Background: an optimization exercise with open tools, aiming at small area. Do not read the settings as production practice.
Where RTL was checked, it was by simulation tests only, not by an equivalence proof against the original.
The series may have gaps, and a smaller design here may also do less where the tests do not look.
Only the layout flow was run in run 2; the RTL was not checked for function there.

==> flow/design.v <==
module clk_counter_fc
  (
    input clk,
    input rstn,
    input start,
    input done,
    output reg [31:0] clk_counter
  );
  always @(posedge clk or negedge rstn) begin
    if (!rstn) begin
      clk_counter <= 32'd0;
    end
    else begin
      if (start && !done) begin
        clk_counter <= clk_counter+1;
      end
      else begin
        clk_counter <= clk_counter;
      end
    end
  end
endmodule
module fc_apb
  (
    input wire PCLK,
    input wire PRESETB,
    input wire [31:0] PADDR,
    input wire PSEL,
    input wire PENABLE,
    input wire PWRITE,
    input wire [31:0] PWDATA,
    output wire [31:0] PRDATA,
    input wire [31:0] clk_counter,
    input wire [31:0] max_index,
    input wire [0:0] fc_done,
    output reg [0:0] fc_start,
    output reg [2:0] COMMAND,
    input wire F_writedone,
    input wire B_writedone,
    input wire cal_done,
    output wire [31:0] num_input_words,
    output wire [31:0] num_output_words
  );
  reg [6:0] nin;
  reg [4:0] nout;
  reg [31:0] prdata_reg;
  assign num_input_words  = {25'd0, nin};
  assign num_output_words = {27'd0, nout};
  wire setup  = PSEL & ~PENABLE;
  wire enable = PSEL & PENABLE;
  wire [13:0] a = PADDR[15:2];
  always @(posedge PCLK, negedge PRESETB) begin
    if (PRESETB == 1'b0) begin
      prdata_reg <= 32'h0;
    end
    else begin
      if (~PWRITE & setup) begin
        case (a)
          14'd0: prdata_reg <= {28'd0, fc_start, COMMAND};
          14'd1: prdata_reg <= {29'd0, cal_done, B_writedone, F_writedone};
          14'd2: prdata_reg <= clk_counter;
          14'd3: prdata_reg <= {31'd0, fc_done};
          14'd4: prdata_reg <= max_index;
          14'd5: prdata_reg <= num_input_words;
          14'd6: prdata_reg <= num_output_words;
          default: prdata_reg <= 32'h0;
        endcase
      end
      else begin
        prdata_reg <= 32'h0;
      end
    end
  end
  assign PRDATA = (~PWRITE & enable) ? prdata_reg : 32'h0;
  always @(posedge PCLK, negedge PRESETB) begin
    if (PRESETB == 1'b0) begin
      fc_start <= 1'b0;
      COMMAND  <= 3'b000;
      nin      <= 7'd64;
      nout     <= 5'd16;
    end
    else if (PWRITE & enable) begin
      case (a)
        14'd0: begin
          COMMAND  <= PWDATA[2:0];
          fc_start <= (PWDATA[2:0] != 3'b000);
        end
        14'd5: nin  <= PWDATA[6:0];
        14'd6: nout <= PWDATA[4:0];
        default: ;
      endcase
    end
  end
endmodule
module fc_module
  #(
    parameter integer C_S00_AXIS_TDATA_WIDTH = 32
  )
  (
    input wire clk,
    input wire rstn,
    output wire S_AXIS_TREADY,
    input wire [C_S00_AXIS_TDATA_WIDTH-1 : 0] S_AXIS_TDATA,
    input wire [(C_S00_AXIS_TDATA_WIDTH/8)-1 : 0] S_AXIS_TKEEP,
    input wire S_AXIS_TUSER,
    input wire S_AXIS_TLAST,
    input wire S_AXIS_TVALID,
    input wire M_AXIS_TREADY,
    output wire M_AXIS_TUSER,
    output wire [C_S00_AXIS_TDATA_WIDTH-1 : 0] M_AXIS_TDATA,
    output wire [(C_S00_AXIS_TDATA_WIDTH/8)-1 : 0] M_AXIS_TKEEP,
    output wire M_AXIS_TLAST,
    output wire M_AXIS_TVALID,
    input fc_start,
    output reg fc_done,
    input wire [2:0] COMMAND,
    input wire [31:0] num_input_words,
    input wire [31:0] num_output_words,
    output reg F_writedone,
    output reg B_writedone,
    output wire [31:0] max_index,
    output reg cal_done
  );
  localparam S_IDLE      = 3'd0;
  localparam S_LOAD_FEAT = 3'd1;
  localparam S_LOAD_BIAS = 3'd2;
  localparam S_CALC_W    = 3'd3;
  localparam S_SEND_RES  = 3'd4;
  localparam S_WAIT_CMD  = 3'd5;
  reg [2:0] state;
  reg [2:0] prev_command;
  reg s_ready_reg;
  reg m_axis_tvalid;
  reg m_axis_tlast;
  reg [6:0] cnt;         
  reg [6:0] neuron_idx;  
  reg signed [23:0] acc;
  reg [6:0] cur_max;
  reg [6:0] max_idx;
  reg [31:0] buf_feature [0:63];
  reg [31:0] buf_bias    [0:15];
  reg [6:0]  buf_res     [0:63];    
  wire [6:0] nin  = num_input_words[6:0];
  wire [4:0] nout = num_output_words[4:0];
  assign S_AXIS_TREADY = s_ready_reg;
  assign M_AXIS_TVALID = m_axis_tvalid;
  assign M_AXIS_TLAST  = m_axis_tlast;
  assign M_AXIS_TUSER  = 1'b0;
  assign M_AXIS_TKEEP  = 4'hF;
  assign max_index     = {25'd0, max_idx};
  wire s_fire = S_AXIS_TVALID & s_ready_reg;
  wire last_in_word = (cnt == nin - 7'd1);
  wire sending = (state == S_SEND_RES);
  wire send_fire = sending & m_axis_tvalid & M_AXIS_TREADY;
  wire [63:0] f_sel = 64'd1 << cnt[5:0];
  reg [31:0] fw;
  integer q;
  always @(*) begin
    fw = 32'd0;
    for (q = 0; q < 64; q = q + 1)
      fw = fw | (buf_feature[q] & {32{f_sel[q]}});
  end
  wire signed [15:0] p0 = $signed(S_AXIS_TDATA[7:0])   * $signed(fw[7:0]);
  wire signed [15:0] p1 = $signed(S_AXIS_TDATA[15:8])  * $signed(fw[15:8]);
  wire signed [15:0] p2 = $signed(S_AXIS_TDATA[23:16]) * $signed(fw[23:16]);
  wire signed [15:0] p3 = $signed(S_AXIS_TDATA[31:24]) * $signed(fw[31:24]);
  wire signed [23:0] next_acc = acc + p0 + p1 + p2 + p3;
  wire [63:0] b_sel = 64'd1 << neuron_idx[5:0];
  reg [7:0] bias_byte;
  always @(*) begin
    bias_byte = 8'd0;
    for (q = 0; q < 64; q = q + 1)
      bias_byte = bias_byte | (buf_bias[q/4][8*(q%4) +: 8] & {8{b_sel[q]}});
  end
  wire signed [18:0] biased = (next_acc >>> 6) + $signed(bias_byte);
  wire [6:0] final_val = biased[18] ? 7'd0 : (|biased[17:7]) ? 7'd127 : biased[6:0];
  wire feat_we = (state == S_LOAD_FEAT) & s_fire;
  wire bias_we = (state == S_LOAD_BIAS) & s_fire;
  wire res_we  = (state == S_CALC_W) & s_fire & last_in_word;
  integer j, b;
  always @(posedge clk) begin
    if (feat_we) buf_feature[cnt[5:0]] <= S_AXIS_TDATA;
    if (bias_we) buf_bias[cnt[3:0]] <= S_AXIS_TDATA;
    for (j = 0; j < 16; j = j + 1)
      for (b = 0; b < 4; b = b + 1)
        if (res_we && neuron_idx[5:2] == j &&
            (neuron_idx[1:0] == b || neuron_idx[1:0] == 2'd0))
          buf_res[4*j+b] <= (neuron_idx[1:0] == b) ? final_val : 7'd0;
  end
  wire [15:0] r_sel = {15'd0, sending} << cnt[3:0];
  reg [27:0] rw;
  always @(*) begin
    rw = 28'd0;
    for (q = 0; q < 16; q = q + 1)
      rw = rw | ({buf_res[4*q+3], buf_res[4*q+2], buf_res[4*q+1], buf_res[4*q]} & {28{r_sel[q]}});
  end
  assign M_AXIS_TDATA = {1'b0, rw[27:21], 1'b0, rw[20:14], 1'b0, rw[13:7], 1'b0, rw[6:0]};
  wire phase_start = fc_start && ((state == S_IDLE) ||
                     (state == S_WAIT_CMD && COMMAND != prev_command));
  always @(posedge clk) begin
    if (phase_start && COMMAND == 3'b100) begin
      acc <= 24'd0;
      neuron_idx <= 7'd0;
    end
    else if (state == S_CALC_W && s_fire) begin
      if (last_in_word) begin
        acc <= 24'd0;
        neuron_idx <= neuron_idx + 7'd1;
        if (neuron_idx == 7'd0 || final_val > cur_max)
          cur_max <= final_val;
      end
      else begin
        acc <= next_acc;
      end
    end
  end
  wire [6:0] cnt_inc = {cnt[6] | (&cnt[5:0]), cnt[5:0] + 6'd1};
  always @(posedge clk) begin
    if (phase_start)
      cnt <= 7'd0;
    else if (s_fire && (state == S_LOAD_FEAT || state == S_LOAD_BIAS))
      cnt <= cnt_inc;
    else if (s_fire && state == S_CALC_W)
      cnt <= last_in_word ? 7'd0 : cnt_inc;
    else if (send_fire)
      cnt <= cnt_inc;
  end
  always @(posedge clk or negedge rstn) begin
    if (!rstn) begin
      state         <= S_IDLE;
      s_ready_reg   <= 1'b0;
      m_axis_tvalid <= 1'b0;
      m_axis_tlast  <= 1'b0;
      F_writedone   <= 1'b0;
      B_writedone   <= 1'b0;
      cal_done      <= 1'b0;
      fc_done       <= 1'b0;
      prev_command  <= 3'b000;
      max_idx       <= 7'd0;
    end
    else begin
      if (m_axis_tvalid && M_AXIS_TREADY) begin
        m_axis_tvalid <= 1'b0;
        m_axis_tlast  <= 1'b0;
      end
      case (state)
        S_IDLE: begin
          s_ready_reg   <= 1'b0;
          m_axis_tvalid <= 1'b0;
          m_axis_tlast  <= 1'b0;
          F_writedone   <= 1'b0;
          B_writedone   <= 1'b0;
          cal_done      <= 1'b0;
          fc_done       <= 1'b0;
          if (fc_start) begin
            prev_command <= COMMAND;
            max_idx      <= 7'd0;
            case (COMMAND)
              3'b001: begin state <= S_LOAD_FEAT; s_ready_reg <= 1'b1; end
              3'b010: begin state <= S_LOAD_BIAS; s_ready_reg <= 1'b1; end
              3'b100: begin state <= S_CALC_W;    s_ready_reg <= 1'b1; end
              3'b101: begin state <= S_SEND_RES; end
              default: state <= S_IDLE;
            endcase
          end
        end
        S_LOAD_FEAT: begin
          if (s_fire && (S_AXIS_TLAST || last_in_word)) begin
            s_ready_reg <= 1'b0;
            F_writedone <= 1'b1;
            state       <= S_WAIT_CMD;
          end
        end
        S_LOAD_BIAS: begin
          if (s_fire && (S_AXIS_TLAST || cnt == {2'b0, nout} - 7'd1)) begin
            s_ready_reg <= 1'b0;
            B_writedone <= 1'b1;
            state       <= S_WAIT_CMD;
          end
        end
        S_CALC_W: begin
          if (s_fire) begin
            if (last_in_word) begin
              if (neuron_idx == 7'd0)
                max_idx <= 7'd0;
              else if (final_val > cur_max)
                max_idx <= neuron_idx;
            end
            if (S_AXIS_TLAST) begin
              s_ready_reg <= 1'b0;
              cal_done    <= 1'b1;
              state       <= S_WAIT_CMD;
            end
          end
        end
        S_SEND_RES: begin
          if (!m_axis_tvalid || M_AXIS_TREADY) begin
            m_axis_tvalid <= 1'b1;
            if (M_AXIS_TREADY && m_axis_tvalid) begin
              if (cnt == {2'b0, nout} - 7'd1) begin
                m_axis_tvalid <= 1'b0;
                m_axis_tlast  <= 1'b0;
                fc_done       <= 1'b1;
                state         <= S_WAIT_CMD;
              end
              else if (cnt == {2'b0, nout} - 7'd2) begin
                m_axis_tlast <= 1'b1;
              end
            end
          end
        end
        S_WAIT_CMD: begin
          if (fc_start == 1'b0) begin
            state        <= S_IDLE;
            prev_command <= 3'b000;
          end
          else if (COMMAND != prev_command) begin
            prev_command <= COMMAND;
            case (COMMAND)
              3'b001: begin state <= S_LOAD_FEAT; s_ready_reg <= 1'b1; F_writedone <= 1'b0; end
              3'b010: begin state <= S_LOAD_BIAS; s_ready_reg <= 1'b1; B_writedone <= 1'b0; end
              3'b100: begin state <= S_CALC_W;    s_ready_reg <= 1'b1; cal_done <= 1'b0; end
              3'b101: begin state <= S_SEND_RES;  fc_done <= 1'b0; end
              default: state <= S_IDLE;
            endcase
          end
        end
        default: state <= S_IDLE;
      endcase
    end
  end
endmodule
`timescale 1ns / 1ps
module fc_top 
  #(
    parameter integer C_S00_AXIS_TDATA_WIDTH = 32
  )
  (
    input wire CLK,
    input wire RESETN,
    output wire S_AXIS_TREADY,
    input wire [C_S00_AXIS_TDATA_WIDTH-1 : 0] S_AXIS_TDATA,
    input wire [(C_S00_AXIS_TDATA_WIDTH/8)-1 : 0] S_AXIS_TKEEP, 
    input wire S_AXIS_TUSER, 
    input wire S_AXIS_TLAST, 
    input wire S_AXIS_TVALID, 
    input wire M_AXIS_TREADY, 
    output wire M_AXIS_TUSER, 
    output wire [C_S00_AXIS_TDATA_WIDTH-1 : 0] M_AXIS_TDATA, 
    output wire [(C_S00_AXIS_TDATA_WIDTH/8)-1 : 0] M_AXIS_TKEEP, 
    output wire M_AXIS_TLAST, 
    output wire M_AXIS_TVALID, 
    input wire [31:0] PADDR, 
    input wire PENABLE, 
    input wire PSEL, 
    input wire PWRITE, 
    input wire [31:0] PWDATA, 
    output wire [31:0] PRDATA, 
    output wire PREADY, 
    output wire PSLVERR
  );
  wire fc_start;
  wire fc_done;
  wire [31:0] clk_counter;
  wire [31:0] max_index;
  assign PREADY = 1'b1;
  assign PSLVERR = 1'b0;
  wire [2:0] fc_cmd;            
  wire F_writedone;             
  wire B_writedone;             
  wire cal_done;                
  wire [31:0] num_input_words;  
  wire [31:0] num_output_words; 
  clk_counter_fc u_clk_counter(
    .clk   (CLK),
    .rstn  (RESETN),
    .start (fc_start),
    .done  (fc_done),
    .clk_counter (clk_counter)
  );
  fc_apb u_fc_apb(
    .PCLK    (CLK),
    .PRESETB (RESETN),
    .PADDR   ({16'd0,PADDR[15:0]}),
    .PSEL    (PSEL),
    .PENABLE (PENABLE),
    .PWRITE  (PWRITE),
    .PWDATA  (PWDATA),
    .PRDATA  (PRDATA),
    .fc_start    (fc_start),
    .fc_done     (fc_done),
    .clk_counter (clk_counter),
    .COMMAND          (fc_cmd),            
    .F_writedone      (F_writedone),       
    .B_writedone      (B_writedone),       
    .cal_done         (cal_done),          
    .max_index        (max_index),        
    .num_input_words  (num_input_words),   
    .num_output_words (num_output_words)   
  );
  fc_module u_fc_module(
    .clk  (CLK),
    .rstn (RESETN),
    .S_AXIS_TREADY (S_AXIS_TREADY),
    .S_AXIS_TDATA  (S_AXIS_TDATA),
    .S_AXIS_TKEEP  (S_AXIS_TKEEP),
    .S_AXIS_TUSER  (S_AXIS_TUSER),
    .S_AXIS_TLAST  (S_AXIS_TLAST),
    .S_AXIS_TVALID (S_AXIS_TVALID),
    .M_AXIS_TREADY (M_AXIS_TREADY),
    .M_AXIS_TUSER  (M_AXIS_TUSER),
    .M_AXIS_TDATA  (M_AXIS_TDATA),
    .M_AXIS_TKEEP  (M_AXIS_TKEEP),
    .M_AXIS_TLAST  (M_AXIS_TLAST),
    .M_AXIS_TVALID (M_AXIS_TVALID),
    .fc_start      (fc_start),
    .fc_done       (fc_done),
    .COMMAND          (fc_cmd),            
    .F_writedone      (F_writedone),       
    .B_writedone      (B_writedone),       
    .cal_done         (cal_done),          
    .max_index        (max_index),         
    .num_input_words  (num_input_words),   
    .num_output_words (num_output_words)   
  );
endmodule
==> flow/run.sh <==
#!/bin/bash
# synth_recipe.tcl (not shown) runs the flow's synth.tcl, then flattens the netlist and writes it again
# the make line also repeats each setting of config.mk as NAME=value (left out here)
make -C /OpenROAD-flow-scripts/flow DESIGN_CONFIG=/design/flow/config.mk WORK_HOME=/design/flow/orfs CLKGATE_MAP_FILE= SYNTH_SCRIPT=/design/flow/synth_recipe.tcl finish
==> flow/config.mk <==
export PLATFORM = sky130hd
export DESIGN_NAME = fc_top
export DESIGN_NICKNAME = fc_top
export VERILOG_FILES = /design/flow/design.v
export SDC_FILE = /design/flow/constraint.sdc
export NUM_CORES = 4
export LEC_CHECK = 0
export CAP_MARGIN = 20
export CORE_MARGIN = 2
export CORE_UTILIZATION = 40
export CTS_BUF_LIST = sky130_fd_sc_hd__clkbuf_4
export PLACE_DENSITY = 0.6
export SLEW_MARGIN = 20
==> flow/constraint.sdc <==
create_clock -name core_clock -period 22.0 [get_ports {CLK}]
set_input_delay 4.4000 -clock core_clock [delete_from_list [all_inputs] [get_ports {CLK}]]
set_output_delay 4.4000 -clock core_clock [all_outputs]
set_load 0.01 [all_outputs]
==> flow_summary.toml, run 1 <==
[die]
dieArea_sq_um = 331000
die_y_um = 576
tapCellCount = 4325
die_w_um = 576
boundaryPins = 183

[synth]
synth_top_area_share_pct = 69.3
synth-simple-area-share_pct = 6.65
synth_area_sq_um = 131000
ys_ff_latch = 3153
synth.top_cells.by_count = "3015 x edfxtp_1, 948 x a22oi_1, 477 x inv_1"
ys_seq_area_share_pct = 71.8
synthFlopType = "edfxtp_1"
syn_area_per_cell_sq_um = 16.0
synth_fa_ha_area_share_pct = 7.50
synth_edf_count = 3015
async_flop_share_pct = 3.17
yosysMostFrequentCell = "edfxtp_1"
syn_inst = 8156
synth_top_family_by_area = "compound AO/OA/AOI/OAI gates"
yosys-top-cells-area = "edfxtp_1 69%, fa_1 6.1%, a22oi_1 5.4%"
synth-compound-area-share_pct = 10.2

[timing]
drv_slew = 0
fin_crit_sh_pct = 75.7
setup_violations = 0
max_freq_mhz = 60.0
rsz0062_at_grt = "false"
slew_headroom_pct = 14.9
fin_setup_tns_ns = 0
tightest_slew_ns = 1.28
final.setup_skew_ns = 0.271
hold-worst-slack_ns = 0.461
final-hold-violation-count = 0

[detailed_routing]
first_pass_iters = 9
dr.first_iter.drc_count = 15100
drt-vias-per-instance = 6.22
routed_wl_um = 483000
vias = 86700
drc_errors = 0

[setup_path]
crit_type = "flip-flop to flip-flop"
arrival_ns = 18.02
worstPathRequired_ns = 23.36
cp_slowest_stage_delay_ns = 0.78
rr_worst_depth = 44
cp_max_fo = 25
worst_setup_path_start_kind = "flip-flop"
cp_common_cell = "fa_1"
slowest_stage = "nor2_1"
r2r-end = "u_fc_module.max_idx[1]"
setup.worst_path.start = "u_fc_module.cnt[0]"
r2r_start = "u_fc_module.cnt[0]"
cp-end-kind = "flip-flop"
critPathCapture = "u_fc_module.max_idx[1]"

[cts]
cts_resized = 0
clk_latency_ns = 1.69
cts_hold_buffers = 0
cts_tree = "built"
cts_setup_buffers = 0
clkTransAtPathRegs_ns = 0.07
cts_num_sinks = 3153
cts_root_buffer = "clkbuf_4"
numCtsBuffers = 782
htree_num_levels = 6
cts_max_path_buffers = 4

[cells_and_area]
multiInputGateArea_sq_um = 34800
num_antenna_cells = 32
nClkBuffers = 1101
mostFrequentLayoutCells = "3015 x edfxtp_1, 1101 x clkbuf_4, 948 x a22oi_1"
nFillCells = 28200
layout.nets = 9699
multi_input_area_share_pct = 23.3
area_growth_pct = 14.2
largest_reg_flops = 2048
buf_share_pct = 2.52
flops_and_latches = 3153
buffers_excl_clock = 452
drive_gt1_share_pct = 18.7

[global_route]
antenna_found_initial = 29
gr-total-overflow = 0
grtUsageTotal_pct = 28.4
grt_pass1_wl_um = 657000

[placed_design]
dp_slack_ns = 5.25
place_congestion = 0.880
place_hpwl_um = 279000

[run_status]
status = "timing/DRC/antenna clean"

[min_path]
hold_class = "flip-flop to flip-flop"
## run 1: worst max-delay path: cells and delay by family, from the launching register on
kind | cells | cell delay [ns]
buffers and inverters | 3 | 1.39
xor gates and xnor gates | 1 | 0.21
AOI/OAI and AO/OA | 11 | 2.31
and+or+nand+nor | 15 | 5.56
adders and majority gates | 13 | 5.84
muxes | 1 | 0.59
DFF | 1 | 0.44
## run 1: through the flow
step	area [sq um]	cells	util [%]
CTS	149000	13900	45.9
floorplan	131000	8165	-
detailed placement	139000	12600	42.9
finish	149000	13900	46.0
global placement	139000	12600	42.9
global route	149000	13900	46.0
## run 1: metal layers
layer	vias to the layer above	GRT usage (%)	wire, um
met2	7208	44.2	217000
li1	34300	-	-
met3	1493	7.52	64900
met5	-	0	116
met4	12	15.6	31100
met1	43700	36.2	169000
## run 1: logic make-up after synthesis
| kind of cell | after synthesis |
|---|---|
| xor gates and xnor gates | 101 |
| AOI/OAI and AO/OA | 1749 |
| muxes | 74 |
| buffers and inverters | 835 |
| adders and majority gates | 546 |
| other | 2 |
| DFF | 3153 |
| and+or+nand+nor | 1696 |
**Run 1: the routed nets**

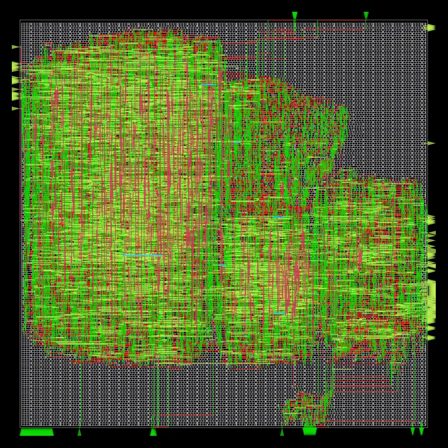
routed len/inst: 34.7 um
met1 WL: 169000 um

**Run 1: placed cells, one color a class**

Bar = 200 um. Fill, decap, tap and diode cells in gray.
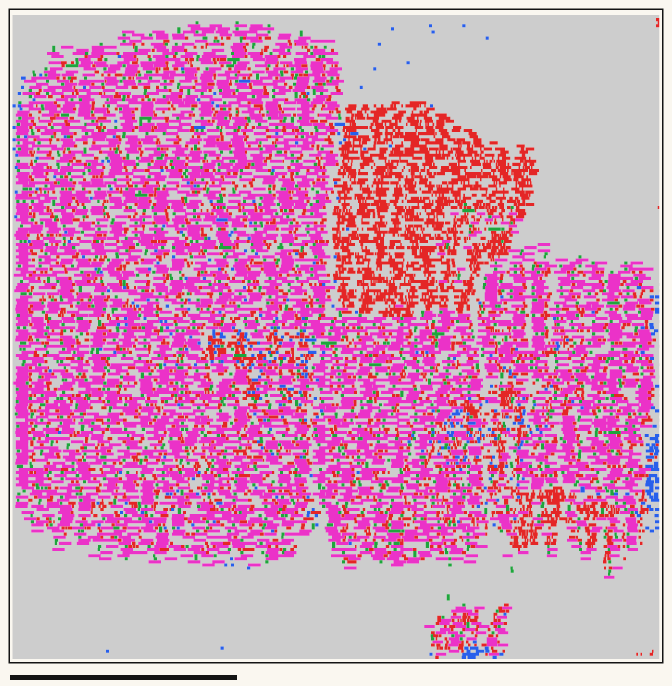
registers: drawn in magenta, cells 3153. remaining logic cells: drawn in red, cells 4655. remaining buffers and delay cells: drawn in blue, cells 452. clock drivers and dummy loads: drawn in green, cells 1312.
Final Instance Area: 149000 sq um
post-layout util: 46.0%
Placement Rows: 209
core area: 325000 sq um
Seq/total area: 62.9%

**Run 1: cell density map**

Bar = 200 um. The die is cut into 29 by 29 equal tiles; white is low, dark blue is high, 0 to 100% covered.
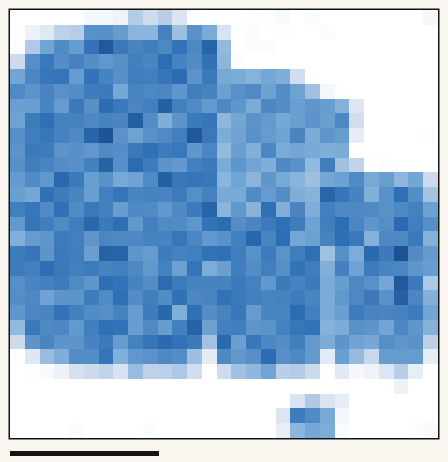
25% of the tiles are nearly empty. The fullest tile reaches 86%. 4.3% of the tiles are over 75% full. The mean over all tiles is 43%. The emptiest ninth of the die: north-east.
Initial Util: 40.3%

--- run 2 (changed files replaced; the others as in run 1) ---
==> flow/design.v <==
module clk_counter_fc
  (
    input clk,
    input rstn,
    input start,
    input done,
    output reg [31:0] clk_counter
  );
  always @(posedge clk or negedge rstn) begin
    if (!rstn) begin
      clk_counter <= 32'd0;
    end
    else begin
      if (start && !done) begin
        clk_counter <= clk_counter+1;
      end
      else begin
        clk_counter <= clk_counter;
      end
    end
  end
endmodule
module fc_apb
  (
    input wire PCLK,
    input wire PRESETB,         
    input wire [31:0] PADDR,    
    input wire PSEL,            
    input wire PENABLE,         
    input wire PWRITE,          
    input wire [31:0] PWDATA,   
    output wire [31:0] PRDATA,   
    input wire [31:0] clk_counter,
    input wire [31:0] max_index,
    input wire [0:0] fc_done,
    output reg [0:0] fc_start,
    output reg [2:0] COMMAND,       
    input wire F_writedone,         
    input wire B_writedone,         
    input wire cal_done,            
    output reg [31:0] num_input_words,   
    output reg [31:0] num_output_words   
  );
  wire state_enable;
  wire state_enable_pre;
  reg [31:0] prdata_reg;
  assign state_enable = PSEL & PENABLE;
  assign state_enable_pre = PSEL & ~PENABLE;
  always @(posedge PCLK, negedge PRESETB) begin
    if (PRESETB == 1'b0) begin
      prdata_reg <= 32'h00000000;  
    end
    else begin
      if (~PWRITE & state_enable_pre) begin
        case ({PADDR[31:2], 2'h0})
          32'h00000000 : prdata_reg <= {28'd0, fc_start, COMMAND};
          32'h00000004 : prdata_reg <= {29'd0, cal_done, B_writedone, F_writedone};
          32'h00000008 : prdata_reg <= clk_counter;
          32'h0000000c : prdata_reg <= {31'd0, fc_done};
          32'h00000010 : prdata_reg <= max_index;
          32'h00000014 : prdata_reg <= num_input_words;
          32'h00000018 : prdata_reg <= num_output_words;
          default: prdata_reg <= 32'h0;
        endcase
      end
      else begin
        prdata_reg <= 32'h0;
      end
    end
  end
  assign PRDATA = (~PWRITE & state_enable) ? prdata_reg : 32'h00000000;
  always @(posedge PCLK, negedge PRESETB) begin
    if (PRESETB == 1'b0) begin
      fc_start <= 1'b0;
      COMMAND  <= 3'b000;
      num_input_words  <= 32'd64;
      num_output_words <= 32'd16;
    end
    else begin
      if (PWRITE & state_enable) begin
        case ({PADDR[31:2], 2'h0})
          32'h00000000 : begin
            COMMAND <= PWDATA[2:0];
            if(PWDATA[2:0] != 3'b000) begin
              fc_start <= 1'b1;
            end 
            else begin
              fc_start <= 1'b0;
            end
          end
          32'h00000004 : begin
          end
          32'h00000014 : begin
             num_input_words <= PWDATA;
          end
          32'h00000018 : begin
             num_output_words <= PWDATA;
          end
          default: ;
        endcase
      end
    end
  end
endmodule
module fc_module 
  #(
    parameter integer C_S00_AXIS_TDATA_WIDTH = 32
  )
  (
    input wire clk,
    input wire rstn,
    output wire S_AXIS_TREADY,
    input wire [C_S00_AXIS_TDATA_WIDTH-1 : 0] S_AXIS_TDATA,
    input wire [(C_S00_AXIS_TDATA_WIDTH/8)-1 : 0] S_AXIS_TKEEP, 
    input wire S_AXIS_TUSER, 
    input wire S_AXIS_TLAST, 
    input wire S_AXIS_TVALID, 
    input wire M_AXIS_TREADY, 
    output wire M_AXIS_TUSER, 
    output wire [C_S00_AXIS_TDATA_WIDTH-1 : 0] M_AXIS_TDATA, 
    output wire [(C_S00_AXIS_TDATA_WIDTH/8)-1 : 0] M_AXIS_TKEEP, 
    output wire M_AXIS_TLAST, 
    output wire M_AXIS_TVALID,
    input fc_start, 
    output reg fc_done,
    input wire [2:0] COMMAND,
    input wire [31:0] num_input_words,   
    input wire [31:0] num_output_words,  
    output reg F_writedone,
    output reg B_writedone,
    output reg [31:0] max_index,
    output reg cal_done
  ); 
  wire [C_S00_AXIS_TDATA_WIDTH-1 : 0] m_axis_tdata;
  reg m_axis_tlast;
  reg m_axis_tvalid;
  wire s_axis_tready;
  assign M_AXIS_TDATA = m_axis_tdata;
  assign M_AXIS_TLAST = m_axis_tlast;
  assign M_AXIS_TVALID = m_axis_tvalid;
  assign M_AXIS_TUSER = 1'b0;
  assign M_AXIS_TKEEP = {(C_S00_AXIS_TDATA_WIDTH/8) {1'b1}};
  localparam FEATURE_WORD_LEN  = 64;   
  localparam BIAS_WORD_LEN     = 16;
  localparam RESULT_WORD_LEN   = 16;
  localparam SCALE_SHIFT = 6;
  reg [31:0]        buf_feature [0:FEATURE_WORD_LEN-1]; 
  reg signed [31:0] buf_bias   [0:RESULT_WORD_LEN-1]; 
  reg [31:0]        buf_result [0:RESULT_WORD_LEN-1]; 
  reg [31:0] input_len;   
  reg [31:0] output_len; 
  reg [31:0] idx;        
  reg [31:0]  k_idx;       
  reg [31:0]  neuron_idx;  
  reg [31:0]  result_idx;  
  reg signed [31:0] current_max_val;  
  reg [31:0]        max_idx_reg;      
  always @(*) max_index = max_idx_reg;
  reg s_ready_reg;
  assign S_AXIS_TREADY = s_ready_reg;
  reg signed [63:0] acc;         
  wire signed [63:0] next_acc;       
  wire signed [31:0] scaled_val;     
  wire signed [31:0] biased_val;     
  wire signed [31:0] final_val;      
  wire signed [7:0] w0, w1, w2, w3; 
  wire signed [7:0] f0, f1, f2, f3; 
  wire [31:0] current_feat_word;    
  assign w0 = $signed(S_AXIS_TDATA[7:0]);   
  assign w1 = $signed(S_AXIS_TDATA[15:8]);
  assign w2 = $signed(S_AXIS_TDATA[23:16]);
  assign w3 = $signed(S_AXIS_TDATA[31:24]); 
  assign current_feat_word = buf_feature[k_idx];
  assign f0 = $signed(current_feat_word[7:0]); 
  assign f1 = $signed(current_feat_word[15:8]);
  assign f2 = $signed(current_feat_word[23:16]);
  assign f3 = $signed(current_feat_word[31:24]); 
  wire signed [63:0] term0 = $signed(w0) * $signed(f0);
  wire signed [63:0] term1 = $signed(w1) * $signed(f1);
  wire signed [63:0] term2 = $signed(w2) * $signed(f2);
  wire signed [63:0] term3 = $signed(w3) * $signed(f3);
  wire signed [63:0] mac_result_64 = term0 + term1 + term2 + term3;
  assign next_acc = acc + mac_result_64;
  assign scaled_val = (next_acc >>> SCALE_SHIFT);  
  wire [1:0] bias_byte_pos;
  wire [7:0] current_bias_q1_6;
  wire signed [31:0] signed_bias_32;
  assign bias_byte_pos = neuron_idx[1:0];   
  assign current_bias_q1_6 = buf_bias[result_idx] >> (8 * bias_byte_pos);
  assign signed_bias_32 = $signed({ {24{current_bias_q1_6[7]}}, current_bias_q1_6 }); 
  assign biased_val = scaled_val + signed_bias_32;
  assign final_val = (biased_val < 0)   ? 32'd0   :  
                     (biased_val > 127) ? 32'd127 :  
                     biased_val;                     
  localparam S_IDLE       = 3'd0; 
  localparam S_LOAD_FEAT  = 3'd1; 
  localparam S_LOAD_BIAS  = 3'd2; 
  localparam S_CALC_W     = 3'd3; 
  localparam S_SEND_RES   = 3'd4; 
  localparam S_WAIT_CMD   = 3'd5; 
  reg [2:0] state;
  reg [2:0] prev_command; 
  assign m_axis_tdata = (state == S_SEND_RES) ? buf_result[result_idx] : 32'h00000000;
  always @(posedge clk or negedge rstn) begin
    if (!rstn) begin
      state             <= S_IDLE;
      s_ready_reg       <= 0;
      m_axis_tvalid     <= 0; 
      m_axis_tlast      <= 0; 
      F_writedone       <= 0;
      B_writedone       <= 0;
      cal_done          <= 0;
      fc_done           <= 0;
      idx               <= 0;
      k_idx             <= 0;
      neuron_idx        <= 0;
      result_idx        <= 0;
      acc               <= 0;
      input_len         <= 0;
      output_len        <= 0;
      prev_command      <= 3'b000;
      current_max_val <= 32'h80000000;  
      max_idx_reg <= 0;
    end 
    else begin
      if (m_axis_tvalid && M_AXIS_TREADY) begin
        m_axis_tvalid <= 0;
        m_axis_tlast  <= 0;
      end
      case (state)
        S_IDLE: begin
          s_ready_reg       <= 0;
          m_axis_tvalid     <= 0; 
          m_axis_tlast      <= 0; 
          F_writedone       <= 0;
          B_writedone       <= 0;
          cal_done          <= 0;
          fc_done           <= 0;
          if (fc_start) begin
            prev_command <= COMMAND;
            current_max_val <= 32'h80000000;  
            max_idx_reg <= 0;
            case (COMMAND)
              3'b001: begin  
                state             <= S_LOAD_FEAT;
                s_ready_reg       <= 1; 
                idx               <= 0;
              end
              3'b010: begin  
                state             <= S_LOAD_BIAS;
                s_ready_reg       <= 1; 
                idx               <= 0;
              end
              3'b100: begin  
                state             <= S_CALC_W;
                s_ready_reg       <= 1; 
                k_idx             <= 0; 
                neuron_idx        <= 0; 
                result_idx        <= 0; 
                acc               <= 0;
              end
              3'b101: begin  
                state             <= S_SEND_RES;
                result_idx        <= 0;  
              end
              default: state <= S_IDLE;
            endcase
          end
        end
        S_LOAD_FEAT: begin
          if (S_AXIS_TVALID && s_ready_reg) begin
            buf_feature[idx] <= S_AXIS_TDATA; 
            idx <= idx + 1;
            if (S_AXIS_TLAST || idx == num_input_words - 1) begin
              input_len     <= idx + 1;
              s_ready_reg   <= 0; 
              F_writedone   <= 1; 
              state         <= S_WAIT_CMD;
            end
          end
        end
        S_LOAD_BIAS: begin
          if (S_AXIS_TVALID && s_ready_reg) begin
            buf_bias[idx] <= $signed(S_AXIS_TDATA); 
            idx <= idx + 1;
            if (S_AXIS_TLAST || idx == num_output_words - 1) begin
              output_len    <= idx + 1;
              s_ready_reg   <= 0; 
              B_writedone   <= 1; 
              state         <= S_WAIT_CMD;
            end
          end
        end
        S_CALC_W: begin
          if (S_AXIS_TVALID && s_ready_reg) begin
            acc   <= next_acc;
            k_idx <= k_idx + 1; 
            if (k_idx == num_input_words - 1) begin
              if (neuron_idx == 0) begin
                current_max_val <= final_val;
                max_idx_reg <= 0;
              end 
              else if (final_val > current_max_val) begin
                current_max_val <= final_val;
                max_idx_reg <= neuron_idx;  
              end
              case (neuron_idx % 4)
                0: buf_result[result_idx]        <= {24'd0, final_val[7:0]};  
                1: buf_result[result_idx][15:8]  <= final_val[7:0]; 
                2: buf_result[result_idx][23:16] <= final_val[7:0]; 
                3: begin
                  buf_result[result_idx][31:24] <= final_val[7:0]; 
                  result_idx                    <= result_idx + 1; 
                end
              endcase
              acc        <= 0;
              k_idx      <= 0; 
              neuron_idx <= neuron_idx + 1; 
            end
            if (S_AXIS_TLAST) begin
              s_ready_reg   <= 0; 
              cal_done      <= 1; 
              state         <= S_WAIT_CMD;
            end
          end
        end
        S_SEND_RES: begin
          if (!m_axis_tvalid || (M_AXIS_TREADY && m_axis_tvalid)) begin
            m_axis_tvalid <= 1;
            if (M_AXIS_TREADY && m_axis_tvalid) begin
              if (result_idx == num_output_words - 1) begin
                m_axis_tvalid <= 0;
                m_axis_tlast  <= 0;
                fc_done     <= 1; 
                state       <= S_WAIT_CMD;
              end 
              else if (result_idx == num_output_words - 2) begin
                result_idx <= result_idx + 1;
                m_axis_tlast  <= 1;
              end
              else begin
                result_idx <= result_idx + 1;
              end
            end 
          end
        end
        S_WAIT_CMD: begin
          if (fc_start == 1'b0) begin
            state <= S_IDLE;
            input_len         <= 0;
            output_len        <= 0;
            prev_command      <= 3'b000;
          end
          else if (COMMAND != prev_command) begin 
             prev_command <= COMMAND; 
             case (COMMAND)
               3'b001: begin 
                  state <= S_LOAD_FEAT;
                  s_ready_reg <= 1; 
                  idx <= 0; 
                  F_writedone <= 0; 
                end
               3'b010: begin 
                  state <= S_LOAD_BIAS;
                  s_ready_reg <= 1; 
                  idx <= 0; 
                  B_writedone <= 0; 
                end
               3'b100: begin 
                  state <= S_CALC_W;
                  s_ready_reg <= 1; 
                  k_idx <= 0; 
                  neuron_idx <= 0; 
                  result_idx <= 0; 
                  acc <= 0; 
                  cal_done <= 0;
                end
               3'b101: begin 
                  state <= S_SEND_RES;
                  result_idx <= 0; 
                  fc_done <= 0; 
                end
               default: state <= S_IDLE;
             endcase
          end
        end
        default: state <= S_IDLE;
      endcase
    end
  end
endmodule
`timescale 1ns / 1ps
module fc_top 
  #(
    parameter integer C_S00_AXIS_TDATA_WIDTH = 32
  )
  (
    input wire CLK,
    input wire RESETN,
    output wire S_AXIS_TREADY,
    input wire [C_S00_AXIS_TDATA_WIDTH-1 : 0] S_AXIS_TDATA,
    input wire [(C_S00_AXIS_TDATA_WIDTH/8)-1 : 0] S_AXIS_TKEEP, 
    input wire S_AXIS_TUSER, 
    input wire S_AXIS_TLAST, 
    input wire S_AXIS_TVALID, 
    input wire M_AXIS_TREADY, 
    output wire M_AXIS_TUSER, 
    output wire [C_S00_AXIS_TDATA_WIDTH-1 : 0] M_AXIS_TDATA, 
    output wire [(C_S00_AXIS_TDATA_WIDTH/8)-1 : 0] M_AXIS_TKEEP, 
    output wire M_AXIS_TLAST, 
    output wire M_AXIS_TVALID, 
    input wire [31:0] PADDR, 
    input wire PENABLE, 
    input wire PSEL, 
    input wire PWRITE, 
    input wire [31:0] PWDATA, 
    output wire [31:0] PRDATA, 
    output wire PREADY, 
    output wire PSLVERR
  );
  wire fc_start;
  wire fc_done;
  wire [31:0] clk_counter;
  wire [31:0] max_index;
  assign PREADY = 1'b1;
  assign PSLVERR = 1'b0;
  wire [2:0] fc_cmd;            
  wire F_writedone;             
  wire B_writedone;             
  wire cal_done;                
  wire [31:0] num_input_words;  
  wire [31:0] num_output_words; 
  clk_counter_fc u_clk_counter(
    .clk   (CLK),
    .rstn  (RESETN),
    .start (fc_start),
    .done  (fc_done),
    .clk_counter (clk_counter)
  );
  fc_apb u_fc_apb(
    .PCLK    (CLK),
    .PRESETB (RESETN),
    .PADDR   ({16'd0,PADDR[15:0]}),
    .PSEL    (PSEL),
    .PENABLE (PENABLE),
    .PWRITE  (PWRITE),
    .PWDATA  (PWDATA),
    .PRDATA  (PRDATA),
    .fc_start    (fc_start),
    .fc_done     (fc_done),
    .clk_counter (clk_counter),
    .COMMAND          (fc_cmd),            
    .F_writedone      (F_writedone),       
    .B_writedone      (B_writedone),       
    .cal_done         (cal_done),          
    .max_index        (max_index),        
    .num_input_words  (num_input_words),   
    .num_output_words (num_output_words)   
  );
  fc_module u_fc_module(
    .clk  (CLK),
    .rstn (RESETN),
    .S_AXIS_TREADY (S_AXIS_TREADY),
    .S_AXIS_TDATA  (S_AXIS_TDATA),
    .S_AXIS_TKEEP  (S_AXIS_TKEEP),
    .S_AXIS_TUSER  (S_AXIS_TUSER),
    .S_AXIS_TLAST  (S_AXIS_TLAST),
    .S_AXIS_TVALID (S_AXIS_TVALID),
    .M_AXIS_TREADY (M_AXIS_TREADY),
    .M_AXIS_TUSER  (M_AXIS_TUSER),
    .M_AXIS_TDATA  (M_AXIS_TDATA),
    .M_AXIS_TKEEP  (M_AXIS_TKEEP),
    .M_AXIS_TLAST  (M_AXIS_TLAST),
    .M_AXIS_TVALID (M_AXIS_TVALID),
    .fc_start      (fc_start),
    .fc_done       (fc_done),
    .COMMAND          (fc_cmd),            
    .F_writedone      (F_writedone),       
    .B_writedone      (B_writedone),       
    .cal_done         (cal_done),          
    .max_index        (max_index),         
    .num_input_words  (num_input_words),   
    .num_output_words (num_output_words)   
  );
endmodule
==> flow/config.mk <==
export PLATFORM = sky130hd
export DESIGN_NAME = fc_top
export DESIGN_NICKNAME = fc_top
export VERILOG_FILES = /design/flow/design.v
export SDC_FILE = /design/flow/constraint.sdc
export NUM_CORES = 4
export LEC_CHECK = 0
export CAP_MARGIN = 20
export CORE_MARGIN = 2
export CORE_UTILIZATION = 40
export PLACE_DENSITY = 0.6
export SLEW_MARGIN = 20
==> flow_summary.toml, run 2 <==
[run_status]
status = "timing/DRC/antenna clean"

[placed_design]
place_congestion = 0.907
place_hpwl_um = 323000

[timing]
final-hold-violation-count = 0
drv_slew = 0
final.setup_skew_ns = 0.100
max_freq_mhz = 49.2
fin_setup_tns_ns = 0
tightest_slew_ns = 1.30
rsz0062_at_grt = "false"

[global_route]
antenna_found_initial = 28
grt_pass1_wl_um = 759000
top_usage_layer = "met2"
grtUsageMet2_pct = 44.7
grtUsageMet3_pct = 7.79
gr-total-overflow = 0
use_met1_pct = 37.6

[synth]
synth.top_cells.by_count = "3072 x edfxtp_1, 750 x a22oi_1, 609 x nor2_1"
ys_seq_area_share_pct = 68.5
synth_top_area_share_pct = 62.2
synthFlopType = "edfxtp_1"
yosysMostFrequentCell = "edfxtp_1"
yosys-top-cells-area = "edfxtp_1 62%, dfrtp_1 6.3%, fa_1 3.9%"
ys_ff_latch = 3447
synth_area_sq_um = 148000
syn_inst = 10100

[detailed_routing]
wl_met3_um = 75400
vias = 101000
wl_per_cell_um = 35.5
drt-vias-per-instance = 6.43
wirelength_met1_um = 200000
dr.first_iter.drc_count = 16800
drc_errors = 0
top_layer_used = "met5"

[setup_path]
worst-path-buf-inv = 11
r2r-end = "u_fc_module.max_idx_reg[18]"
cp_max_fo = 39
crit_type = "flip-flop to flip-flop"
cp_common_cell = "fa_1"
slowest_stage = "nand2b_2"
rr_worst_depth = 65
critPathCapture = "u_fc_module.max_idx_reg[18]"
cp_slowest_stage_delay_ns = 0.98
setup.worst_path.start = "u_fc_module.k_idx[5]"
worst_setup_path_start_kind = "flip-flop"

[cts]
clkTransAtPathRegs_ns = 0.06
htree_num_levels = 5
numCtsBuffers = 349
cts_root_buffer = "clkbuf_16"
cts_resized = 0
cts_setup_buffers = 0
cts_num_sinks = 3447
clk_latency_ns = 0.98
cts_hold_buffers = 0
cts_tree = "built"

[cells_and_area]
mostFrequentLayoutCells = "3072 x edfxtp_1, 750 x a22oi_1, 563 x inv_1"
layout.nets = 11100
drive_gt1_share_pct = 11.3

[die]
initial_core_util_pct = 40.2
dieArea_sq_um = 376000
die_w_um = 613
die_y_um = 613
boundaryPins = 183
fp-row-count = 223

[min_path]
hold_class = "flip-flop to flip-flop"
[run 2: cell count changes after synthesis, moves of 86 or more]
cell      previous run  this run
a21oi_1            107       256
a221oi_1           195       357
a22o_1             198       371
a22oi_1            948       750
clkbuf_1           191       428
dfrtp_1             98       372
fa_1               395       290
ha_1               151       238
inv_1              477       563
nand3_1            116       213
nand4_1            186       291
nor2_1             359       609
xnor2_1             69       278
xor2_1              31       125
[run 2: through the flow]
step                      area [sq um]  hold WS, ns  util [%]  cells
after floorplan                 149000        0.446         -  10200
after global placement          158000        0.471      42.8  15100
after detailed placement        158000        0.480      42.9  15100
after CTS                       169000        0.491      45.9  15700
after global routing            169000        0.511      45.9  15700
final                           169000        0.496      45.9  15700
[run 2: area by class of cell]
class	instances	area [sq um]
Fill cell	32000	199000
Timing Repair Buffer	486	4100
Antenna cell	23	57.6
Clock buffer	438	9240
Multi-Input combinational cell	5634	44100
Inverter	564	2120
Clock inverter	188	1930
Tap cell	4950	6190
Sequential cell	3447	102000
[run 2: logic make-up after synthesis]
logic type | synth area share [%]
flops | 68.5
compound gates | 11.9
simple gates | 7.09
buf+inv | 2.82
fa+ha+maj | 5.92
xor+xnor | 2.47
mux | 1.24
other cells | 0.00506
**Run 2: cell density map**

Bar = 200 um. The die is cut into 31 by 31 equal tiles; white is low, dark blue is high, 0 to 100% covered.
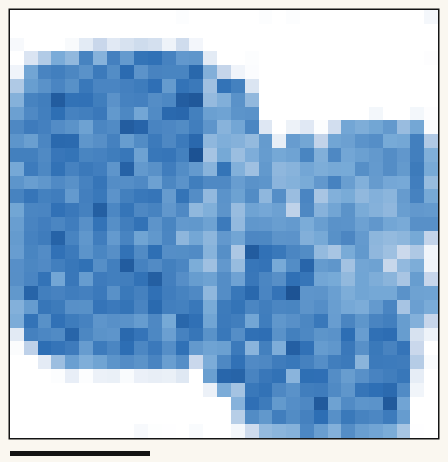
The mean over all tiles is 43%. 3.7% of the tiles are over 75% full. The densest ninth of the die: west. The emptiest ninth of the die: north-east. 24% of the tiles are nearly empty. The fullest tile reaches 86%.

**Run 2: the routed nets**

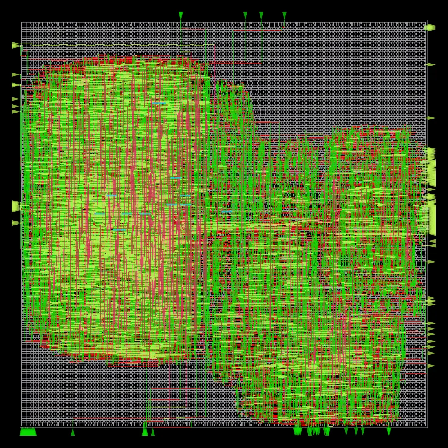
Routed met2 length: 248000 um
Routed WL: 559000 um

**Run 2: placed cells, one color a class**

Bar = 200 um. Fill, decap, tap and diode cells in gray.
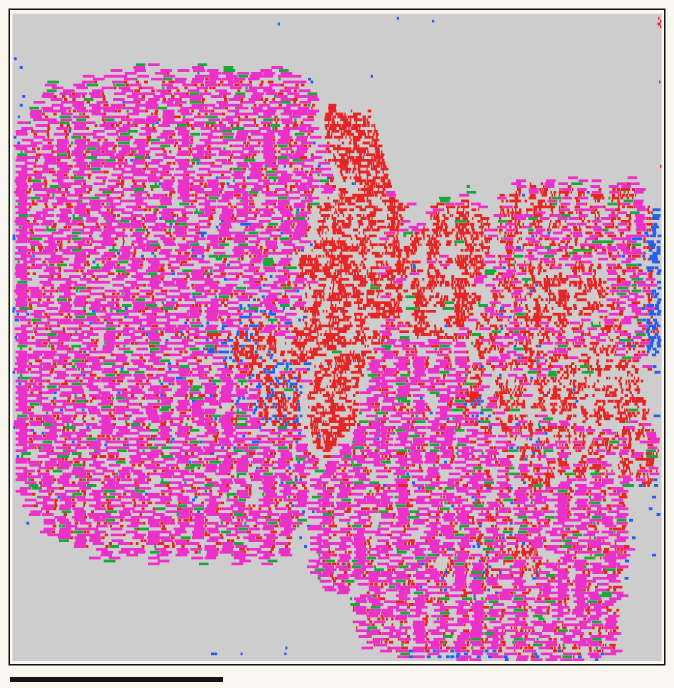
remaining logic cells: drawn in red, cells 6198. remaining buffers and delay cells: drawn in blue, cells 486. registers: drawn in magenta, cells 3447. clock drivers and dummy loads: drawn in green, cells 626.

## Run 3: large edit since run 2, in outline
flow/design.v: 485 -> 2227 lines; modules unchanged: 2
  fc_apb: edited, 82 -> 72 lines
  fc_module: edited, 287 -> 240 lines
  fc_dot: new, 1799 lines
==> module fc_module as of run 3 <==
module fc_module
  #(
    parameter integer C_S00_AXIS_TDATA_WIDTH = 32
  )
  (
    input wire clk,
    input wire rstn,
    output wire S_AXIS_TREADY,
    input wire [C_S00_AXIS_TDATA_WIDTH-1 : 0] S_AXIS_TDATA,
    input wire [(C_S00_AXIS_TDATA_WIDTH/8)-1 : 0] S_AXIS_TKEEP,
    input wire S_AXIS_TUSER,
    input wire S_AXIS_TLAST,
    input wire S_AXIS_TVALID,
    input wire M_AXIS_TREADY,
    output wire M_AXIS_TUSER,
    output wire [C_S00_AXIS_TDATA_WIDTH-1 : 0] M_AXIS_TDATA,
    output wire [(C_S00_AXIS_TDATA_WIDTH/8)-1 : 0] M_AXIS_TKEEP,
    output wire M_AXIS_TLAST,
    output wire M_AXIS_TVALID,
    input fc_start,
    output reg fc_done,
    input wire [2:0] COMMAND,
    input wire [31:0] num_input_words,
    input wire [31:0] num_output_words,
    output reg F_writedone,
    output reg B_writedone,
    output wire [31:0] max_index,
    output reg cal_done
  );
  localparam S_IDLE      = 3'd0;
  localparam S_LOAD_FEAT = 3'd1;
  localparam S_LOAD_BIAS = 3'd2;
  localparam S_CALC_W    = 3'd3;
  localparam S_SEND_RES  = 3'd4;
  localparam S_WAIT_CMD  = 3'd5;
  reg [2:0] state;
  reg [2:0] prev_command;
  reg s_ready_reg;
  reg m_axis_tvalid;
  reg m_axis_tlast;
  reg [6:0] cnt;         
  reg [6:0] neuron_idx;  
  reg [23:0] acc_n;      
  reg [6:0] cur_max;
  reg [6:0] max_idx;
  reg [31:0] buf_feature [0:63];
  reg [31:0] buf_bias    [0:15];
  reg [6:0]  buf_res     [0:63];    
  wire [6:0] nin  = num_input_words[6:0];
  wire [4:0] nout = num_output_words[4:0];
  assign S_AXIS_TREADY = s_ready_reg;
  assign M_AXIS_TVALID = m_axis_tvalid;
  assign M_AXIS_TLAST  = m_axis_tlast;
  assign M_AXIS_TUSER  = 1'b0;
  assign M_AXIS_TKEEP  = 4'hF;
  assign max_index     = {25'd0, max_idx};
  wire s_fire = S_AXIS_TVALID & s_ready_reg;
  wire last_in_word = (cnt == nin - 7'd1);
  wire sending = (state == S_SEND_RES);
  wire send_fire = sending & m_axis_tvalid & M_AXIS_TREADY;
  wire [63:0] f_sel = 64'd1 << cnt[5:0];
  reg [31:0] fw;
  integer q;
  always @(*) begin
    fw = 32'd0;
    for (q = 0; q < 64; q = q + 1)
      fw = fw | (buf_feature[q] & {32{f_sel[q]}});
  end
  wire use_acc = (cnt != 7'd0);    
  wire [23:0] sum_n;               
  fc_dot u_dot (
    .w       (S_AXIS_TDATA),
    .f       (fw),
    .acc_n   (acc_n),
    .use_acc (use_acc),
    .last    (last_in_word),
    .bias    (bias_byte),
    .sum_n   (sum_n)
  );
  wire [23:0] biased = ~sum_n;
  wire [63:0] b_sel = 64'd1 << neuron_idx[5:0];
  reg [7:0] bias_byte;
  always @(*) begin
    bias_byte = 8'd0;
    for (q = 0; q < 64; q = q + 1)
      bias_byte = bias_byte | (buf_bias[q/4][8*(q%4) +: 8] & {8{b_sel[q]}});
  end
  wire [6:0] final_val = biased[23] ? 7'd0 : (|biased[22:13]) ? 7'd127 : biased[12:6];
  wire feat_we = (state == S_LOAD_FEAT) & s_fire;
  wire bias_we = (state == S_LOAD_BIAS) & s_fire;
  wire res_we  = (state == S_CALC_W) & s_fire & last_in_word;
  integer j, b;
  always @(posedge clk) begin
    if (feat_we) buf_feature[cnt[5:0]] <= S_AXIS_TDATA;
    if (bias_we) buf_bias[cnt[3:0]] <= S_AXIS_TDATA;
    for (j = 0; j < 16; j = j + 1)
      for (b = 0; b < 4; b = b + 1)
        if (res_we && neuron_idx[5:2] == j &&
            (neuron_idx[1:0] == b || neuron_idx[1:0] == 2'd0))
          buf_res[4*j+b] <= (neuron_idx[1:0] == b) ? final_val : 7'd0;
  end
  wire [15:0] r_sel = {15'd0, sending} << cnt[3:0];
  reg [27:0] rw;
  always @(*) begin
    rw = 28'd0;
    for (q = 0; q < 16; q = q + 1)
      rw = rw | ({buf_res[4*q+3], buf_res[4*q+2], buf_res[4*q+1], buf_res[4*q]} & {28{r_sel[q]}});
  end
  assign M_AXIS_TDATA = {1'b0, rw[27:21], 1'b0, rw[20:14], 1'b0, rw[13:7], 1'b0, rw[6:0]};
  wire phase_start = fc_start && ((state == S_IDLE) ||
                     (state == S_WAIT_CMD && COMMAND != prev_command));
  always @(posedge clk) begin
    if (state == S_CALC_W && s_fire)
      acc_n <= sum_n;
  end
  always @(posedge clk) begin
    if (phase_start && COMMAND == 3'b100)
      neuron_idx <= 7'd0;
    else if (state == S_CALC_W && s_fire && last_in_word) begin
      neuron_idx <= neuron_idx + 7'd1;
      if (neuron_idx == 7'd0 || final_val > cur_max)
        cur_max <= final_val;
    end
  end
  wire [6:0] cnt_inc = {cnt[6] | (&cnt[5:0]), cnt[5:0] + 6'd1};
  always @(posedge clk) begin
    if (phase_start)
      cnt <= 7'd0;
    else if (s_fire && (state == S_LOAD_FEAT || state == S_LOAD_BIAS))
      cnt <= cnt_inc;
    else if (s_fire && state == S_CALC_W)
      cnt <= last_in_word ? 7'd0 : cnt_inc;
    else if (send_fire)
      cnt <= cnt_inc;
  end
  always @(posedge clk or negedge rstn) begin
    if (!rstn) begin
      state         <= S_IDLE;
      s_ready_reg   <= 1'b0;
      m_axis_tvalid <= 1'b0;
      m_axis_tlast  <= 1'b0;
      F_writedone   <= 1'b0;
      B_writedone   <= 1'b0;
      cal_done      <= 1'b0;
      fc_done       <= 1'b0;
      prev_command  <= 3'b000;
      max_idx       <= 7'd0;
    end
    else begin
      if (m_axis_tvalid && M_AXIS_TREADY) begin
        m_axis_tvalid <= 1'b0;
        m_axis_tlast  <= 1'b0;
      end
      case (state)
        S_IDLE: begin
          s_ready_reg   <= 1'b0;
          m_axis_tvalid <= 1'b0;
          m_axis_tlast  <= 1'b0;
          F_writedone   <= 1'b0;
          B_writedone   <= 1'b0;
          cal_done      <= 1'b0;
          fc_done       <= 1'b0;
          if (fc_start) begin
            prev_command <= COMMAND;
            max_idx      <= 7'd0;
            case (COMMAND)
              3'b001: begin state <= S_LOAD_FEAT; s_ready_reg <= 1'b1; end
              3'b010: begin state <= S_LOAD_BIAS; s_ready_reg <= 1'b1; end
              3'b100: begin state <= S_CALC_W;    s_ready_reg <= 1'b1; end
              3'b101: begin state <= S_SEND_RES; end
              default: state <= S_IDLE;
            endcase
          end
        end
        S_LOAD_FEAT: begin
          if (s_fire && (S_AXIS_TLAST || last_in_word)) begin
            s_ready_reg <= 1'b0;
            F_writedone <= 1'b1;
            state       <= S_WAIT_CMD;
          end
        end
        S_LOAD_BIAS: begin
          if (s_fire && (S_AXIS_TLAST || cnt == {2'b0, nout} - 7'd1)) begin
            s_ready_reg <= 1'b0;
            B_writedone <= 1'b1;
            state       <= S_WAIT_CMD;
          end
        end
        S_CALC_W: begin
          if (s_fire) begin
            if (last_in_word) begin
              if (neuron_idx == 7'd0)
                max_idx <= 7'd0;
              else if (final_val > cur_max)
                max_idx <= neuron_idx;
            end
            if (S_AXIS_TLAST) begin
              s_ready_reg <= 1'b0;
              cal_done    <= 1'b1;
              state       <= S_WAIT_CMD;
            end
          end
        end
        S_SEND_RES: begin
          if (!m_axis_tvalid || M_AXIS_TREADY) begin
            m_axis_tvalid <= 1'b1;
            if (M_AXIS_TREADY && m_axis_tvalid) begin
              if (cnt == {2'b0, nout} - 7'd1) begin
                m_axis_tvalid <= 1'b0;
                m_axis_tlast  <= 1'b0;
                fc_done       <= 1'b1;
                state         <= S_WAIT_CMD;
              end
              else if (cnt == {2'b0, nout} - 7'd2) begin
                m_axis_tlast <= 1'b1;
              end
            end
          end
        end
        S_WAIT_CMD: begin
          if (fc_start == 1'b0) begin
            state        <= S_IDLE;
            prev_command <= 3'b000;
          end
          else if (COMMAND != prev_command) begin
            prev_command <= COMMAND;
            case (COMMAND)
              3'b001: begin state <= S_LOAD_FEAT; s_ready_reg <= 1'b1; F_writedone <= 1'b0; end
              3'b010: begin state <= S_LOAD_BIAS; s_ready_reg <= 1'b1; B_writedone <= 1'b0; end
              3'b100: begin state <= S_CALC_W;    s_ready_reg <= 1'b1; cal_done <= 1'b0; end
              3'b101: begin state <= S_SEND_RES;  fc_done <= 1'b0; end
              default: state <= S_IDLE;
            endcase
          end
        end
        default: state <= S_IDLE;
      endcase
    end
  end
endmodule
==> module fc_apb as of run 3 <==
module fc_apb
  (
    input wire PCLK,
    input wire PRESETB,
    input wire [31:0] PADDR,
    input wire PSEL,
    input wire PENABLE,
    input wire PWRITE,
    input wire [31:0] PWDATA,
    output wire [31:0] PRDATA,
    input wire [31:0] clk_counter,
    input wire [31:0] max_index,
    input wire [0:0] fc_done,
    output reg [0:0] fc_start,
    output reg [2:0] COMMAND,
    input wire F_writedone,
    input wire B_writedone,
    input wire cal_done,
    output wire [31:0] num_input_words,
    output wire [31:0] num_output_words
  );
  reg [6:0] nin;
  reg [4:0] nout;
  reg [31:0] prdata_reg;
  assign num_input_words  = {25'd0, nin};
  assign num_output_words = {27'd0, nout};
  wire setup  = PSEL & ~PENABLE;
  wire enable = PSEL & PENABLE;
  wire [13:0] a = PADDR[15:2];
  always @(posedge PCLK, negedge PRESETB) begin
    if (PRESETB == 1'b0) begin
      prdata_reg <= 32'h0;
    end
    else begin
      if (~PWRITE & setup) begin
        case (a)
          14'd0: prdata_reg <= {28'd0, fc_start, COMMAND};
          14'd1: prdata_reg <= {29'd0, cal_done, B_writedone, F_writedone};
          14'd2: prdata_reg <= clk_counter;
          14'd3: prdata_reg <= {31'd0, fc_done};
          14'd4: prdata_reg <= max_index;
          14'd5: prdata_reg <= num_input_words;
          14'd6: prdata_reg <= num_output_words;
          default: prdata_reg <= 32'h0;
        endcase
      end
      else begin
        prdata_reg <= 32'h0;
      end
    end
  end
  assign PRDATA = (~PWRITE & enable) ? prdata_reg : 32'h0;
  always @(posedge PCLK, negedge PRESETB) begin
    if (PRESETB == 1'b0) begin
      fc_start <= 1'b0;
      COMMAND  <= 3'b000;
      nin      <= 7'd64;
      nout     <= 5'd16;
    end
    else if (PWRITE & enable) begin
      case (a)
        14'd0: begin
          COMMAND  <= PWDATA[2:0];
          fc_start <= (PWDATA[2:0] != 3'b000);
        end
        14'd5: nin  <= PWDATA[6:0];
        14'd6: nout <= PWDATA[4:0];
        default: ;
      endcase
    end
  end
endmodule
==> flow/flow/run.sh (new file) <==
#!/bin/bash
# Layout flow: the standard flow (standard.sh, standard synthesis, floorplan,
# placement, routing), with a leaner clock tree: no dummy loads, clkbuf_8 only,
# and sink clusters of up to 14 flip-flops within 60 um. Port buffers use buf_1.
# make's output goes to make_finish.log; ORFS writes each step's log under orfs/logs.
set -euo pipefail
CTS="-sink_clustering_enable -repair_clock_nets -dont_use_dummy_load"
CTS="$CTS -buf_list sky130_fd_sc_hd__clkbuf_8 -sink_clustering_size 14 -sink_clustering_max_diameter 60"
bash standard.sh "CTS_ARGS=$CTS" "BUFFER_PORTS_ARGS=-buffer_cell sky130_fd_sc_hd__buf_1" finish > make_finish.log 2>&1
==> flow/standard.sh (new file) <==
#!/bin/bash
# synth_recipe.tcl (not shown) runs the flow's synth.tcl, then flattens the netlist and writes it again
# the make line also repeats each setting of config.mk as NAME=value (left out here)
make -C /OpenROAD-flow-scripts/flow DESIGN_CONFIG=/design/flow/config.mk WORK_HOME=/design/flow/orfs CLKGATE_MAP_FILE= SYNTH_SCRIPT=/design/flow/synth_recipe.tcl "${@:-finish}"
--- a/flow/config.mk
+++ b/flow/config.mk
@@ -8,5 +8,5 @@
 export CAP_MARGIN = 20
 export CORE_MARGIN = 2
-export CORE_UTILIZATION = 40
-export PLACE_DENSITY = 0.6
+export CORE_UTILIZATION = 55
+export PLACE_DENSITY = 0.7
 export SLEW_MARGIN = 20
removed: flow/run.sh
==> flow_summary.toml, run 3 <==
[setup_path]
slowest_stage = "nand3_1"
crit_type = "flip-flop to flip-flop"
worst_setup_path_start_kind = "flip-flop"
cp_common_cell = "fa_1"
worst-path-buf-inv = 11
rr_worst_depth = 54
critPathCapture = "u_fc_module.max_idx[5]"
r2r-end = "u_fc_module.max_idx[5]"
cp_slowest_stage_delay_ns = 1.09
cp_max_fo = 18

[timing]
tightest_slew_ns = 1.26
rsz0062_at_grt = "false"
final.setup_skew_ns = 0.117
final-hold-violation-count = 0
max_freq_mhz = 53.1
hold-worst-slack_ns = 0.492
fin_setup_tns_ns = 0
fin_crit_sh_pct = 85.5
drv_slew = 0

[cts]
cts_root_buffer = "clkbuf_8"
cts_resized = 0
clk_latency_ns = 1.17
cts_max_path_buffers = 4
clkTransAtPathRegs_ns = 0.09
cts_hold_buffers = 0
cts_tree = "built"

[run_status]
status = "timing/DRC/antenna clean"

[synth]
syn_inst = 7943
synth_top_area_cell = "edfxtp_1"
yosysMostFrequentCell = "edfxtp_1"
synth_area_sq_um = 128000
synthFlopType = "edfxtp_1"
ys_seq_area_share_pct = 73.7
yosys-top-cells-area = "edfxtp_1 72%, a22oi_1 5.4%, fa_1 4.2%"
synth.top_cells.by_count = "3039 x edfxtp_1, 913 x a22oi_1, 452 x nand2_1"
synth_top_area_share_pct = 71.5

[cells_and_area]
nFillCells = 16900
seqCellArea_sq_um = 94100
multiInputGateArea_sq_um = 31500
nNonClkInverters = 362
flops_and_latches = 3153
area_dominant_class = "registers"
final_core_util_pct = 59.8
multi_input_gates = 4020
layout.nets = 8710
sh_seq_area_pct = 68.3
num_antenna_cells = 24
mostFrequentLayoutCells = "3039 x edfxtp_1, 913 x a22oi_1, 452 x nand2_1"
design_area_sq_um = 138000
multi_input_area_share_pct = 22.8
buf_share_pct = 2.31
nClkBuffers = 281
instances_no_fill = 11300

[global_route]
antenna_found_initial = 24
grt_pass1_wl_um = 625000
gr-total-overflow = 0

[die]
initial_core_util_pct = 55.4
die_y_um = 486
tapCellCount = 3026
dieArea_sq_um = 236000
die_w_um = 486

[detailed_routing]
wl_per_cell_um = 40.9
drc_errors = 0
dr.first_iter.drc_count = 18400

[placed_design]
place_hpwl_um = 273000
place_congestion = 0.970
postPlaceCellArea_sq_um = 134000

[min_path]
hold_class = "flip-flop to flip-flop"
==> run 3: cell count changes in the layout (fill, tap and decap cells not counted), sizes merged, moves of 217 or more <==
cell | before | now
a221oi | 357 | 88
a22o | 371 | 89
dfrtp | 372 | 98
inv | 574 | 357
nor2 | 609 | 363
xnor2 | 278 | 48
==> run 3: cells by family after synthesis <==
family / count (synthesis) / synth area share, %
multiplexers: 257 / 2.23
flip-flops: 3153 / 73.7
AND/OR/NAND/NOR: 1737 / 6.82
buffers and inverters: 779 / 2.48
other: 2 / 0.00588
adder cells (fa/ha/maj): 318 / 4.70
AO/OA/AOI/OAI: 1633 / 9.62
XOR/XNOR: 64 / 0.456
==> run 3: per-layer routing <==
metal  track usage, %  routed length (um)  up-vias
li1                 -                   -    31500
met1             50.4              152000    41700
met2             54.8              193000     9001
met3             16.3               84700     1851
met4             21.0               32300       30
met5            0.184                 494        -
**Run 3: metal 1**

Bar = 100 um.
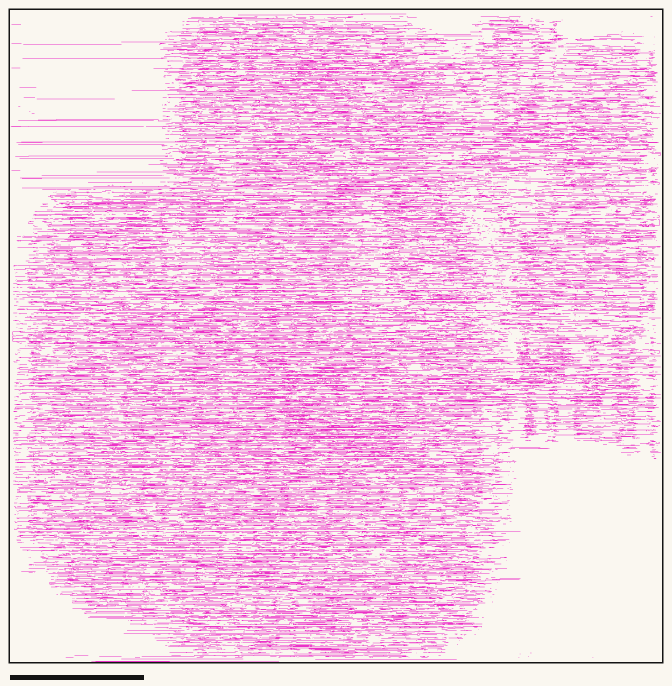
The layer carries 152 mm of wire. The longest straight run is 186 um. 8224 nets have wire on it.
met1 Use GR: 50.4%
Routed WL: 463000 um
DR vias: 84.1k

**Run 3: a small window of the routed layout**

Bar = 20 um. Region (339, 96) to (389, 146) um. Cells in gray, sequential cells in the stronger gray; small squares are vias.
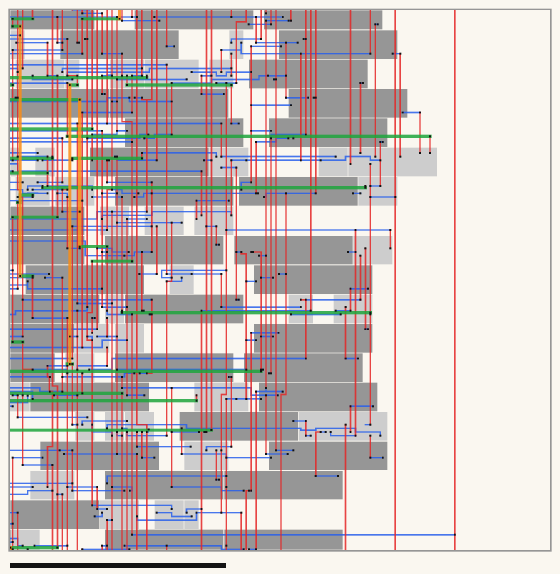
M4: drawn in orange. M2: drawn in red. M1: drawn in blue. M3: drawn in green.
74 logic cells have their middle in the window. Most frequent: edfxtp_1 (36), mux2i_1 (8), buf_4 (4). Netlist names of flops here include u_fc_module.buf_feature (36). Sequential cells in the window: 36.

**Run 3: cell density map**

Bar = 100 um. The die is cut into 24 by 24 equal tiles; white is low, dark blue is high, 0 to 100% covered.
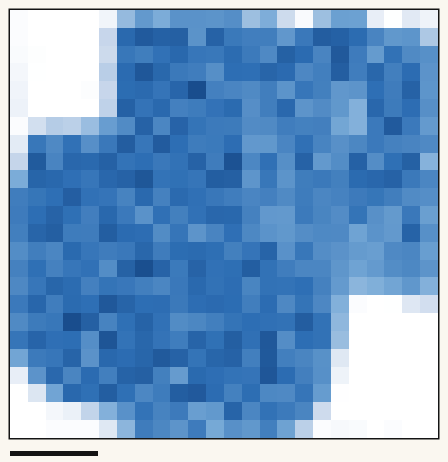
23% of the tiles are over 75% full. The emptiest ninth of the die: south-east. The mean over all tiles is 57%.

**Run 3: the routed nets**

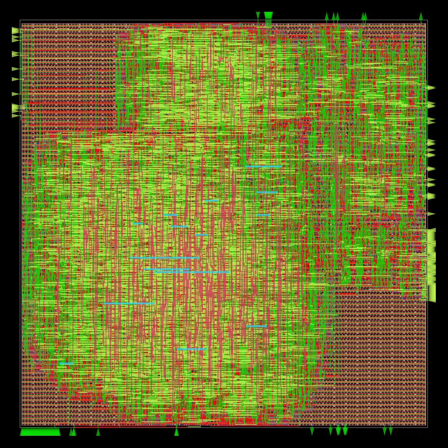

==> run 4: changes to the inputs <==
--- a/flow/config.mk
+++ b/flow/config.mk
@@ -7,6 +7,6 @@
 export LEC_CHECK = 0
 export CAP_MARGIN = 20
 export CORE_MARGIN = 2
-export CORE_UTILIZATION = 55
-export PLACE_DENSITY = 0.7
+export CORE_UTILIZATION = 40
+export PLACE_DENSITY = 0.6
 export SLEW_MARGIN = 20
**Run 4: the routed nets**

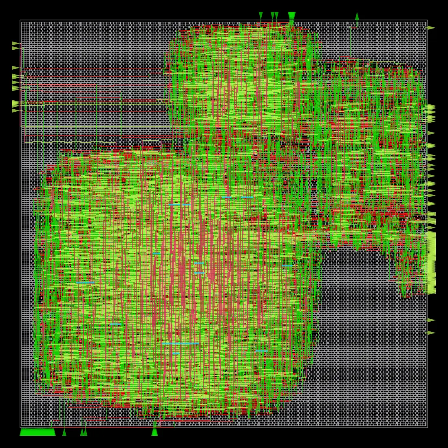
Top Metal Used: met5
met3 wire length: 77200 um
Overall Global Routing Usage: 29.7%
routed len/inst: 39.4 um

**Run 4: placed cells, one color a class**

Bar = 200 um. Fill, decap, tap and diode cells in gray.
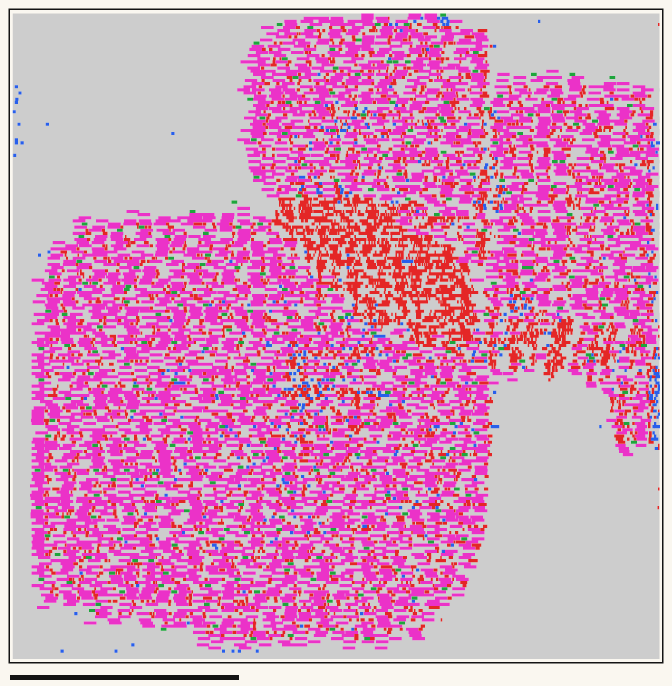
remaining logic cells: drawn in red, cells 4382. registers: drawn in magenta, cells 3153. clock-net drivers: drawn in green, cells 282. remaining buffers and delay cells: drawn in blue, cells 476.
Seq/total area: 67.4%
core area: 318000 sq um
Final Instance Area: 139000 sq um
post-layout util: 43.9%

**Run 4: a small window of the routed layout**

Bar = 20 um. Region (402, 117) to (452, 167) um. Cells in gray, sequential cells in the stronger gray; small squares are vias.
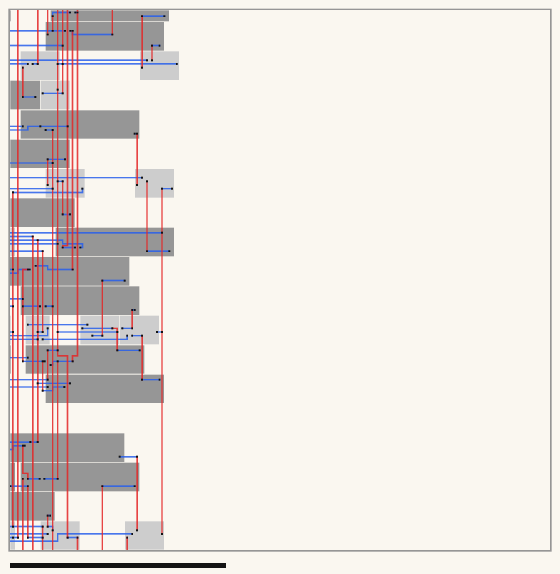
M1: drawn in blue. M2: drawn in red.
Sequential cells in the window: 11. Netlist names of flops here include u_fc_module.buf_feature (11). Most frequent: edfxtp_1 (11), mux2i_1 (8). 21 logic cells have their middle in the window.

==> flow_summary.toml, run 4 <==
[placed_design]
place_hpwl_um = 290000
dp_slack_ns = 3.26
place_congestion = 0.933
dp.cells = 12200
postPlaceCellArea_sq_um = 135000

[global_route]
gr-total-overflow = 0
grtUsageMet2_pct = 43.1
antenna_found_initial = 36
grt_pass1_vias = 77600
grt_pass1_wl_um = 660000
grt_max_degree = 89
grtUsageMet3_pct = 10.2
use_met1_pct = 39.5
top_usage_layer = "met2"

[cts]
cts_num_sinks = 3153
cts_tree = "built"
htree_num_levels = 5
clkTransAtPathRegs_ns = 0.08
cts_resized = 0
cts_hold_buffers = 0
cts_max_path_buffers = 4
clk_latency_ns = 1.16
cts_root_buffer = "clkbuf_8"
cts_setup_buffers = 0

[detailed_routing]
met2_length_um = 208000
drc_errors = 0
vias = 82700
ant_nets = 0
wirelength_met1_um = 176000
drt-vias-per-instance = 6.62
dr.first_iter.drc_count = 16200
routed_wl_um = 493000

[synth]
synth.top_cells.by_count = "3039 x edfxtp_1, 913 x a22oi_1, 452 x nand2_1"
yosys-top-cells-area = "edfxtp_1 72%, a22oi_1 5.4%, fa_1 4.2%"
synth_top_area_share_pct = 71.5
syn_inst = 7943
ys_seq_area_share_pct = 73.7
synthFlopType = "edfxtp_1"
synth.distinct_cells = 90
synth_area_sq_um = 128000
synth_top_area_cell = "edfxtp_1"
yosysWarnings = 4
async_flop_share_pct = 3.17
ys_ff_latch = 3153
yosysMostFrequentCell = "edfxtp_1"
syn_area_per_cell_sq_um = 16.1

[setup_path]
critPathCapture = "u_fc_module.max_idx[2]"
r2r-end = "u_fc_module.max_idx[2]"
rr_worst_depth = 55
crit_type = "flip-flop to flip-flop"
worst_setup_path_start_kind = "flip-flop"
cp_max_fo = 14
path_delay_family = "adder cells"
cp_slowest_stage_delay_ns = 1.16
cp_common_cell = "fa_1"
setup.worst_path.start = "u_fc_module.cnt[0]"
r2r_start = "u_fc_module.cnt[0]"
worstPathRequired_ns = 22.86
arrival_ns = 19.71
slowest_stage = "a2111oi_1"
worst-path-buf-inv = 11
cp-end-kind = "flip-flop"

[run_status]
status = "timing/DRC/antenna clean"

[timing]
layout_min_cycle_time_ns = 18.85
drv_slew = 0
tightest_slew_ns = 1.36
fin_crit_sh_pct = 85.7
setup_violations = 0
hold-worst-slack_ns = 0.487
fin_setup_tns_ns = 0
final.setup_skew_ns = 0.217
final-hold-violation-count = 0
max_freq_mhz = 53.0
fin_ws_ns = 3.15
rsz0062_at_grt = "false"

[die]
fp-row-count = 207
boundaryPins = 183
die_w_um = 569
dieArea_sq_um = 324000
die_y_um = 569
initial_core_util_pct = 40.2

[cells_and_area]
seqCellArea_sq_um = 94100
layout.nets = 8722
multiInputGateArea_sq_um = 31600
largest_reg_flops = 2048
layout_commonest_cell = "edfxtp_1"
mostFrequentLayoutCells = "3039 x edfxtp_1, 913 x a22oi_1, 452 x nand2_1"
instances_no_fill = 12500
nFillCells = 27600
drive_gt1_share_pct = 11.6
area_growth_pct = 9.29

[flow_run]
max-cap-violations = 0

[min_path]
hold_class = "flip-flop to flip-flop"
run 4: cell counts after synthesis:
No cell type changed its count.
run 4: logic make-up (layout without fill, tap and decap cells):
| family | Yosys count | after routing | synth area share, % |
|---|---|---|---|
| AO/OA/AOI/OAI | 1633 | 1633 | 9.62 |
| XOR/XNOR | 64 | 64 | 0.456 |
| adder cells (fa/ha/maj) | 318 | 318 | 4.70 |
| buffers and inverters | 779 | 1120 | 2.48 |
| flip-flops | 3153 | 3153 | 73.7 |
| multiplexers | 257 | 257 | 2.23 |
| other | 2 | 26 | 0.00588 |
| AND/OR/NAND/NOR | 1737 | 1737 | 6.82 |
run 4: layout make-up:
type | count | area share, %
Tap cell | 4180 | 3.75
Clock buffer | 282 | 2.78
Timing Repair Buffer | 476 | 2.39
Sequential cell | 3153 | 67.4
Inverter | 362 | 0.974
Antenna cell | 15 | 0.0269
Multi-Input combinational cell | 4020 | 22.6
==> run 5: changes to the inputs <==
--- a/flow/design.v
+++ b/flow/design.v
@@ -6,17 +6,23 @@
     input done,
     output reg [31:0] clk_counter
   );
+  reg inc_d;
+  wire [32:0] carry;
+  assign carry[0] = inc_d;
+  genvar i;
+  generate
+    for (i = 0; i < 32; i = i + 1) begin : g_inc
+      assign carry[i+1] = carry[i] & clk_counter[i];
+    end
+  endgenerate
   always @(posedge clk or negedge rstn) begin
     if (!rstn) begin
+      inc_d       <= 1'b0;
       clk_counter <= 32'd0;
     end
     else begin
-      if (start && !done) begin
-        clk_counter <= clk_counter+1;
-      end
-      else begin
-        clk_counter <= clk_counter;
-      end
+      inc_d       <= start && !done;
+      clk_counter <= clk_counter ^ carry[31:0];
     end
   end
 endmodule
@@ -33,7 +39,7 @@
     input wire [31:0] clk_counter,
     input wire [31:0] max_index,
     input wire [0:0] fc_done,
-    output reg [0:0] fc_start,
+    output wire [0:0] fc_start,
     output reg [2:0] COMMAND,
     input wire F_writedone,
     input wire B_writedone,
@@ -43,48 +49,51 @@
   );
   reg [6:0] nin;
   reg [4:0] nout;
-  reg [31:0] prdata_reg;
+  reg [2:0] rsel;       
+  reg [6:0] cap;        
   assign num_input_words  = {25'd0, nin};
   assign num_output_words = {27'd0, nout};
+  assign fc_start = (COMMAND != 3'b000);
   wire setup  = PSEL & ~PENABLE;
   wire enable = PSEL & PENABLE;
   wire [13:0] a = PADDR[15:2];
+  wire rd_setup = ~PWRITE & setup;
   always @(posedge PCLK, negedge PRESETB) begin
-    if (PRESETB == 1'b0) begin
-      prdata_reg <= 32'h0;
-    end
-    else begin
-      if (~PWRITE & setup) begin
-        case (a)
-          14'd0: prdata_reg <= {28'd0, fc_start, COMMAND};
-          14'd1: prdata_reg <= {29'd0, cal_done, B_writedone, F_writedone};
-          14'd2: prdata_reg <= clk_counter;
-          14'd3: prdata_reg <= {31'd0, fc_done};
-          14'd4: prdata_reg <= max_index;
-          14'd5: prdata_reg <= num_input_words;
-          14'd6: prdata_reg <= num_output_words;
-          default: prdata_reg <= 32'h0;
-        endcase
-      end
-      else begin
-        prdata_reg <= 32'h0;
-      end
-    end
+    if (PRESETB == 1'b0)
+      rsel <= 3'd7;
+    else if (rd_setup && a < 14'd7)
+      rsel <= a[2:0];
+    else
+      rsel <= 3'd7;
+  end
+  always @(posedge PCLK) begin
+    case (a[2:0])
+      3'd1: cap <= {4'd0, cal_done, B_writedone, F_writedone};
+      3'd3: cap <= {6'd0, fc_done};
+      default: cap <= max_index[6:0];
+    endcase
+  end
+  reg [31:0] rdata;
+  always @(*) begin
+    case (rsel)
+      3'd0: rdata = {28'd0, fc_start, COMMAND};
+      3'd1, 3'd3, 3'd4: rdata = {25'd0, cap};
+      3'd2: rdata = clk_counter;
+      3'd5: rdata = num_input_words;
+      3'd6: rdata = num_output_words;
+      default: rdata = 32'd0;
+    endcase
   end
-  assign PRDATA = (~PWRITE & enable) ? prdata_reg : 32'h0;
+  assign PRDATA = (~PWRITE & enable) ? rdata : 32'h0;
   always @(posedge PCLK, negedge PRESETB) begin
     if (PRESETB == 1'b0) begin
-      fc_start <= 1'b0;
       COMMAND  <= 3'b000;
       nin      <= 7'd64;
       nout     <= 5'd16;
     end
     else if (PWRITE & enable) begin
       case (a)
-        14'd0: begin
-          COMMAND  <= PWDATA[2:0];
-          fc_start <= (PWDATA[2:0] != 3'b000);
-        end
+        14'd0: COMMAND <= PWDATA[2:0];
         14'd5: nin  <= PWDATA[6:0];
         14'd6: nout <= PWDATA[4:0];
         default: ;
==> flow/flow/run.sh (replaced) <==
#!/bin/bash
# Layout flow: the standard flow (standard.sh) with three changes.
#  - Synthesis: the standard synthesis script, except that ABC maps the logic
#    with flow/area.abc (area-oriented mapping with don't-care optimisation)
#    instead of ORFS's abc_speed script. Registers are mapped before ABC runs,
#    so they are the standard synthesis's.
#  - Clock tree: no dummy loads, clkbuf_8 only, sink clusters of up to 14
#    flip-flops within 60 um.
#  - Port buffers: buf_1.
# make's output goes to make_finish.log; ORFS writes each step's log under orfs/logs.
set -euo pipefail
W=$(pwd)
F=$W/flow
# ORFS's synth.tcl with only the ABC script changed
sed 's|^  log_cmd abc {\*}\$abc_args$|  log_cmd abc {*}[lreplace $abc_args 1 1 $::env(FLOW_ABC_SCRIPT)]|' \
  "$FLOW_HOME/scripts/synth.tcl" > "$W/orfs_synth_area.tcl"
grep -q 'FLOW_ABC_SCRIPT' "$W/orfs_synth_area.tcl"
sed "s|source \$::env(SCRIPTS_DIR)/synth.tcl|source $W/orfs_synth_area.tcl|" \
  "$W/synth_recipe.tcl" > "$W/flow_synth.tcl"
grep -q 'orfs_synth_area.tcl' "$W/flow_synth.tcl"
export FLOW_ABC_SCRIPT=$F/area.abc
CTS="-sink_clustering_enable -repair_clock_nets -dont_use_dummy_load"
CTS="$CTS -buf_list sky130_fd_sc_hd__clkbuf_8 -sink_clustering_size 14 -sink_clustering_max_diameter 60"
bash standard.sh "SYNTH_SCRIPT=$W/flow_synth.tcl" "CTS_ARGS=$CTS" \
  "BUFFER_PORTS_ARGS=-buffer_cell sky130_fd_sc_hd__buf_1" ${FLOW_TARGETS:-finish} > make_finish.log 2>&1
==> flow/flow/area.abc (new file) <==
strash
dc2
&get -n
&st
&dch -f
&nf -a
&put
mfs2
&get -n
&st
&dch -f
&nf -a
&put
**Run 5: placed cells, one color a class**

Bar = 200 um. Fill, decap, tap and diode cells in gray.
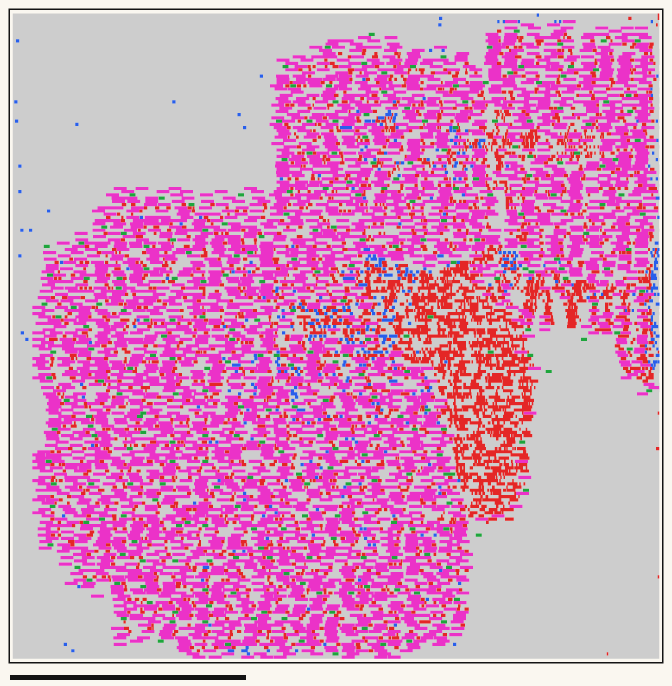
clock-net drivers: drawn in green, cells 278. remaining logic cells: drawn in red, cells 3481. remaining buffers and delay cells: drawn in blue, cells 467. registers: drawn in magenta, cells 3131.

**Run 5: metal 1**

Bar = 200 um.
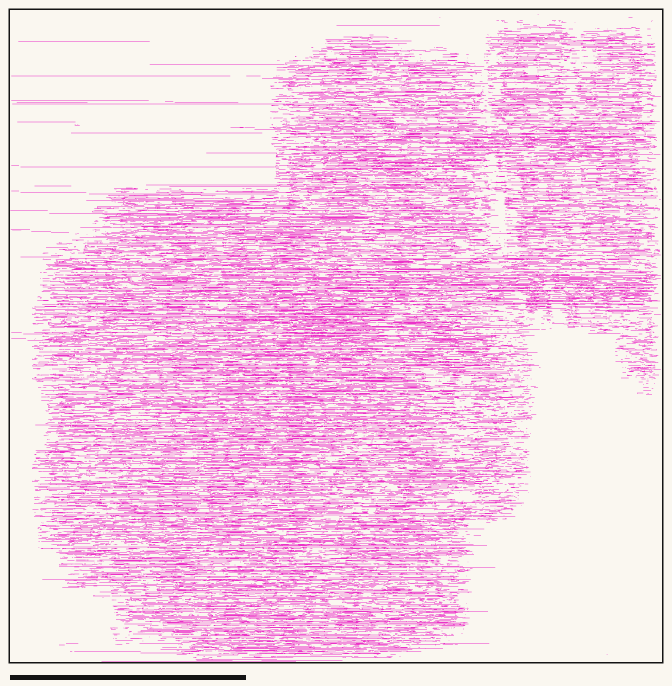
The wires run mostly horizontal. 7389 nets have wire on it. The layer holds 35% of the routed length.

**Run 5: a small window of the routed layout**

Bar = 20 um. Region (389, 113) to (439, 163) um. Cells in gray, sequential cells in the stronger gray; small squares are vias.
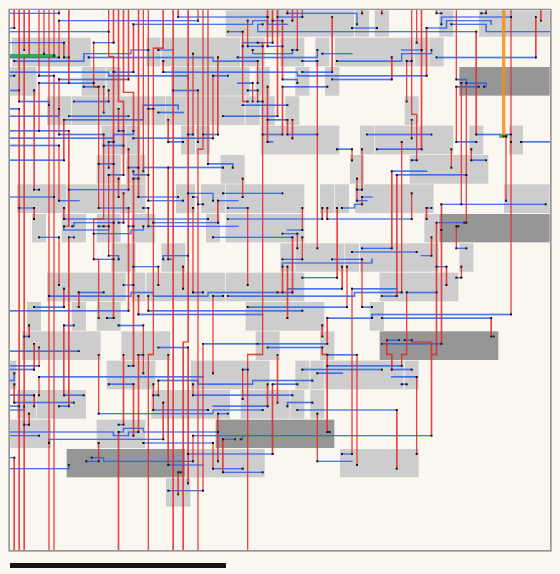
M1: drawn in blue. M3: drawn in green. M4: drawn in orange. M2: drawn in red.
Most frequent: clkinv_1 (38), fa_1 (27), nor2b_1 (10). Sequential cells in the window: 5. 102 logic cells have their middle in the window. Netlist names of flops here include u_fc_module.acc_n (5).

==> flow_summary.toml, run 5 <==
[synth]
synth-simple-area-share_pct = 6.29
synth_top_family_by_area = "compound AO/OA/AOI/OAI gates"
synth_area_sq_um = 120000
synth-compound-area-share_pct = 9.16
synth.distinct_cells = 58
yosysWarnings = 4
syn_area_per_cell_sq_um = 18.2
synthMuxAreaShare_pct = 0.205
yosys-top-cells-area = "edfxtp_1 76%, a222oi_1 5.1%, fa_1 4.5%"
yosysMostFrequentCell = "edfxtp_1"
async_flop_share_pct = 2.27
synth_top_area_cell = "edfxtp_1"
synth_top_area_share_pct = 75.8
ys_seq_area_share_pct = 77.7
synthFlopType = "edfxtp_1"

[setup_path]
cp_max_fo = 21
slowest_stage = "nor4_4"
cp_common_cell = "fa_1"
worst_setup_path_start_kind = "flip-flop"
worstPathRequired_ns = 22.65
rr_worst_depth = 52
cp_slowest_stage_delay_ns = 0.97
worst-path-buf-inv = 9
arrival_ns = 19.91

[cells_and_area]
layout.nets = 7816
instances_no_fill = 11300
area_growth_pct = 11.0
largest_reg_flops = 2048
multiInputGateArea_sq_um = 26700
layout_commonest_cell = "edfxtp_1"
drive_gt1_share_pct = 11.5

[timing]
setup_violations = 0
layout_min_cycle_time_ns = 19.26
tightest_slew_ns = 1.19
drv_slew = 0
final-hold-violation-count = 0
fin_setup_tns_ns = 0

[cts]
cts_setup_buffers = 0
cts_tree = "built"
cts_resized = 0
clk_latency_ns = 1.12
cts_hold_buffers = 0
cts_root_buffer = "clkbuf_8"
cts_num_sinks = 3131
cts_max_path_buffers = 4

[detailed_routing]
vias = 75500
wl_per_cell_um = 39.7
drt-vias-per-instance = 6.66
routed_wl_um = 450000
ant_nets = 0

[placed_design]
dp.cells = 11000
place_hpwl_um = 262000
place_congestion = 0.916
dp_slack_ns = 2.64

[die]
die_w_um = 552
boundaryPins = 183
design.core.area_sq_um = 300000
initial_core_util_pct = 40.2
dieArea_sq_um = 305000

[global_route]
grt_max_degree = 89
grtUsageTotal_pct = 28.6
antenna_found_initial = 33

[run_status]
status = "timing/DRC/antenna clean"

[flow_run]
max-cap-violations = 0
==> run 5: final timing paths <==
path | from | endpoint
worst max-delay path | u_fc_module.cnt[0] | u_fc_module.cur_max[0]
max in group asynchronous | RESETN | u_clk_counter.clk_counter[18]
min in group asynchronous | RESETN | u_clk_counter.clk_counter[28]
worst min register to register | u_clk_counter.clk_counter[31] | u_clk_counter.clk_counter[31]
worst max register to register | u_fc_module.cnt[0] | u_fc_module.cur_max[0]
worst min-delay path | u_clk_counter.clk_counter[31] | u_clk_counter.clk_counter[31]
==> run 5: per-layer routing <==
layer	track usage [%]	vias to the layer above	part of all wire, %
li1	-	28800	-
met1	37.5	38600	35
met2	43.2	6769	44
met3	9.20	1322	15
met4	13.7	14	5.7
met5	0	-	0.023
==> run 5: final cells by class <==
cell class	count	area share, %
flip-flops and latches	3131	70.0
multi-input cells	3134	20.0
well taps	3958	3.71
clock buffers	278	2.86
repair buffers	467	2.47
inverters	347	0.975
diodes	22	0.0412
==> run 5: stage by stage <==
stage | hold WS (ns) | util, %
finish | 0.463 | 44.6
global route | 0.462 | 44.6
CTS | 0.460 | 44.6
detailed placement | 0.451 | 43.3
global placement | 0.447 | 43.3
floorplan | 0.427 | -
**Run 5: the routed nets**

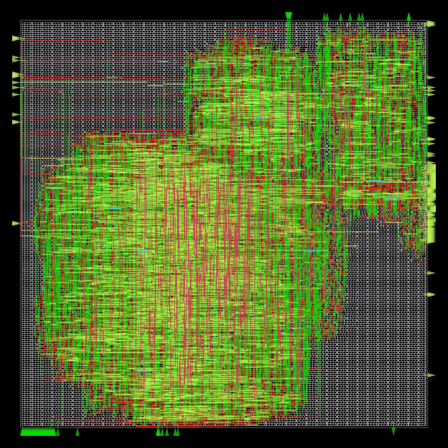

==> run 6: changes to the inputs <==
==> flow/config.mk (replaced) <==
export PLATFORM = sky130hd
export DESIGN_NAME = fc_top
export DESIGN_NICKNAME = fc_top
export VERILOG_FILES = /design/flow/design.v
export SDC_FILE = /design/flow/constraint.sdc
export NUM_CORES = 4
export LEC_CHECK = 0
export CAP_MARGIN = 5
export CORE_MARGIN = 2
export CORE_UTILIZATION = 55
export PLACE_DENSITY = 0.7
export SLEW_MARGIN = 5
**Run 6: the routed nets**

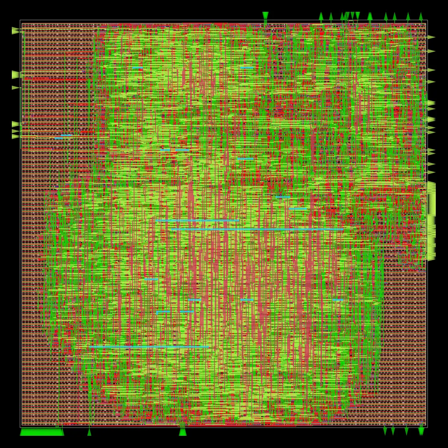
met3 wire length: 79400 um
DR vias: 76.6k

**Run 6: a small window of the routed layout**

Bar = 20 um. Region (329, 93) to (379, 143) um. Cells in gray, sequential cells in the stronger gray; small squares are vias.
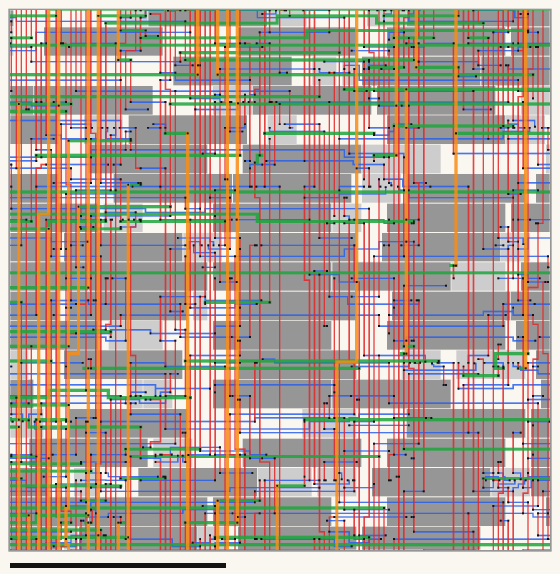
M3: drawn in green. M1: drawn in blue. M4: drawn in orange. M2: drawn in red.
Netlist names of flops here include u_fc_module.buf_feature (52). Most frequent: edfxtp_1 (52), a222oi_1 (13), a22oi_1 (7). Sequential cells in the window: 52. 87 logic cells have their middle in the window.

**Run 6: cell density map**

Bar = 100 um. The die is cut into 24 by 24 equal tiles; white is low, dark blue is high, 0 to 100% covered.
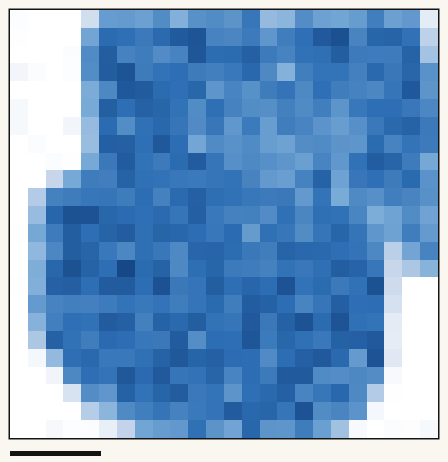
14% of the tiles are nearly empty. The emptiest ninth of the die: north-west. The fullest tile reaches 90%. The mean over all tiles is 58%. 26% of the tiles are over 75% full.

==> flow_summary.toml, run 6 <==
[min_path]
hold_start = "u_clk_counter.clk_counter[31]"

[detailed_routing]
wirelength_met1_um = 136000
routed_wl_um = 425000
ant_nets = 0
met2_length_um = 181000
wl_per_cell_um = 41.5
drt-vias-per-instance = 7.50
first_pass_iters = 13
top_layer_used = "met5"

[cells_and_area]
layout.nets = 7810
num_antenna_cells = 20
sh_seq_area_pct = 70.8
flops_and_latches = 3131
multi_input_area_share_pct = 20.2
nClkBuffers = 279
multi_input_gates = 3134
buffers_excl_clock = 460
mostFrequentLayoutCells = "3039 x edfxtp_1, 615 x a222oi_1, 401 x a22oi_1"
final_core_util_pct = 60.8
largest_reg_flops = 2048
nNonClkInverters = 347
area_growth_pct = 9.76
buf_share_pct = 2.38
drive_gt1_share_pct = 11.4
multiInputGateArea_sq_um = 26700
layout_commonest_cell = "edfxtp_1"
clk_share_pct = 2.91
area_dominant_class = "registers"
instances_no_fill = 10200

[timing]
drv_slew = 2
layout_min_cycle_time_ns = 19.58
final.setup_skew_ns = 0.112
fin_setup_tns_ns = 0
fin_crit_sh_pct = 89.0
setup_violations = 0
hold-worst-slack_ns = 0.462
tightest_slew_ns = 1.54

[global_route]
use_met1_pct = 48.8
grt_max_degree = 89
grt_pass1_wl_um = 574000
grtUsageMet2_pct = 55.0
top_usage_layer = "met2"
grtUsageMet3_pct = 15.4
grtUsageTotal_pct = 37.6
antenna_found_initial = 31

[setup_path]
worst_setup_path_start_kind = "flip-flop"
worst-path-buf-inv = 10
slowest_stage = "nor3_1"
cp_max_fo = 18
worstPathRequired_ns = 22.71
setup.worst_path.start = "u_fc_module.cnt[0]"
cp_common_cell = "fa_1"
arrival_ns = 20.30
cp_slowest_stage_delay_ns = 1.12
r2r_start = "u_fc_module.cnt[0]"

[die]
boundaryPins = 183
dieArea_sq_um = 223000
die_w_um = 472
tapCellCount = 2854
design.core.area_sq_um = 217000
initial_core_util_pct = 55.4

[placed_design]
place_congestion = 0.977
postPlaceCellArea_sq_um = 128000
place_hpwl_um = 249000
dp.cells = 9925
dp_slack_ns = 2.58

[run_status]
status = "finished with violations"
violations = "capacitance limit"

[cts]
cts_root_buffer = "clkbuf_8"
cts_tree = "built"
cts_resized = 0
cts_max_path_buffers = 4
cts_num_sinks = 3131
clk_latency_ns = 1.13
cts_hold_buffers = 0
cts_setup_buffers = 0

[synth]
yosys-top-cells-area = "edfxtp_1 76%, a222oi_1 5.1%, fa_1 4.5%"
synth_edf_count = 3039
ys_seq_area_share_pct = 77.7
synth.distinct_cells = 58
synthFlopType = "edfxtp_1"
synth_area_sq_um = 120000
ys_ff_latch = 3131
synth_top_area_share_pct = 75.8
syn_area_per_cell_sq_um = 18.2
async_flop_share_pct = 2.27
yosysWarnings = 4
synth_top_area_cell = "edfxtp_1"
yosysMostFrequentCell = "edfxtp_1"

[flow_run]
max-cap-violations = 1
## run 6: worst paths after layout
kind                                            endpoint  slack, ns  cells after the start
hold / removal             u_clk_counter.clk_counter[31]       0.46                      1
min in group asynchronous  u_clk_counter.clk_counter[19]       3.50                      2
max in group asynchronous         u_fc_module.max_idx[3]      17.83                      2
hold reg to reg            u_clk_counter.clk_counter[31]       0.46                      1
setup / recovery                  u_fc_module.cur_max[3]       2.42                     52
setup reg to reg                  u_fc_module.cur_max[3]       2.42                     52
## run 6: kinds of logic after synthesis
group | share of synthesized area, %
other | 0.00624
xor gates and xnor gates | 0.215
AOI/OAI and AO/OA | 9.16
buffers and inverters | 1.15
muxes | 0.205
DFF | 77.7
adders and majority gates | 5.30
and+or+nand+nor | 6.29
==> run 7: changes to the inputs <==
--- a/flow/flow/run.sh
+++ b/flow/flow/run.sh
@@ -4,8 +4,8 @@
 #    with flow/area.abc (area-oriented mapping with don't-care optimisation)
 #    instead of ORFS's abc_speed script. Registers are mapped before ABC runs,
 #    so they are the standard synthesis's.
-#  - Clock tree: no dummy loads, clkbuf_8 only, sink clusters of up to 14
-#    flip-flops within 60 um.
+#  - Clock tree: no dummy loads, clkbuf_4 only, sink clusters of up to 8
+#    flip-flops within 40 um.
 #  - Port buffers: buf_1.
 # make's output goes to make_finish.log; ORFS writes each step's log under orfs/logs.
 set -euo pipefail
@@ -20,6 +20,6 @@
 grep -q 'orfs_synth_area.tcl' "$W/flow_synth.tcl"
 export FLOW_ABC_SCRIPT=$F/area.abc
 CTS="-sink_clustering_enable -repair_clock_nets -dont_use_dummy_load"
-CTS="$CTS -buf_list sky130_fd_sc_hd__clkbuf_8 -sink_clustering_size 14 -sink_clustering_max_diameter 60"
+CTS="$CTS -buf_list sky130_fd_sc_hd__clkbuf_4 -sink_clustering_size 8 -sink_clustering_max_diameter 40"
 bash standard.sh "SYNTH_SCRIPT=$W/flow_synth.tcl" "CTS_ARGS=$CTS" \
   "BUFFER_PORTS_ARGS=-buffer_cell sky130_fd_sc_hd__buf_1" ${FLOW_TARGETS:-finish} > make_finish.log 2>&1
--- a/flow/config.mk
+++ b/flow/config.mk
@@ -5,8 +5,8 @@
 export SDC_FILE = /design/flow/constraint.sdc
 export NUM_CORES = 4
 export LEC_CHECK = 0
-export CAP_MARGIN = 5
+export CAP_MARGIN = 20
 export CORE_MARGIN = 2
 export CORE_UTILIZATION = 55
 export PLACE_DENSITY = 0.7
-export SLEW_MARGIN = 5
+export SLEW_MARGIN = 20
**Run 7: cell density map**

Bar = 100 um. The die is cut into 24 by 24 equal tiles; white is low, dark blue is high, 0 to 100% covered.
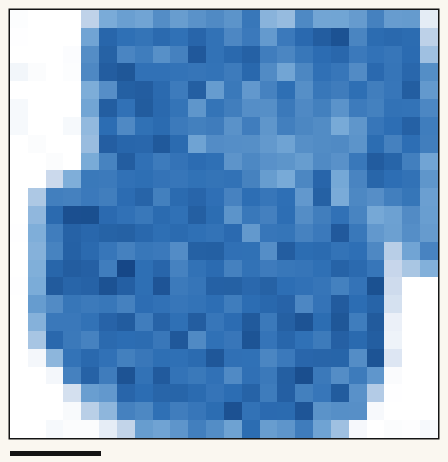
core area: 217000 sq um
Initial Util: 55.4%
post-layout util: 60.6%

**Run 7: metal 1**

Bar = 100 um.
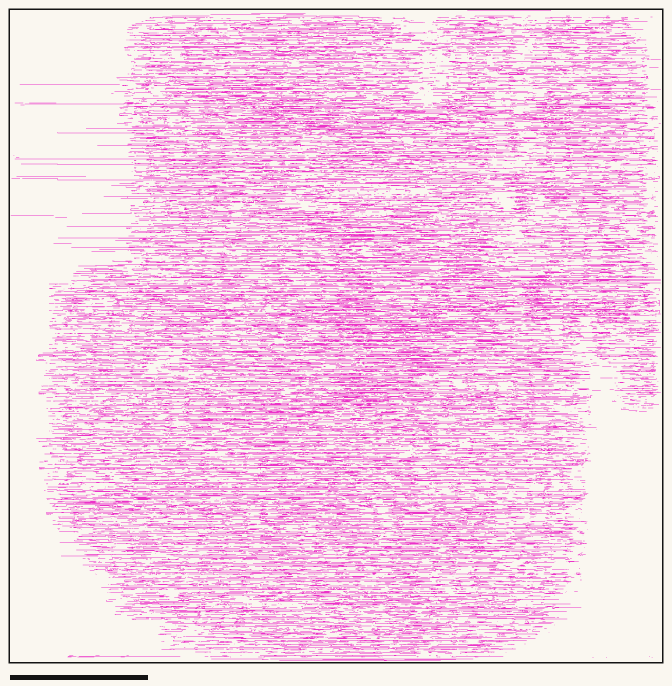
Routed WL: 427000 um
met1 Use GR: 49.2%
DR vias: 78.0k

==> flow_summary.toml, run 7 <==
[global_route]
grt_pass1_wl_um = 579000
grt_max_degree = 89
grtUsageTotal_pct = 37.9
antenna_found_initial = 36
top_usage_layer = "met2"
grtUsageMet2_pct = 55.0
grtUsageMet3_pct = 15.8

[timing]
final.setup_skew_ns = 0.242
final-hold-violation-count = 0
setup_violations = 0
hold-worst-slack_ns = 0.434
rsz0062_at_grt = "false"
drv_slew = 0
slew_headroom_pct = 9.85
layout_min_cycle_time_ns = 19.32
tightest_slew_ns = 1.34
fin_crit_sh_pct = 87.8
fin_setup_tns_ns = 0

[cells_and_area]
sh_seq_area_pct = 70.9
multiInputGateArea_sq_um = 26700
num_antenna_cells = 29
area_growth_pct = 9.49
drive_gt1_share_pct = 13.6
instances_no_fill = 10400
clk_share_pct = 2.63
buf_share_pct = 2.38
layout.nets = 7992
area_dominant_class = "registers"
buffers_excl_clock = 460
mostFrequentLayoutCells = "3039 x edfxtp_1, 615 x a222oi_1, 492 x clkbuf_4"
nClkBuffers = 461
multi_input_area_share_pct = 20.3
largest_reg_flops = 2048
nNonClkInverters = 347
layout_commonest_cell = "edfxtp_1"
flops_and_latches = 3131
multi_input_gates = 3134

[synth]
syn_area_per_cell_sq_um = 18.2
synth_area_sq_um = 120000
synth_top_area_cell = "edfxtp_1"
synth.distinct_cells = 58
ys_seq_area_share_pct = 77.7
yosysWarnings = 4
async_flop_share_pct = 2.27
yosys-top-cells-area = "edfxtp_1 76%, a222oi_1 5.1%, fa_1 4.5%"
ys_ff_latch = 3131
synth_edf_count = 3039
synth_top_area_share_pct = 75.8
synthFlopType = "edfxtp_1"
yosysMostFrequentCell = "edfxtp_1"

[flow_run]
max-cap-violations = 0

[die]
tapCellCount = 2854
die_w_um = 472
boundaryPins = 183
dieArea_sq_um = 223000

[placed_design]
place_hpwl_um = 249000
dp.cells = 9925
dp_slack_ns = 2.58
postPlaceCellArea_sq_um = 128000

[run_status]
status = "timing/DRC/antenna clean"

[setup_path]
rrSetupSlack_ns = 2.68
cp_max_fo = 19
arrival_ns = 20.41
cp_slowest_stage_delay_ns = 0.77
slowest_stage = "and4_1"
cp_common_cell = "fa_1"
worst_setup_path_start_kind = "flip-flop"
worstPathRequired_ns = 23.09

[detailed_routing]
ant_nets = 0
wirelength_met1_um = 136000
wl_per_cell_um = 41.0
wl_met3_um = 80600
drt-vias-per-instance = 7.49
met2_length_um = 182000
top_layer_used = "met5"
first_pass_iters = 22

[cts]
cts_root_buffer = "clkbuf_4"
cts_hold_buffers = 0
clk_latency_ns = 1.65
numCtsBuffers = 461
cts_resized = 0
cts_max_path_buffers = 4
cts_tree = "built"
cts_num_sinks = 3131
**Run 7: a small window of the routed layout**

Bar = 20 um. Region (329, 93) to (379, 143) um. Cells in gray, sequential cells in the stronger gray; small squares are vias.
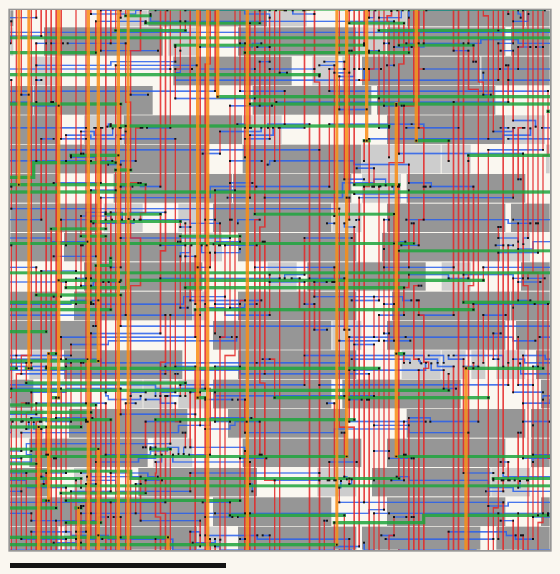

-- run 7: cell counts after synthesis --
Identical to the previous run, type by type.
-- run 7: kinds of logic after synthesis --
kind of cell / Yosys count / share of synthesized area, %
AO/OA/AOI/OAI: 1265 / 9.16
XOR/XNOR: 28 / 0.215
adder cells (fa/ha/maj): 348 / 5.30
buffers and inverters: 358 / 1.15
flip-flops: 3131 / 77.7
multiplexers: 22 / 0.205
other: 2 / 0.00624
AND/OR/NAND/NOR: 1460 / 6.29
-- run 7: path summary, 6_finish.rpt --
check | end | from | cells after the start
worst max-delay path | u_fc_module.cur_max[3] | u_fc_module.cnt[0] | 52
worst min-delay path | u_clk_counter.inc_d | u_fc_module.fc_done | 1
worst max register to register | u_fc_module.cur_max[3] | u_fc_module.cnt[0] | 52
worst min register to register | u_clk_counter.inc_d | u_fc_module.fc_done | 1
max in group asynchronous | u_fc_module.state[2] | RESETN | 2
min in group asynchronous | u_clk_counter.clk_counter[26] | RESETN | 2
-- run 7: critical path: cells and delay by family, from the launching register on --
family | cells | cell delay, ns
and+or+nand+nor | 9 | 3.48
adders and majority gates | 25 | 10.61
DFF | 1 | 0.75
AOI/OAI and AO/OA | 8 | 2.72
buffers and inverters | 10 | 1.37
==> run 8: changes to the inputs <==
--- a/flow/design.v
+++ b/flow/design.v
@@ -146,7 +146,9 @@
   reg [23:0] acc_n;      
   reg [6:0] cur_max;
   reg [6:0] max_idx;
-  reg [31:0] buf_feature [0:63];
+  reg [31:0] feat0 [0:15];         
+  reg [31:0] ring [1:3][0:15];     
+  reg [3:0] ring_rot [1:3];
   reg [31:0] buf_bias    [0:15];
   reg [6:0]  buf_res     [0:63];    
   wire [6:0] nin  = num_input_words[6:0];
@@ -161,14 +163,18 @@
   wire last_in_word = (cnt == nin - 7'd1);
   wire sending = (state == S_SEND_RES);
   wire send_fire = sending & m_axis_tvalid & M_AXIS_TREADY;
-  wire [63:0] f_sel = 64'd1 << cnt[5:0];
-  reg [31:0] fw;
+  wire [15:0] f_sel = 16'd1 << cnt[3:0];
+  reg [31:0] fw0;
   integer q;
   always @(*) begin
-    fw = 32'd0;
-    for (q = 0; q < 64; q = q + 1)
-      fw = fw | (buf_feature[q] & {32{f_sel[q]}});
+    fw0 = 32'd0;
+    for (q = 0; q < 16; q = q + 1)
+      fw0 = fw0 | (feat0[q] & {32{f_sel[q]}});
   end
+  wire [1:0] grp = cnt[5:4];
+  wire [31:0] fw = (grp == 2'd0) ? fw0 :
+                   (grp == 2'd1) ? ring[1][0] :
+                   (grp == 2'd2) ? ring[2][0] : ring[3][0];
   wire use_acc = (cnt != 7'd0);    
   wire [23:0] sum_n;               
   fc_dot u_dot (
@@ -194,7 +200,7 @@
   wire res_we  = (state == S_CALC_W) & s_fire & last_in_word;
   integer j, b;
   always @(posedge clk) begin
-    if (feat_we) buf_feature[cnt[5:0]] <= S_AXIS_TDATA;
+    if (feat_we && grp == 2'd0) feat0[cnt[3:0]] <= S_AXIS_TDATA;
     if (bias_we) buf_bias[cnt[3:0]] <= S_AXIS_TDATA;
     for (j = 0; j < 16; j = j + 1)
       for (b = 0; b < 4; b = b + 1)
@@ -210,6 +216,26 @@
       rw = rw | ({buf_res[4*q+3], buf_res[4*q+2], buf_res[4*q+1], buf_res[4*q]} & {28{r_sel[q]}});
   end
   assign M_AXIS_TDATA = {1'b0, rw[27:21], 1'b0, rw[20:14], 1'b0, rw[13:7], 1'b0, rw[6:0]};
+  wire feat_busy = (state == S_LOAD_FEAT) || (state == S_CALC_W);
+  wire calc_fire = (state == S_CALC_W) & s_fire;
+  reg [3:1] ring_step, ring_load;
+  integer g, p;
+  always @(*) begin
+    for (g = 1; g <= 3; g = g + 1) begin
+      ring_load[g] = feat_we && grp == g;
+      ring_step[g] = ring_load[g] || (calc_fire && grp == g) ||
+                     (ring_rot[g] != 4'd0 && !(feat_busy && grp == g));
+    end
+  end
+  always @(posedge clk) begin
+    for (g = 1; g <= 3; g = g + 1)
+      if (ring_step[g]) begin
+        ring_rot[g] <= ring_rot[g] + 4'd1;
+        for (p = 0; p < 15; p = p + 1)
+          ring[g][p] <= ring[g][p+1];
+        ring[g][15] <= ring_load[g] ? S_AXIS_TDATA : ring[g][0];
+      end
+  end
   wire phase_start = fc_start && ((state == S_IDLE) ||
                      (state == S_WAIT_CMD && COMMAND != prev_command));
   always @(posedge clk) begin
**Run 8: the routed nets**

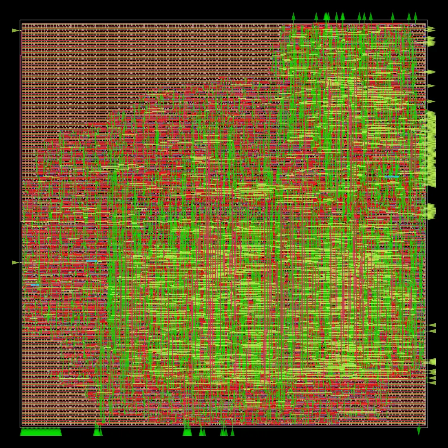
DR vias: 59.2k
met1 WL: 104000 um
routed len/inst: 28.5 um
met3 wire length: 31500 um
Routed met2 length: 120000 um

**Run 8: metal 1**

Bar = 100 um.
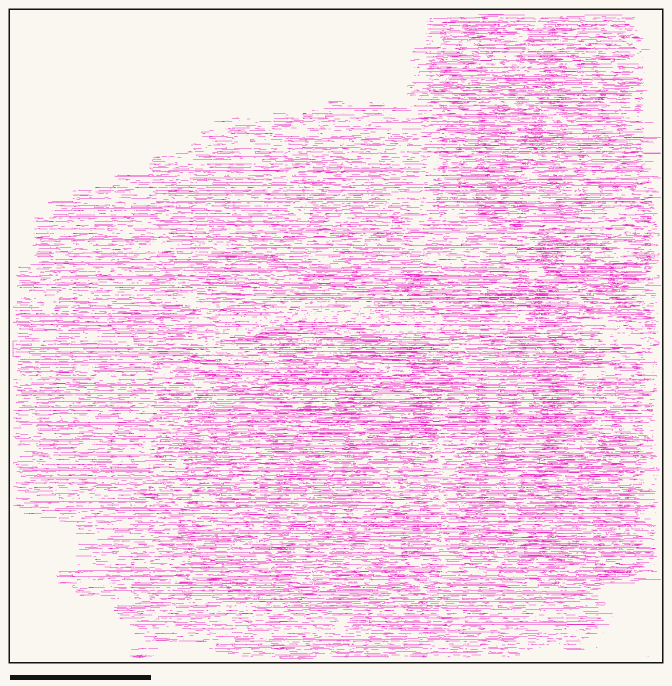
met1 Use GR: 35.5%
Routed WL: 271000 um

**Run 8: placed cells, one color a class**

Bar = 100 um. Fill, decap, tap and diode cells in gray.
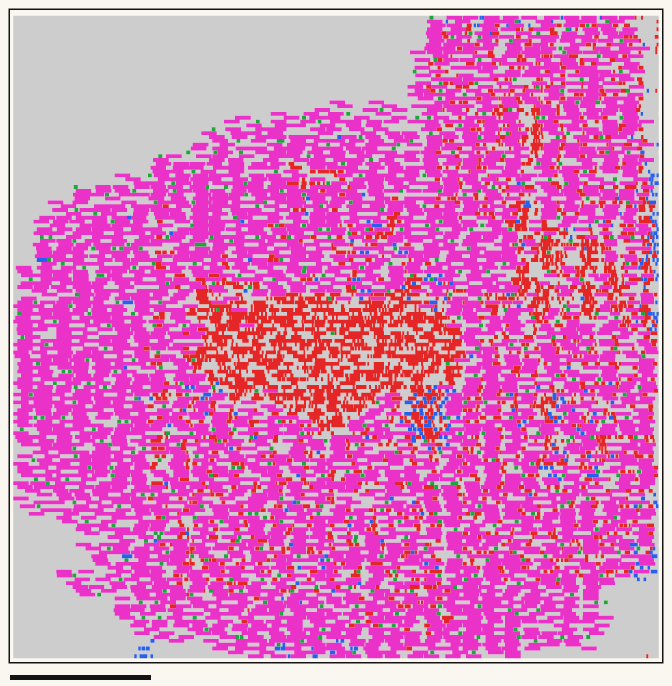
core area: 207000 sq um
Seq/total area: 75.5%
Placement Rows: 167

==> flow_summary.toml, run 8 <==
[run_status]
status = "timing/DRC/antenna clean"

[cells_and_area]
layout_commonest_cell = "edfxtp_1"
instances_no_fill = 9487
largest_reg_flops = 1536
drive_gt1_share_pct = 11.5
multiInputGateArea_sq_um = 20100
mostFrequentLayoutCells = "3051 x edfxtp_1, 463 x clkbuf_4, 365 x nand2_1"
final_core_util_pct = 59.9

[global_route]
grtUsageTotal_pct = 25.4
grt_pass1_wl_um = 389000

[die]
die_w_um = 461
initial_core_util_pct = 55.4
boundaryPins = 183
dieArea_sq_um = 213000

[cts]
cts_num_sinks = 3143
cts_hold_buffers = 0
cts_max_path_buffers = 4
cts_tree = "built"
clk_latency_ns = 1.53
cts_root_buffer = "clkbuf_4"

[setup_path]
slowest_stage = "xor2_1"
rrSetupSlack_ns = 4.03
path_delay_family = "adder cells"
cp_common_cell = "fa_1"
worstPathRequired_ns = 23.02
worst_setup_path_start_kind = "flip-flop"
setup.worst_path.start = "u_fc_module.cnt[1]"
crit_cells = 51
rr_worst_depth = 51
worst-path-buf-inv = 12
cp_max_fo = 22
cp_slowest_stage_delay_ns = 0.85
r2r_start = "u_fc_module.cnt[1]"
critPathCapture = "u_fc_module.cur_max[0]"
r2r-end = "u_fc_module.cur_max[0]"

[synth]
synth.distinct_cells = 51
yosysMostFrequentCell = "edfxtp_1"
yosys-top-cells-area = "edfxtp_1 80%, fa_1 4.7%, a222oi_1 2.0%"
synthFlopType = "edfxtp_1"
ys_seq_area_share_pct = 81.7
ys_ff_latch = 3143
synth_top_area_share_pct = 79.7
yosysWarnings = 6
synth_area_sq_um = 115000
syn_area_per_cell_sq_um = 19.4

[min_path]
min_path_cells = 0
whs_endpoint = "u_fc_module.ring[14][28]"

[flow_run]
max-cap-violations = 0

[timing]
fin_setup_tns_ns = 0
slew_headroom_pct = 13.2
final.setup_skew_ns = 0.206
fin_crit_sh_pct = 81.7
layout_min_cycle_time_ns = 17.97
hold-worst-slack_ns = 0.288

[detailed_routing]
drt-vias-per-instance = 6.24
ant_nets = 0

[placed_design]
postPlaceCellArea_sq_um = 121000
dp.cells = 9012
[run 8: cell count changes after synthesis, moves of 104 or more]
cell      change
a222oi_1    -385
a22oi_1     -151
and2_0      +118
nand2_1     +113
nand2b_1    -123
nand4_1     -104
nor2b_1     -122
[run 8: logic make-up after synthesis]
group / share of synthesized area [%]
buf+inv: 1.24
simple gates: 4.58
other cells: 0.00654
compound gates: 5.47
flops: 81.7
mux: 1.16
fa+ha+maj: 5.61
xor+xnor: 0.267
[run 8: area by class of cell]
cell class	count	share of cell area [%]
multi-input combinational	2405	16.1
antenna	12	0.0242
tap	2788	2.81
sequential	3143	75.5
timing repair buffer	317	1.62
inverter	359	1.08
clock buffer	463	2.80
[run 8: metal layers]
| layer | vias to the layer above | track usage [%] | part of all wire (%) |
|---|---|---|---|
| met5 | - | 0 | 0.011 |
| li1 | 24900 | - | - |
| met3 | 688 | 6.03 | 12 |
| met4 | 6 | 12.4 | 5.4 |
| met2 | 3883 | 38.1 | 44 |
| met1 | 29800 | 35.5 | 39 |
==> run 9: changes to the inputs <==
--- a/flow/design.v
+++ b/flow/design.v
@@ -146,9 +146,13 @@
   reg [23:0] acc_n;      
   reg [6:0] cur_max;
   reg [6:0] max_idx;
-  reg [31:0] feat0 [0:15];         
-  reg [31:0] ring [1:3][0:15];     
-  reg [3:0] ring_rot [1:3];
+  reg [31:0] feat0 [0:7];          
+  reg [31:0] ring1 [0:7];           
+  reg [31:0] ring2 [0:15];          
+  reg [31:0] ring3 [0:31];          
+  reg [2:0] rot1;
+  reg [3:0] rot2;
+  reg [4:0] rot3;
   reg [31:0] buf_bias    [0:15];
   reg [6:0]  buf_res     [0:63];    
   wire [6:0] nin  = num_input_words[6:0];
@@ -163,18 +167,19 @@
   wire last_in_word = (cnt == nin - 7'd1);
   wire sending = (state == S_SEND_RES);
   wire send_fire = sending & m_axis_tvalid & M_AXIS_TREADY;
-  wire [15:0] f_sel = 16'd1 << cnt[3:0];
+  wire [7:0] f_sel = 8'd1 << cnt[2:0];
   reg [31:0] fw0;
   integer q;
   always @(*) begin
     fw0 = 32'd0;
-    for (q = 0; q < 16; q = q + 1)
+    for (q = 0; q < 8; q = q + 1)
       fw0 = fw0 | (feat0[q] & {32{f_sel[q]}});
   end
-  wire [1:0] grp = cnt[5:4];
-  wire [31:0] fw = (grp == 2'd0) ? fw0 :
-                   (grp == 2'd1) ? ring[1][0] :
-                   (grp == 2'd2) ? ring[2][0] : ring[3][0];
+  wire in_g0 = (cnt[5:3] == 3'd0);
+  wire in_r1 = (cnt[5:3] == 3'd1);
+  wire in_r2 = (cnt[5:4] == 2'd1);
+  wire in_r3 = cnt[5];
+  wire [31:0] fw = in_r3 ? ring3[0] : in_r2 ? ring2[0] : in_r1 ? ring1[0] : fw0;
   wire use_acc = (cnt != 7'd0);    
   wire [23:0] sum_n;               
   fc_dot u_dot (
@@ -200,7 +205,7 @@
   wire res_we  = (state == S_CALC_W) & s_fire & last_in_word;
   integer j, b;
   always @(posedge clk) begin
-    if (feat_we && grp == 2'd0) feat0[cnt[3:0]] <= S_AXIS_TDATA;
+    if (feat_we && in_g0) feat0[cnt[2:0]] <= S_AXIS_TDATA;
     if (bias_we) buf_bias[cnt[3:0]] <= S_AXIS_TDATA;
     for (j = 0; j < 16; j = j + 1)
       for (b = 0; b < 4; b = b + 1)
@@ -218,23 +223,29 @@
   assign M_AXIS_TDATA = {1'b0, rw[27:21], 1'b0, rw[20:14], 1'b0, rw[13:7], 1'b0, rw[6:0]};
   wire feat_busy = (state == S_LOAD_FEAT) || (state == S_CALC_W);
   wire calc_fire = (state == S_CALC_W) & s_fire;
-  reg [3:1] ring_step, ring_load;
-  integer g, p;
-  always @(*) begin
-    for (g = 1; g <= 3; g = g + 1) begin
-      ring_load[g] = feat_we && grp == g;
-      ring_step[g] = ring_load[g] || (calc_fire && grp == g) ||
-                     (ring_rot[g] != 4'd0 && !(feat_busy && grp == g));
-    end
-  end
+  wire load1 = feat_we & in_r1;
+  wire load2 = feat_we & in_r2;
+  wire load3 = feat_we & in_r3;
+  wire step1 = load1 | (calc_fire & in_r1) | (rot1 != 3'd0 & ~(feat_busy & in_r1));
+  wire step2 = load2 | (calc_fire & in_r2) | (rot2 != 4'd0 & ~(feat_busy & in_r2));
+  wire step3 = load3 | (calc_fire & in_r3) | (rot3 != 5'd0 & ~(feat_busy & in_r3));
+  integer p;
   always @(posedge clk) begin
-    for (g = 1; g <= 3; g = g + 1)
-      if (ring_step[g]) begin
-        ring_rot[g] <= ring_rot[g] + 4'd1;
-        for (p = 0; p < 15; p = p + 1)
-          ring[g][p] <= ring[g][p+1];
-        ring[g][15] <= ring_load[g] ? S_AXIS_TDATA : ring[g][0];
-      end
+    if (step1) begin
+      rot1 <= rot1 + 3'd1;
+      for (p = 0; p < 7; p = p + 1) ring1[p] <= ring1[p+1];
+      ring1[7] <= load1 ? S_AXIS_TDATA : ring1[0];
+    end
+    if (step2) begin
+      rot2 <= rot2 + 4'd1;
+      for (p = 0; p < 15; p = p + 1) ring2[p] <= ring2[p+1];
+      ring2[15] <= load2 ? S_AXIS_TDATA : ring2[0];
+    end
+    if (step3) begin
+      rot3 <= rot3 + 5'd1;
+      for (p = 0; p < 31; p = p + 1) ring3[p] <= ring3[p+1];
+      ring3[31] <= load3 ? S_AXIS_TDATA : ring3[0];
+    end
   end
   wire phase_start = fc_start && ((state == S_IDLE) ||
                      (state == S_WAIT_CMD && COMMAND != prev_command));
**Run 9: the routed nets**

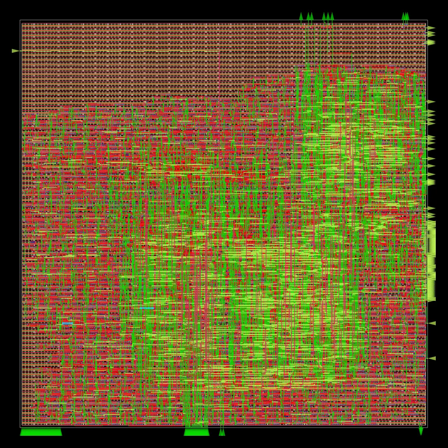
Routed WL: 246000 um
Overall Global Routing Usage: 23.3%
DR vias: 55.9k

**Run 9: cell density map**

Bar = 100 um. The die is cut into 23 by 23 equal tiles; white is low, dark blue is high, 0 to 100% covered.
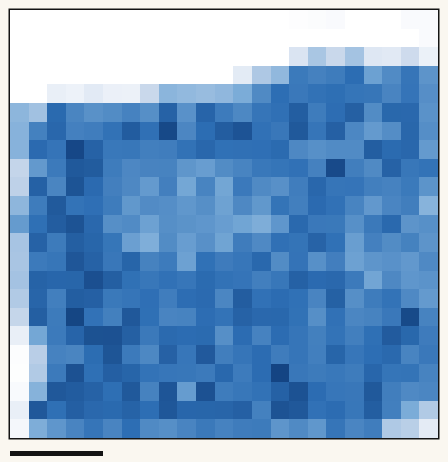
core area: 205000 sq um
Initial Util: 55.4%
post-layout util: 59.7%

**Run 9: a small window of the routed layout**

Bar = 20 um. Region (319, 90) to (369, 140) um. Cells in gray, sequential cells in the stronger gray; small squares are vias.
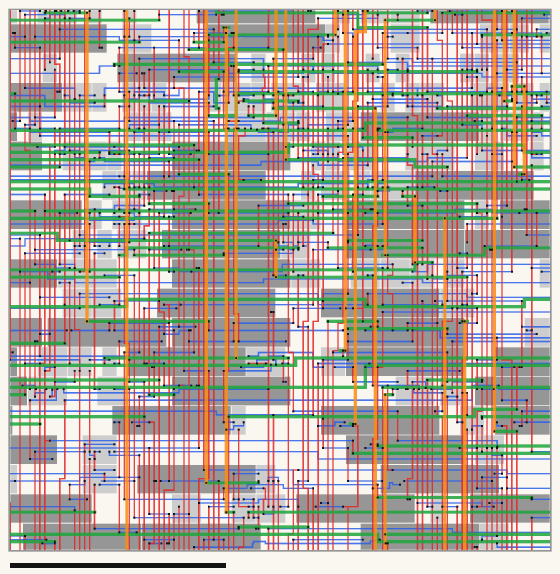
M2: drawn in red. M3: drawn in green. M1: drawn in blue. M4: drawn in orange.
132 logic cells have their middle in the window. Sequential cells in the window: 34. Netlist names of flops here include u_fc_module.buf_bias (34). Most frequent: edfxtp_1 (34), nor2_1 (29), buf_4 (23).

==> flow_summary.toml, run 9 <==
[cells_and_area]
mostFrequentLayoutCells = "3051 x edfxtp_1, 454 x clkbuf_4, 353 x clkinv_1"
layout_commonest_cell = "edfxtp_1"
largest_reg_flops = 1024
nFillCells = 14700
drive_gt1_share_pct = 10.9
area_growth_pct = 7.88

[setup_path]
cp_max_fo = 32
worst-path-buf-inv = 8
cp_common_cell = "fa_1"
rrSetupSlack_ns = 4.22
cp_slowest_stage_delay_ns = 0.85
r2r-end = "u_fc_module.cur_max[2]"
setup.worst_path.start = "u_fc_module.cnt[0]"
crit_cells = 50
cp-end-kind = "flip-flop"
rr_worst_depth = 50
slowest_stage = "dfxtp_1"
worst_setup_path_start_kind = "flip-flop"
worstPathRequired_ns = 23.03
path_delay_family = "adder cells"
r2r_start = "u_fc_module.cnt[0]"
crit_type = "flip-flop to flip-flop"
critPathCapture = "u_fc_module.cur_max[2]"

[flow_run]
max-cap-violations = 0

[timing]
fin_crit_sh_pct = 80.8
layout_min_cycle_time_ns = 17.78
setup_violations = 0
final.setup_skew_ns = 0.143
drv_slew = 0
final-hold-violation-count = 0
hold-worst-slack_ns = 0.338
fin_setup_tns_ns = 0
tightest_slew_ns = 1.23
slew_headroom_pct = 17.4
max_freq_mhz = 56.2

[global_route]
grt_max_degree = 203
grt_pass1_wl_um = 357000

[synth]
synth_fa_ha_area_share_pct = 5.69
async_flop_share_pct = 2.26
synthFlopType = "edfxtp_1"
synth.distinct_cells = 53
synth-compound-area-share_pct = 4.63
yosysWarnings = 7
synth_top_area_share_pct = 80.8
yosysMostFrequentCell = "edfxtp_1"
synth_xor_area_share_pct = 0.301
ys_ff_latch = 3143
ys_seq_area_share_pct = 82.8
syn_area_per_cell_sq_um = 20.0
synthMuxAreaShare_pct = 1.12
yosys-top-cells-area = "edfxtp_1 81%, fa_1 4.7%, a222oi_1 2.1%"
synth.top_cells.by_count = "3051 x edfxtp_1, 353 x clkinv_1, 320 x nand2_1"
synth_top_family_by_area = "adder cells"
synth-simple-area-share_pct = 4.26
synth_area_sq_um = 113000
synth_edf_count = 3051

[cts]
cts_root_buffer = "clkbuf_4"
cts_num_sinks = 3143
cts_tree = "built"
clkTransAtPathRegs_ns = 0.11
cts_resized = 0
cts_max_path_buffers = 4
cts_hold_buffers = 0
clk_latency_ns = 1.49

[die]
dieArea_sq_um = 210000
fp-row-count = 166
die_w_um = 458
boundaryPins = 183

[placed_design]
dp_slack_ns = 2.98
place_congestion = 0.893

[detailed_routing]
dr.first_iter.drc_count = 8682
wl_per_cell_um = 26.9
ant_nets = 0
drt-vias-per-instance = 6.13
first_pass_iters = 10

[min_path]
min_path_cells = 0
whs_endpoint = "u_fc_module.ring2[14][17]"

[run_status]
status = "timing/DRC/antenna clean"
[run 9: stage by stage]
stage	util (%)	area [sq um]	std cells
after floorplan	-	113000	5685
after global placement	58.0	119000	8650
after detailed placement	58.0	119000	8652
after CTS	59.7	122000	9106
after global routing	59.7	122000	9114
final	59.7	122000	9123
[run 9: cell type report]
class	count	area (sq um)	area share, %
repair buffers	292	1890	1.54
inverters	353	1330	1.08
flip-flops and latches	3143	93800	76.7
multi-input cells	2178	18500	15.1
well taps	2688	3360	2.75
clock buffers	454	3410	2.79
diodes	15	37.5	0.0307
[run 9: metal layers]
layer	wire length, um	up-vias	global-route usage, %
met5	23	-	0
met2	108000	3341	34.0
li1	-	23800	-
met1	98400	28200	33.8
met3	28300	582	5.85
met4	10400	4	10.0

## separate check: timing with driven ports
In the flow no input, the clock included, has a driving cell. The finished layouts below were timed again as built, in two steps. Step 1 assumes that a clkbuf_16 drives the clock port and a buf_2 every other input. Step 2 adds t to the input delays and takes it off the output delays; t is the mean of the earliest and latest rising clock arrival at the registers after step 1. Input paths then give back, and output paths get back, about the clock's delay inside the block. Slacks: ideal / step 1 / step 2; pairs: ideal / step 1.
| run | shift t [ns] | setup WS [ns] | hold slack, ns |
|---|---|---|---|
| run 1 | 1.659 | 5.337 / 5.337 / 5.153 | 0.461 / 0.461 / 0.461 |
| run 2 | 1.039 | 1.691 / 1.691 / 1.351 | 0.496 / 0.496 / 0.496 |
| run 3 | 1.205 | 3.180 / 3.180 / 3.003 | 0.492 / 0.492 / 0.492 |
| run 4 | 1.151 | 3.150 / 3.150 / 3.040 | 0.487 / 0.487 / 0.487 |
| run 5 | 1.119 | 2.741 / 2.741 / 2.559 | 0.463 / 0.463 / 0.463 |
| run 6 | 1.176 | 2.416 / 2.416 / 2.416 | 0.462 / 0.462 / 0.462 |
| run 7 | 1.615 | 2.679 / 2.679 / 2.431 | 0.434 / 0.434 / 0.434 |
| run 8 | 1.488 | 4.032 / 4.032 / 2.754 | 0.288 / 0.288 / 0.288 |
| run 9 | 1.490 | 4.221 / 4.221 / 2.905 | 0.338 / 0.338 / 0.338 |
For run 9, which loses most, drivers alone change the setup slack by 0.000 ns; drivers and shift together by -1.316 ns.
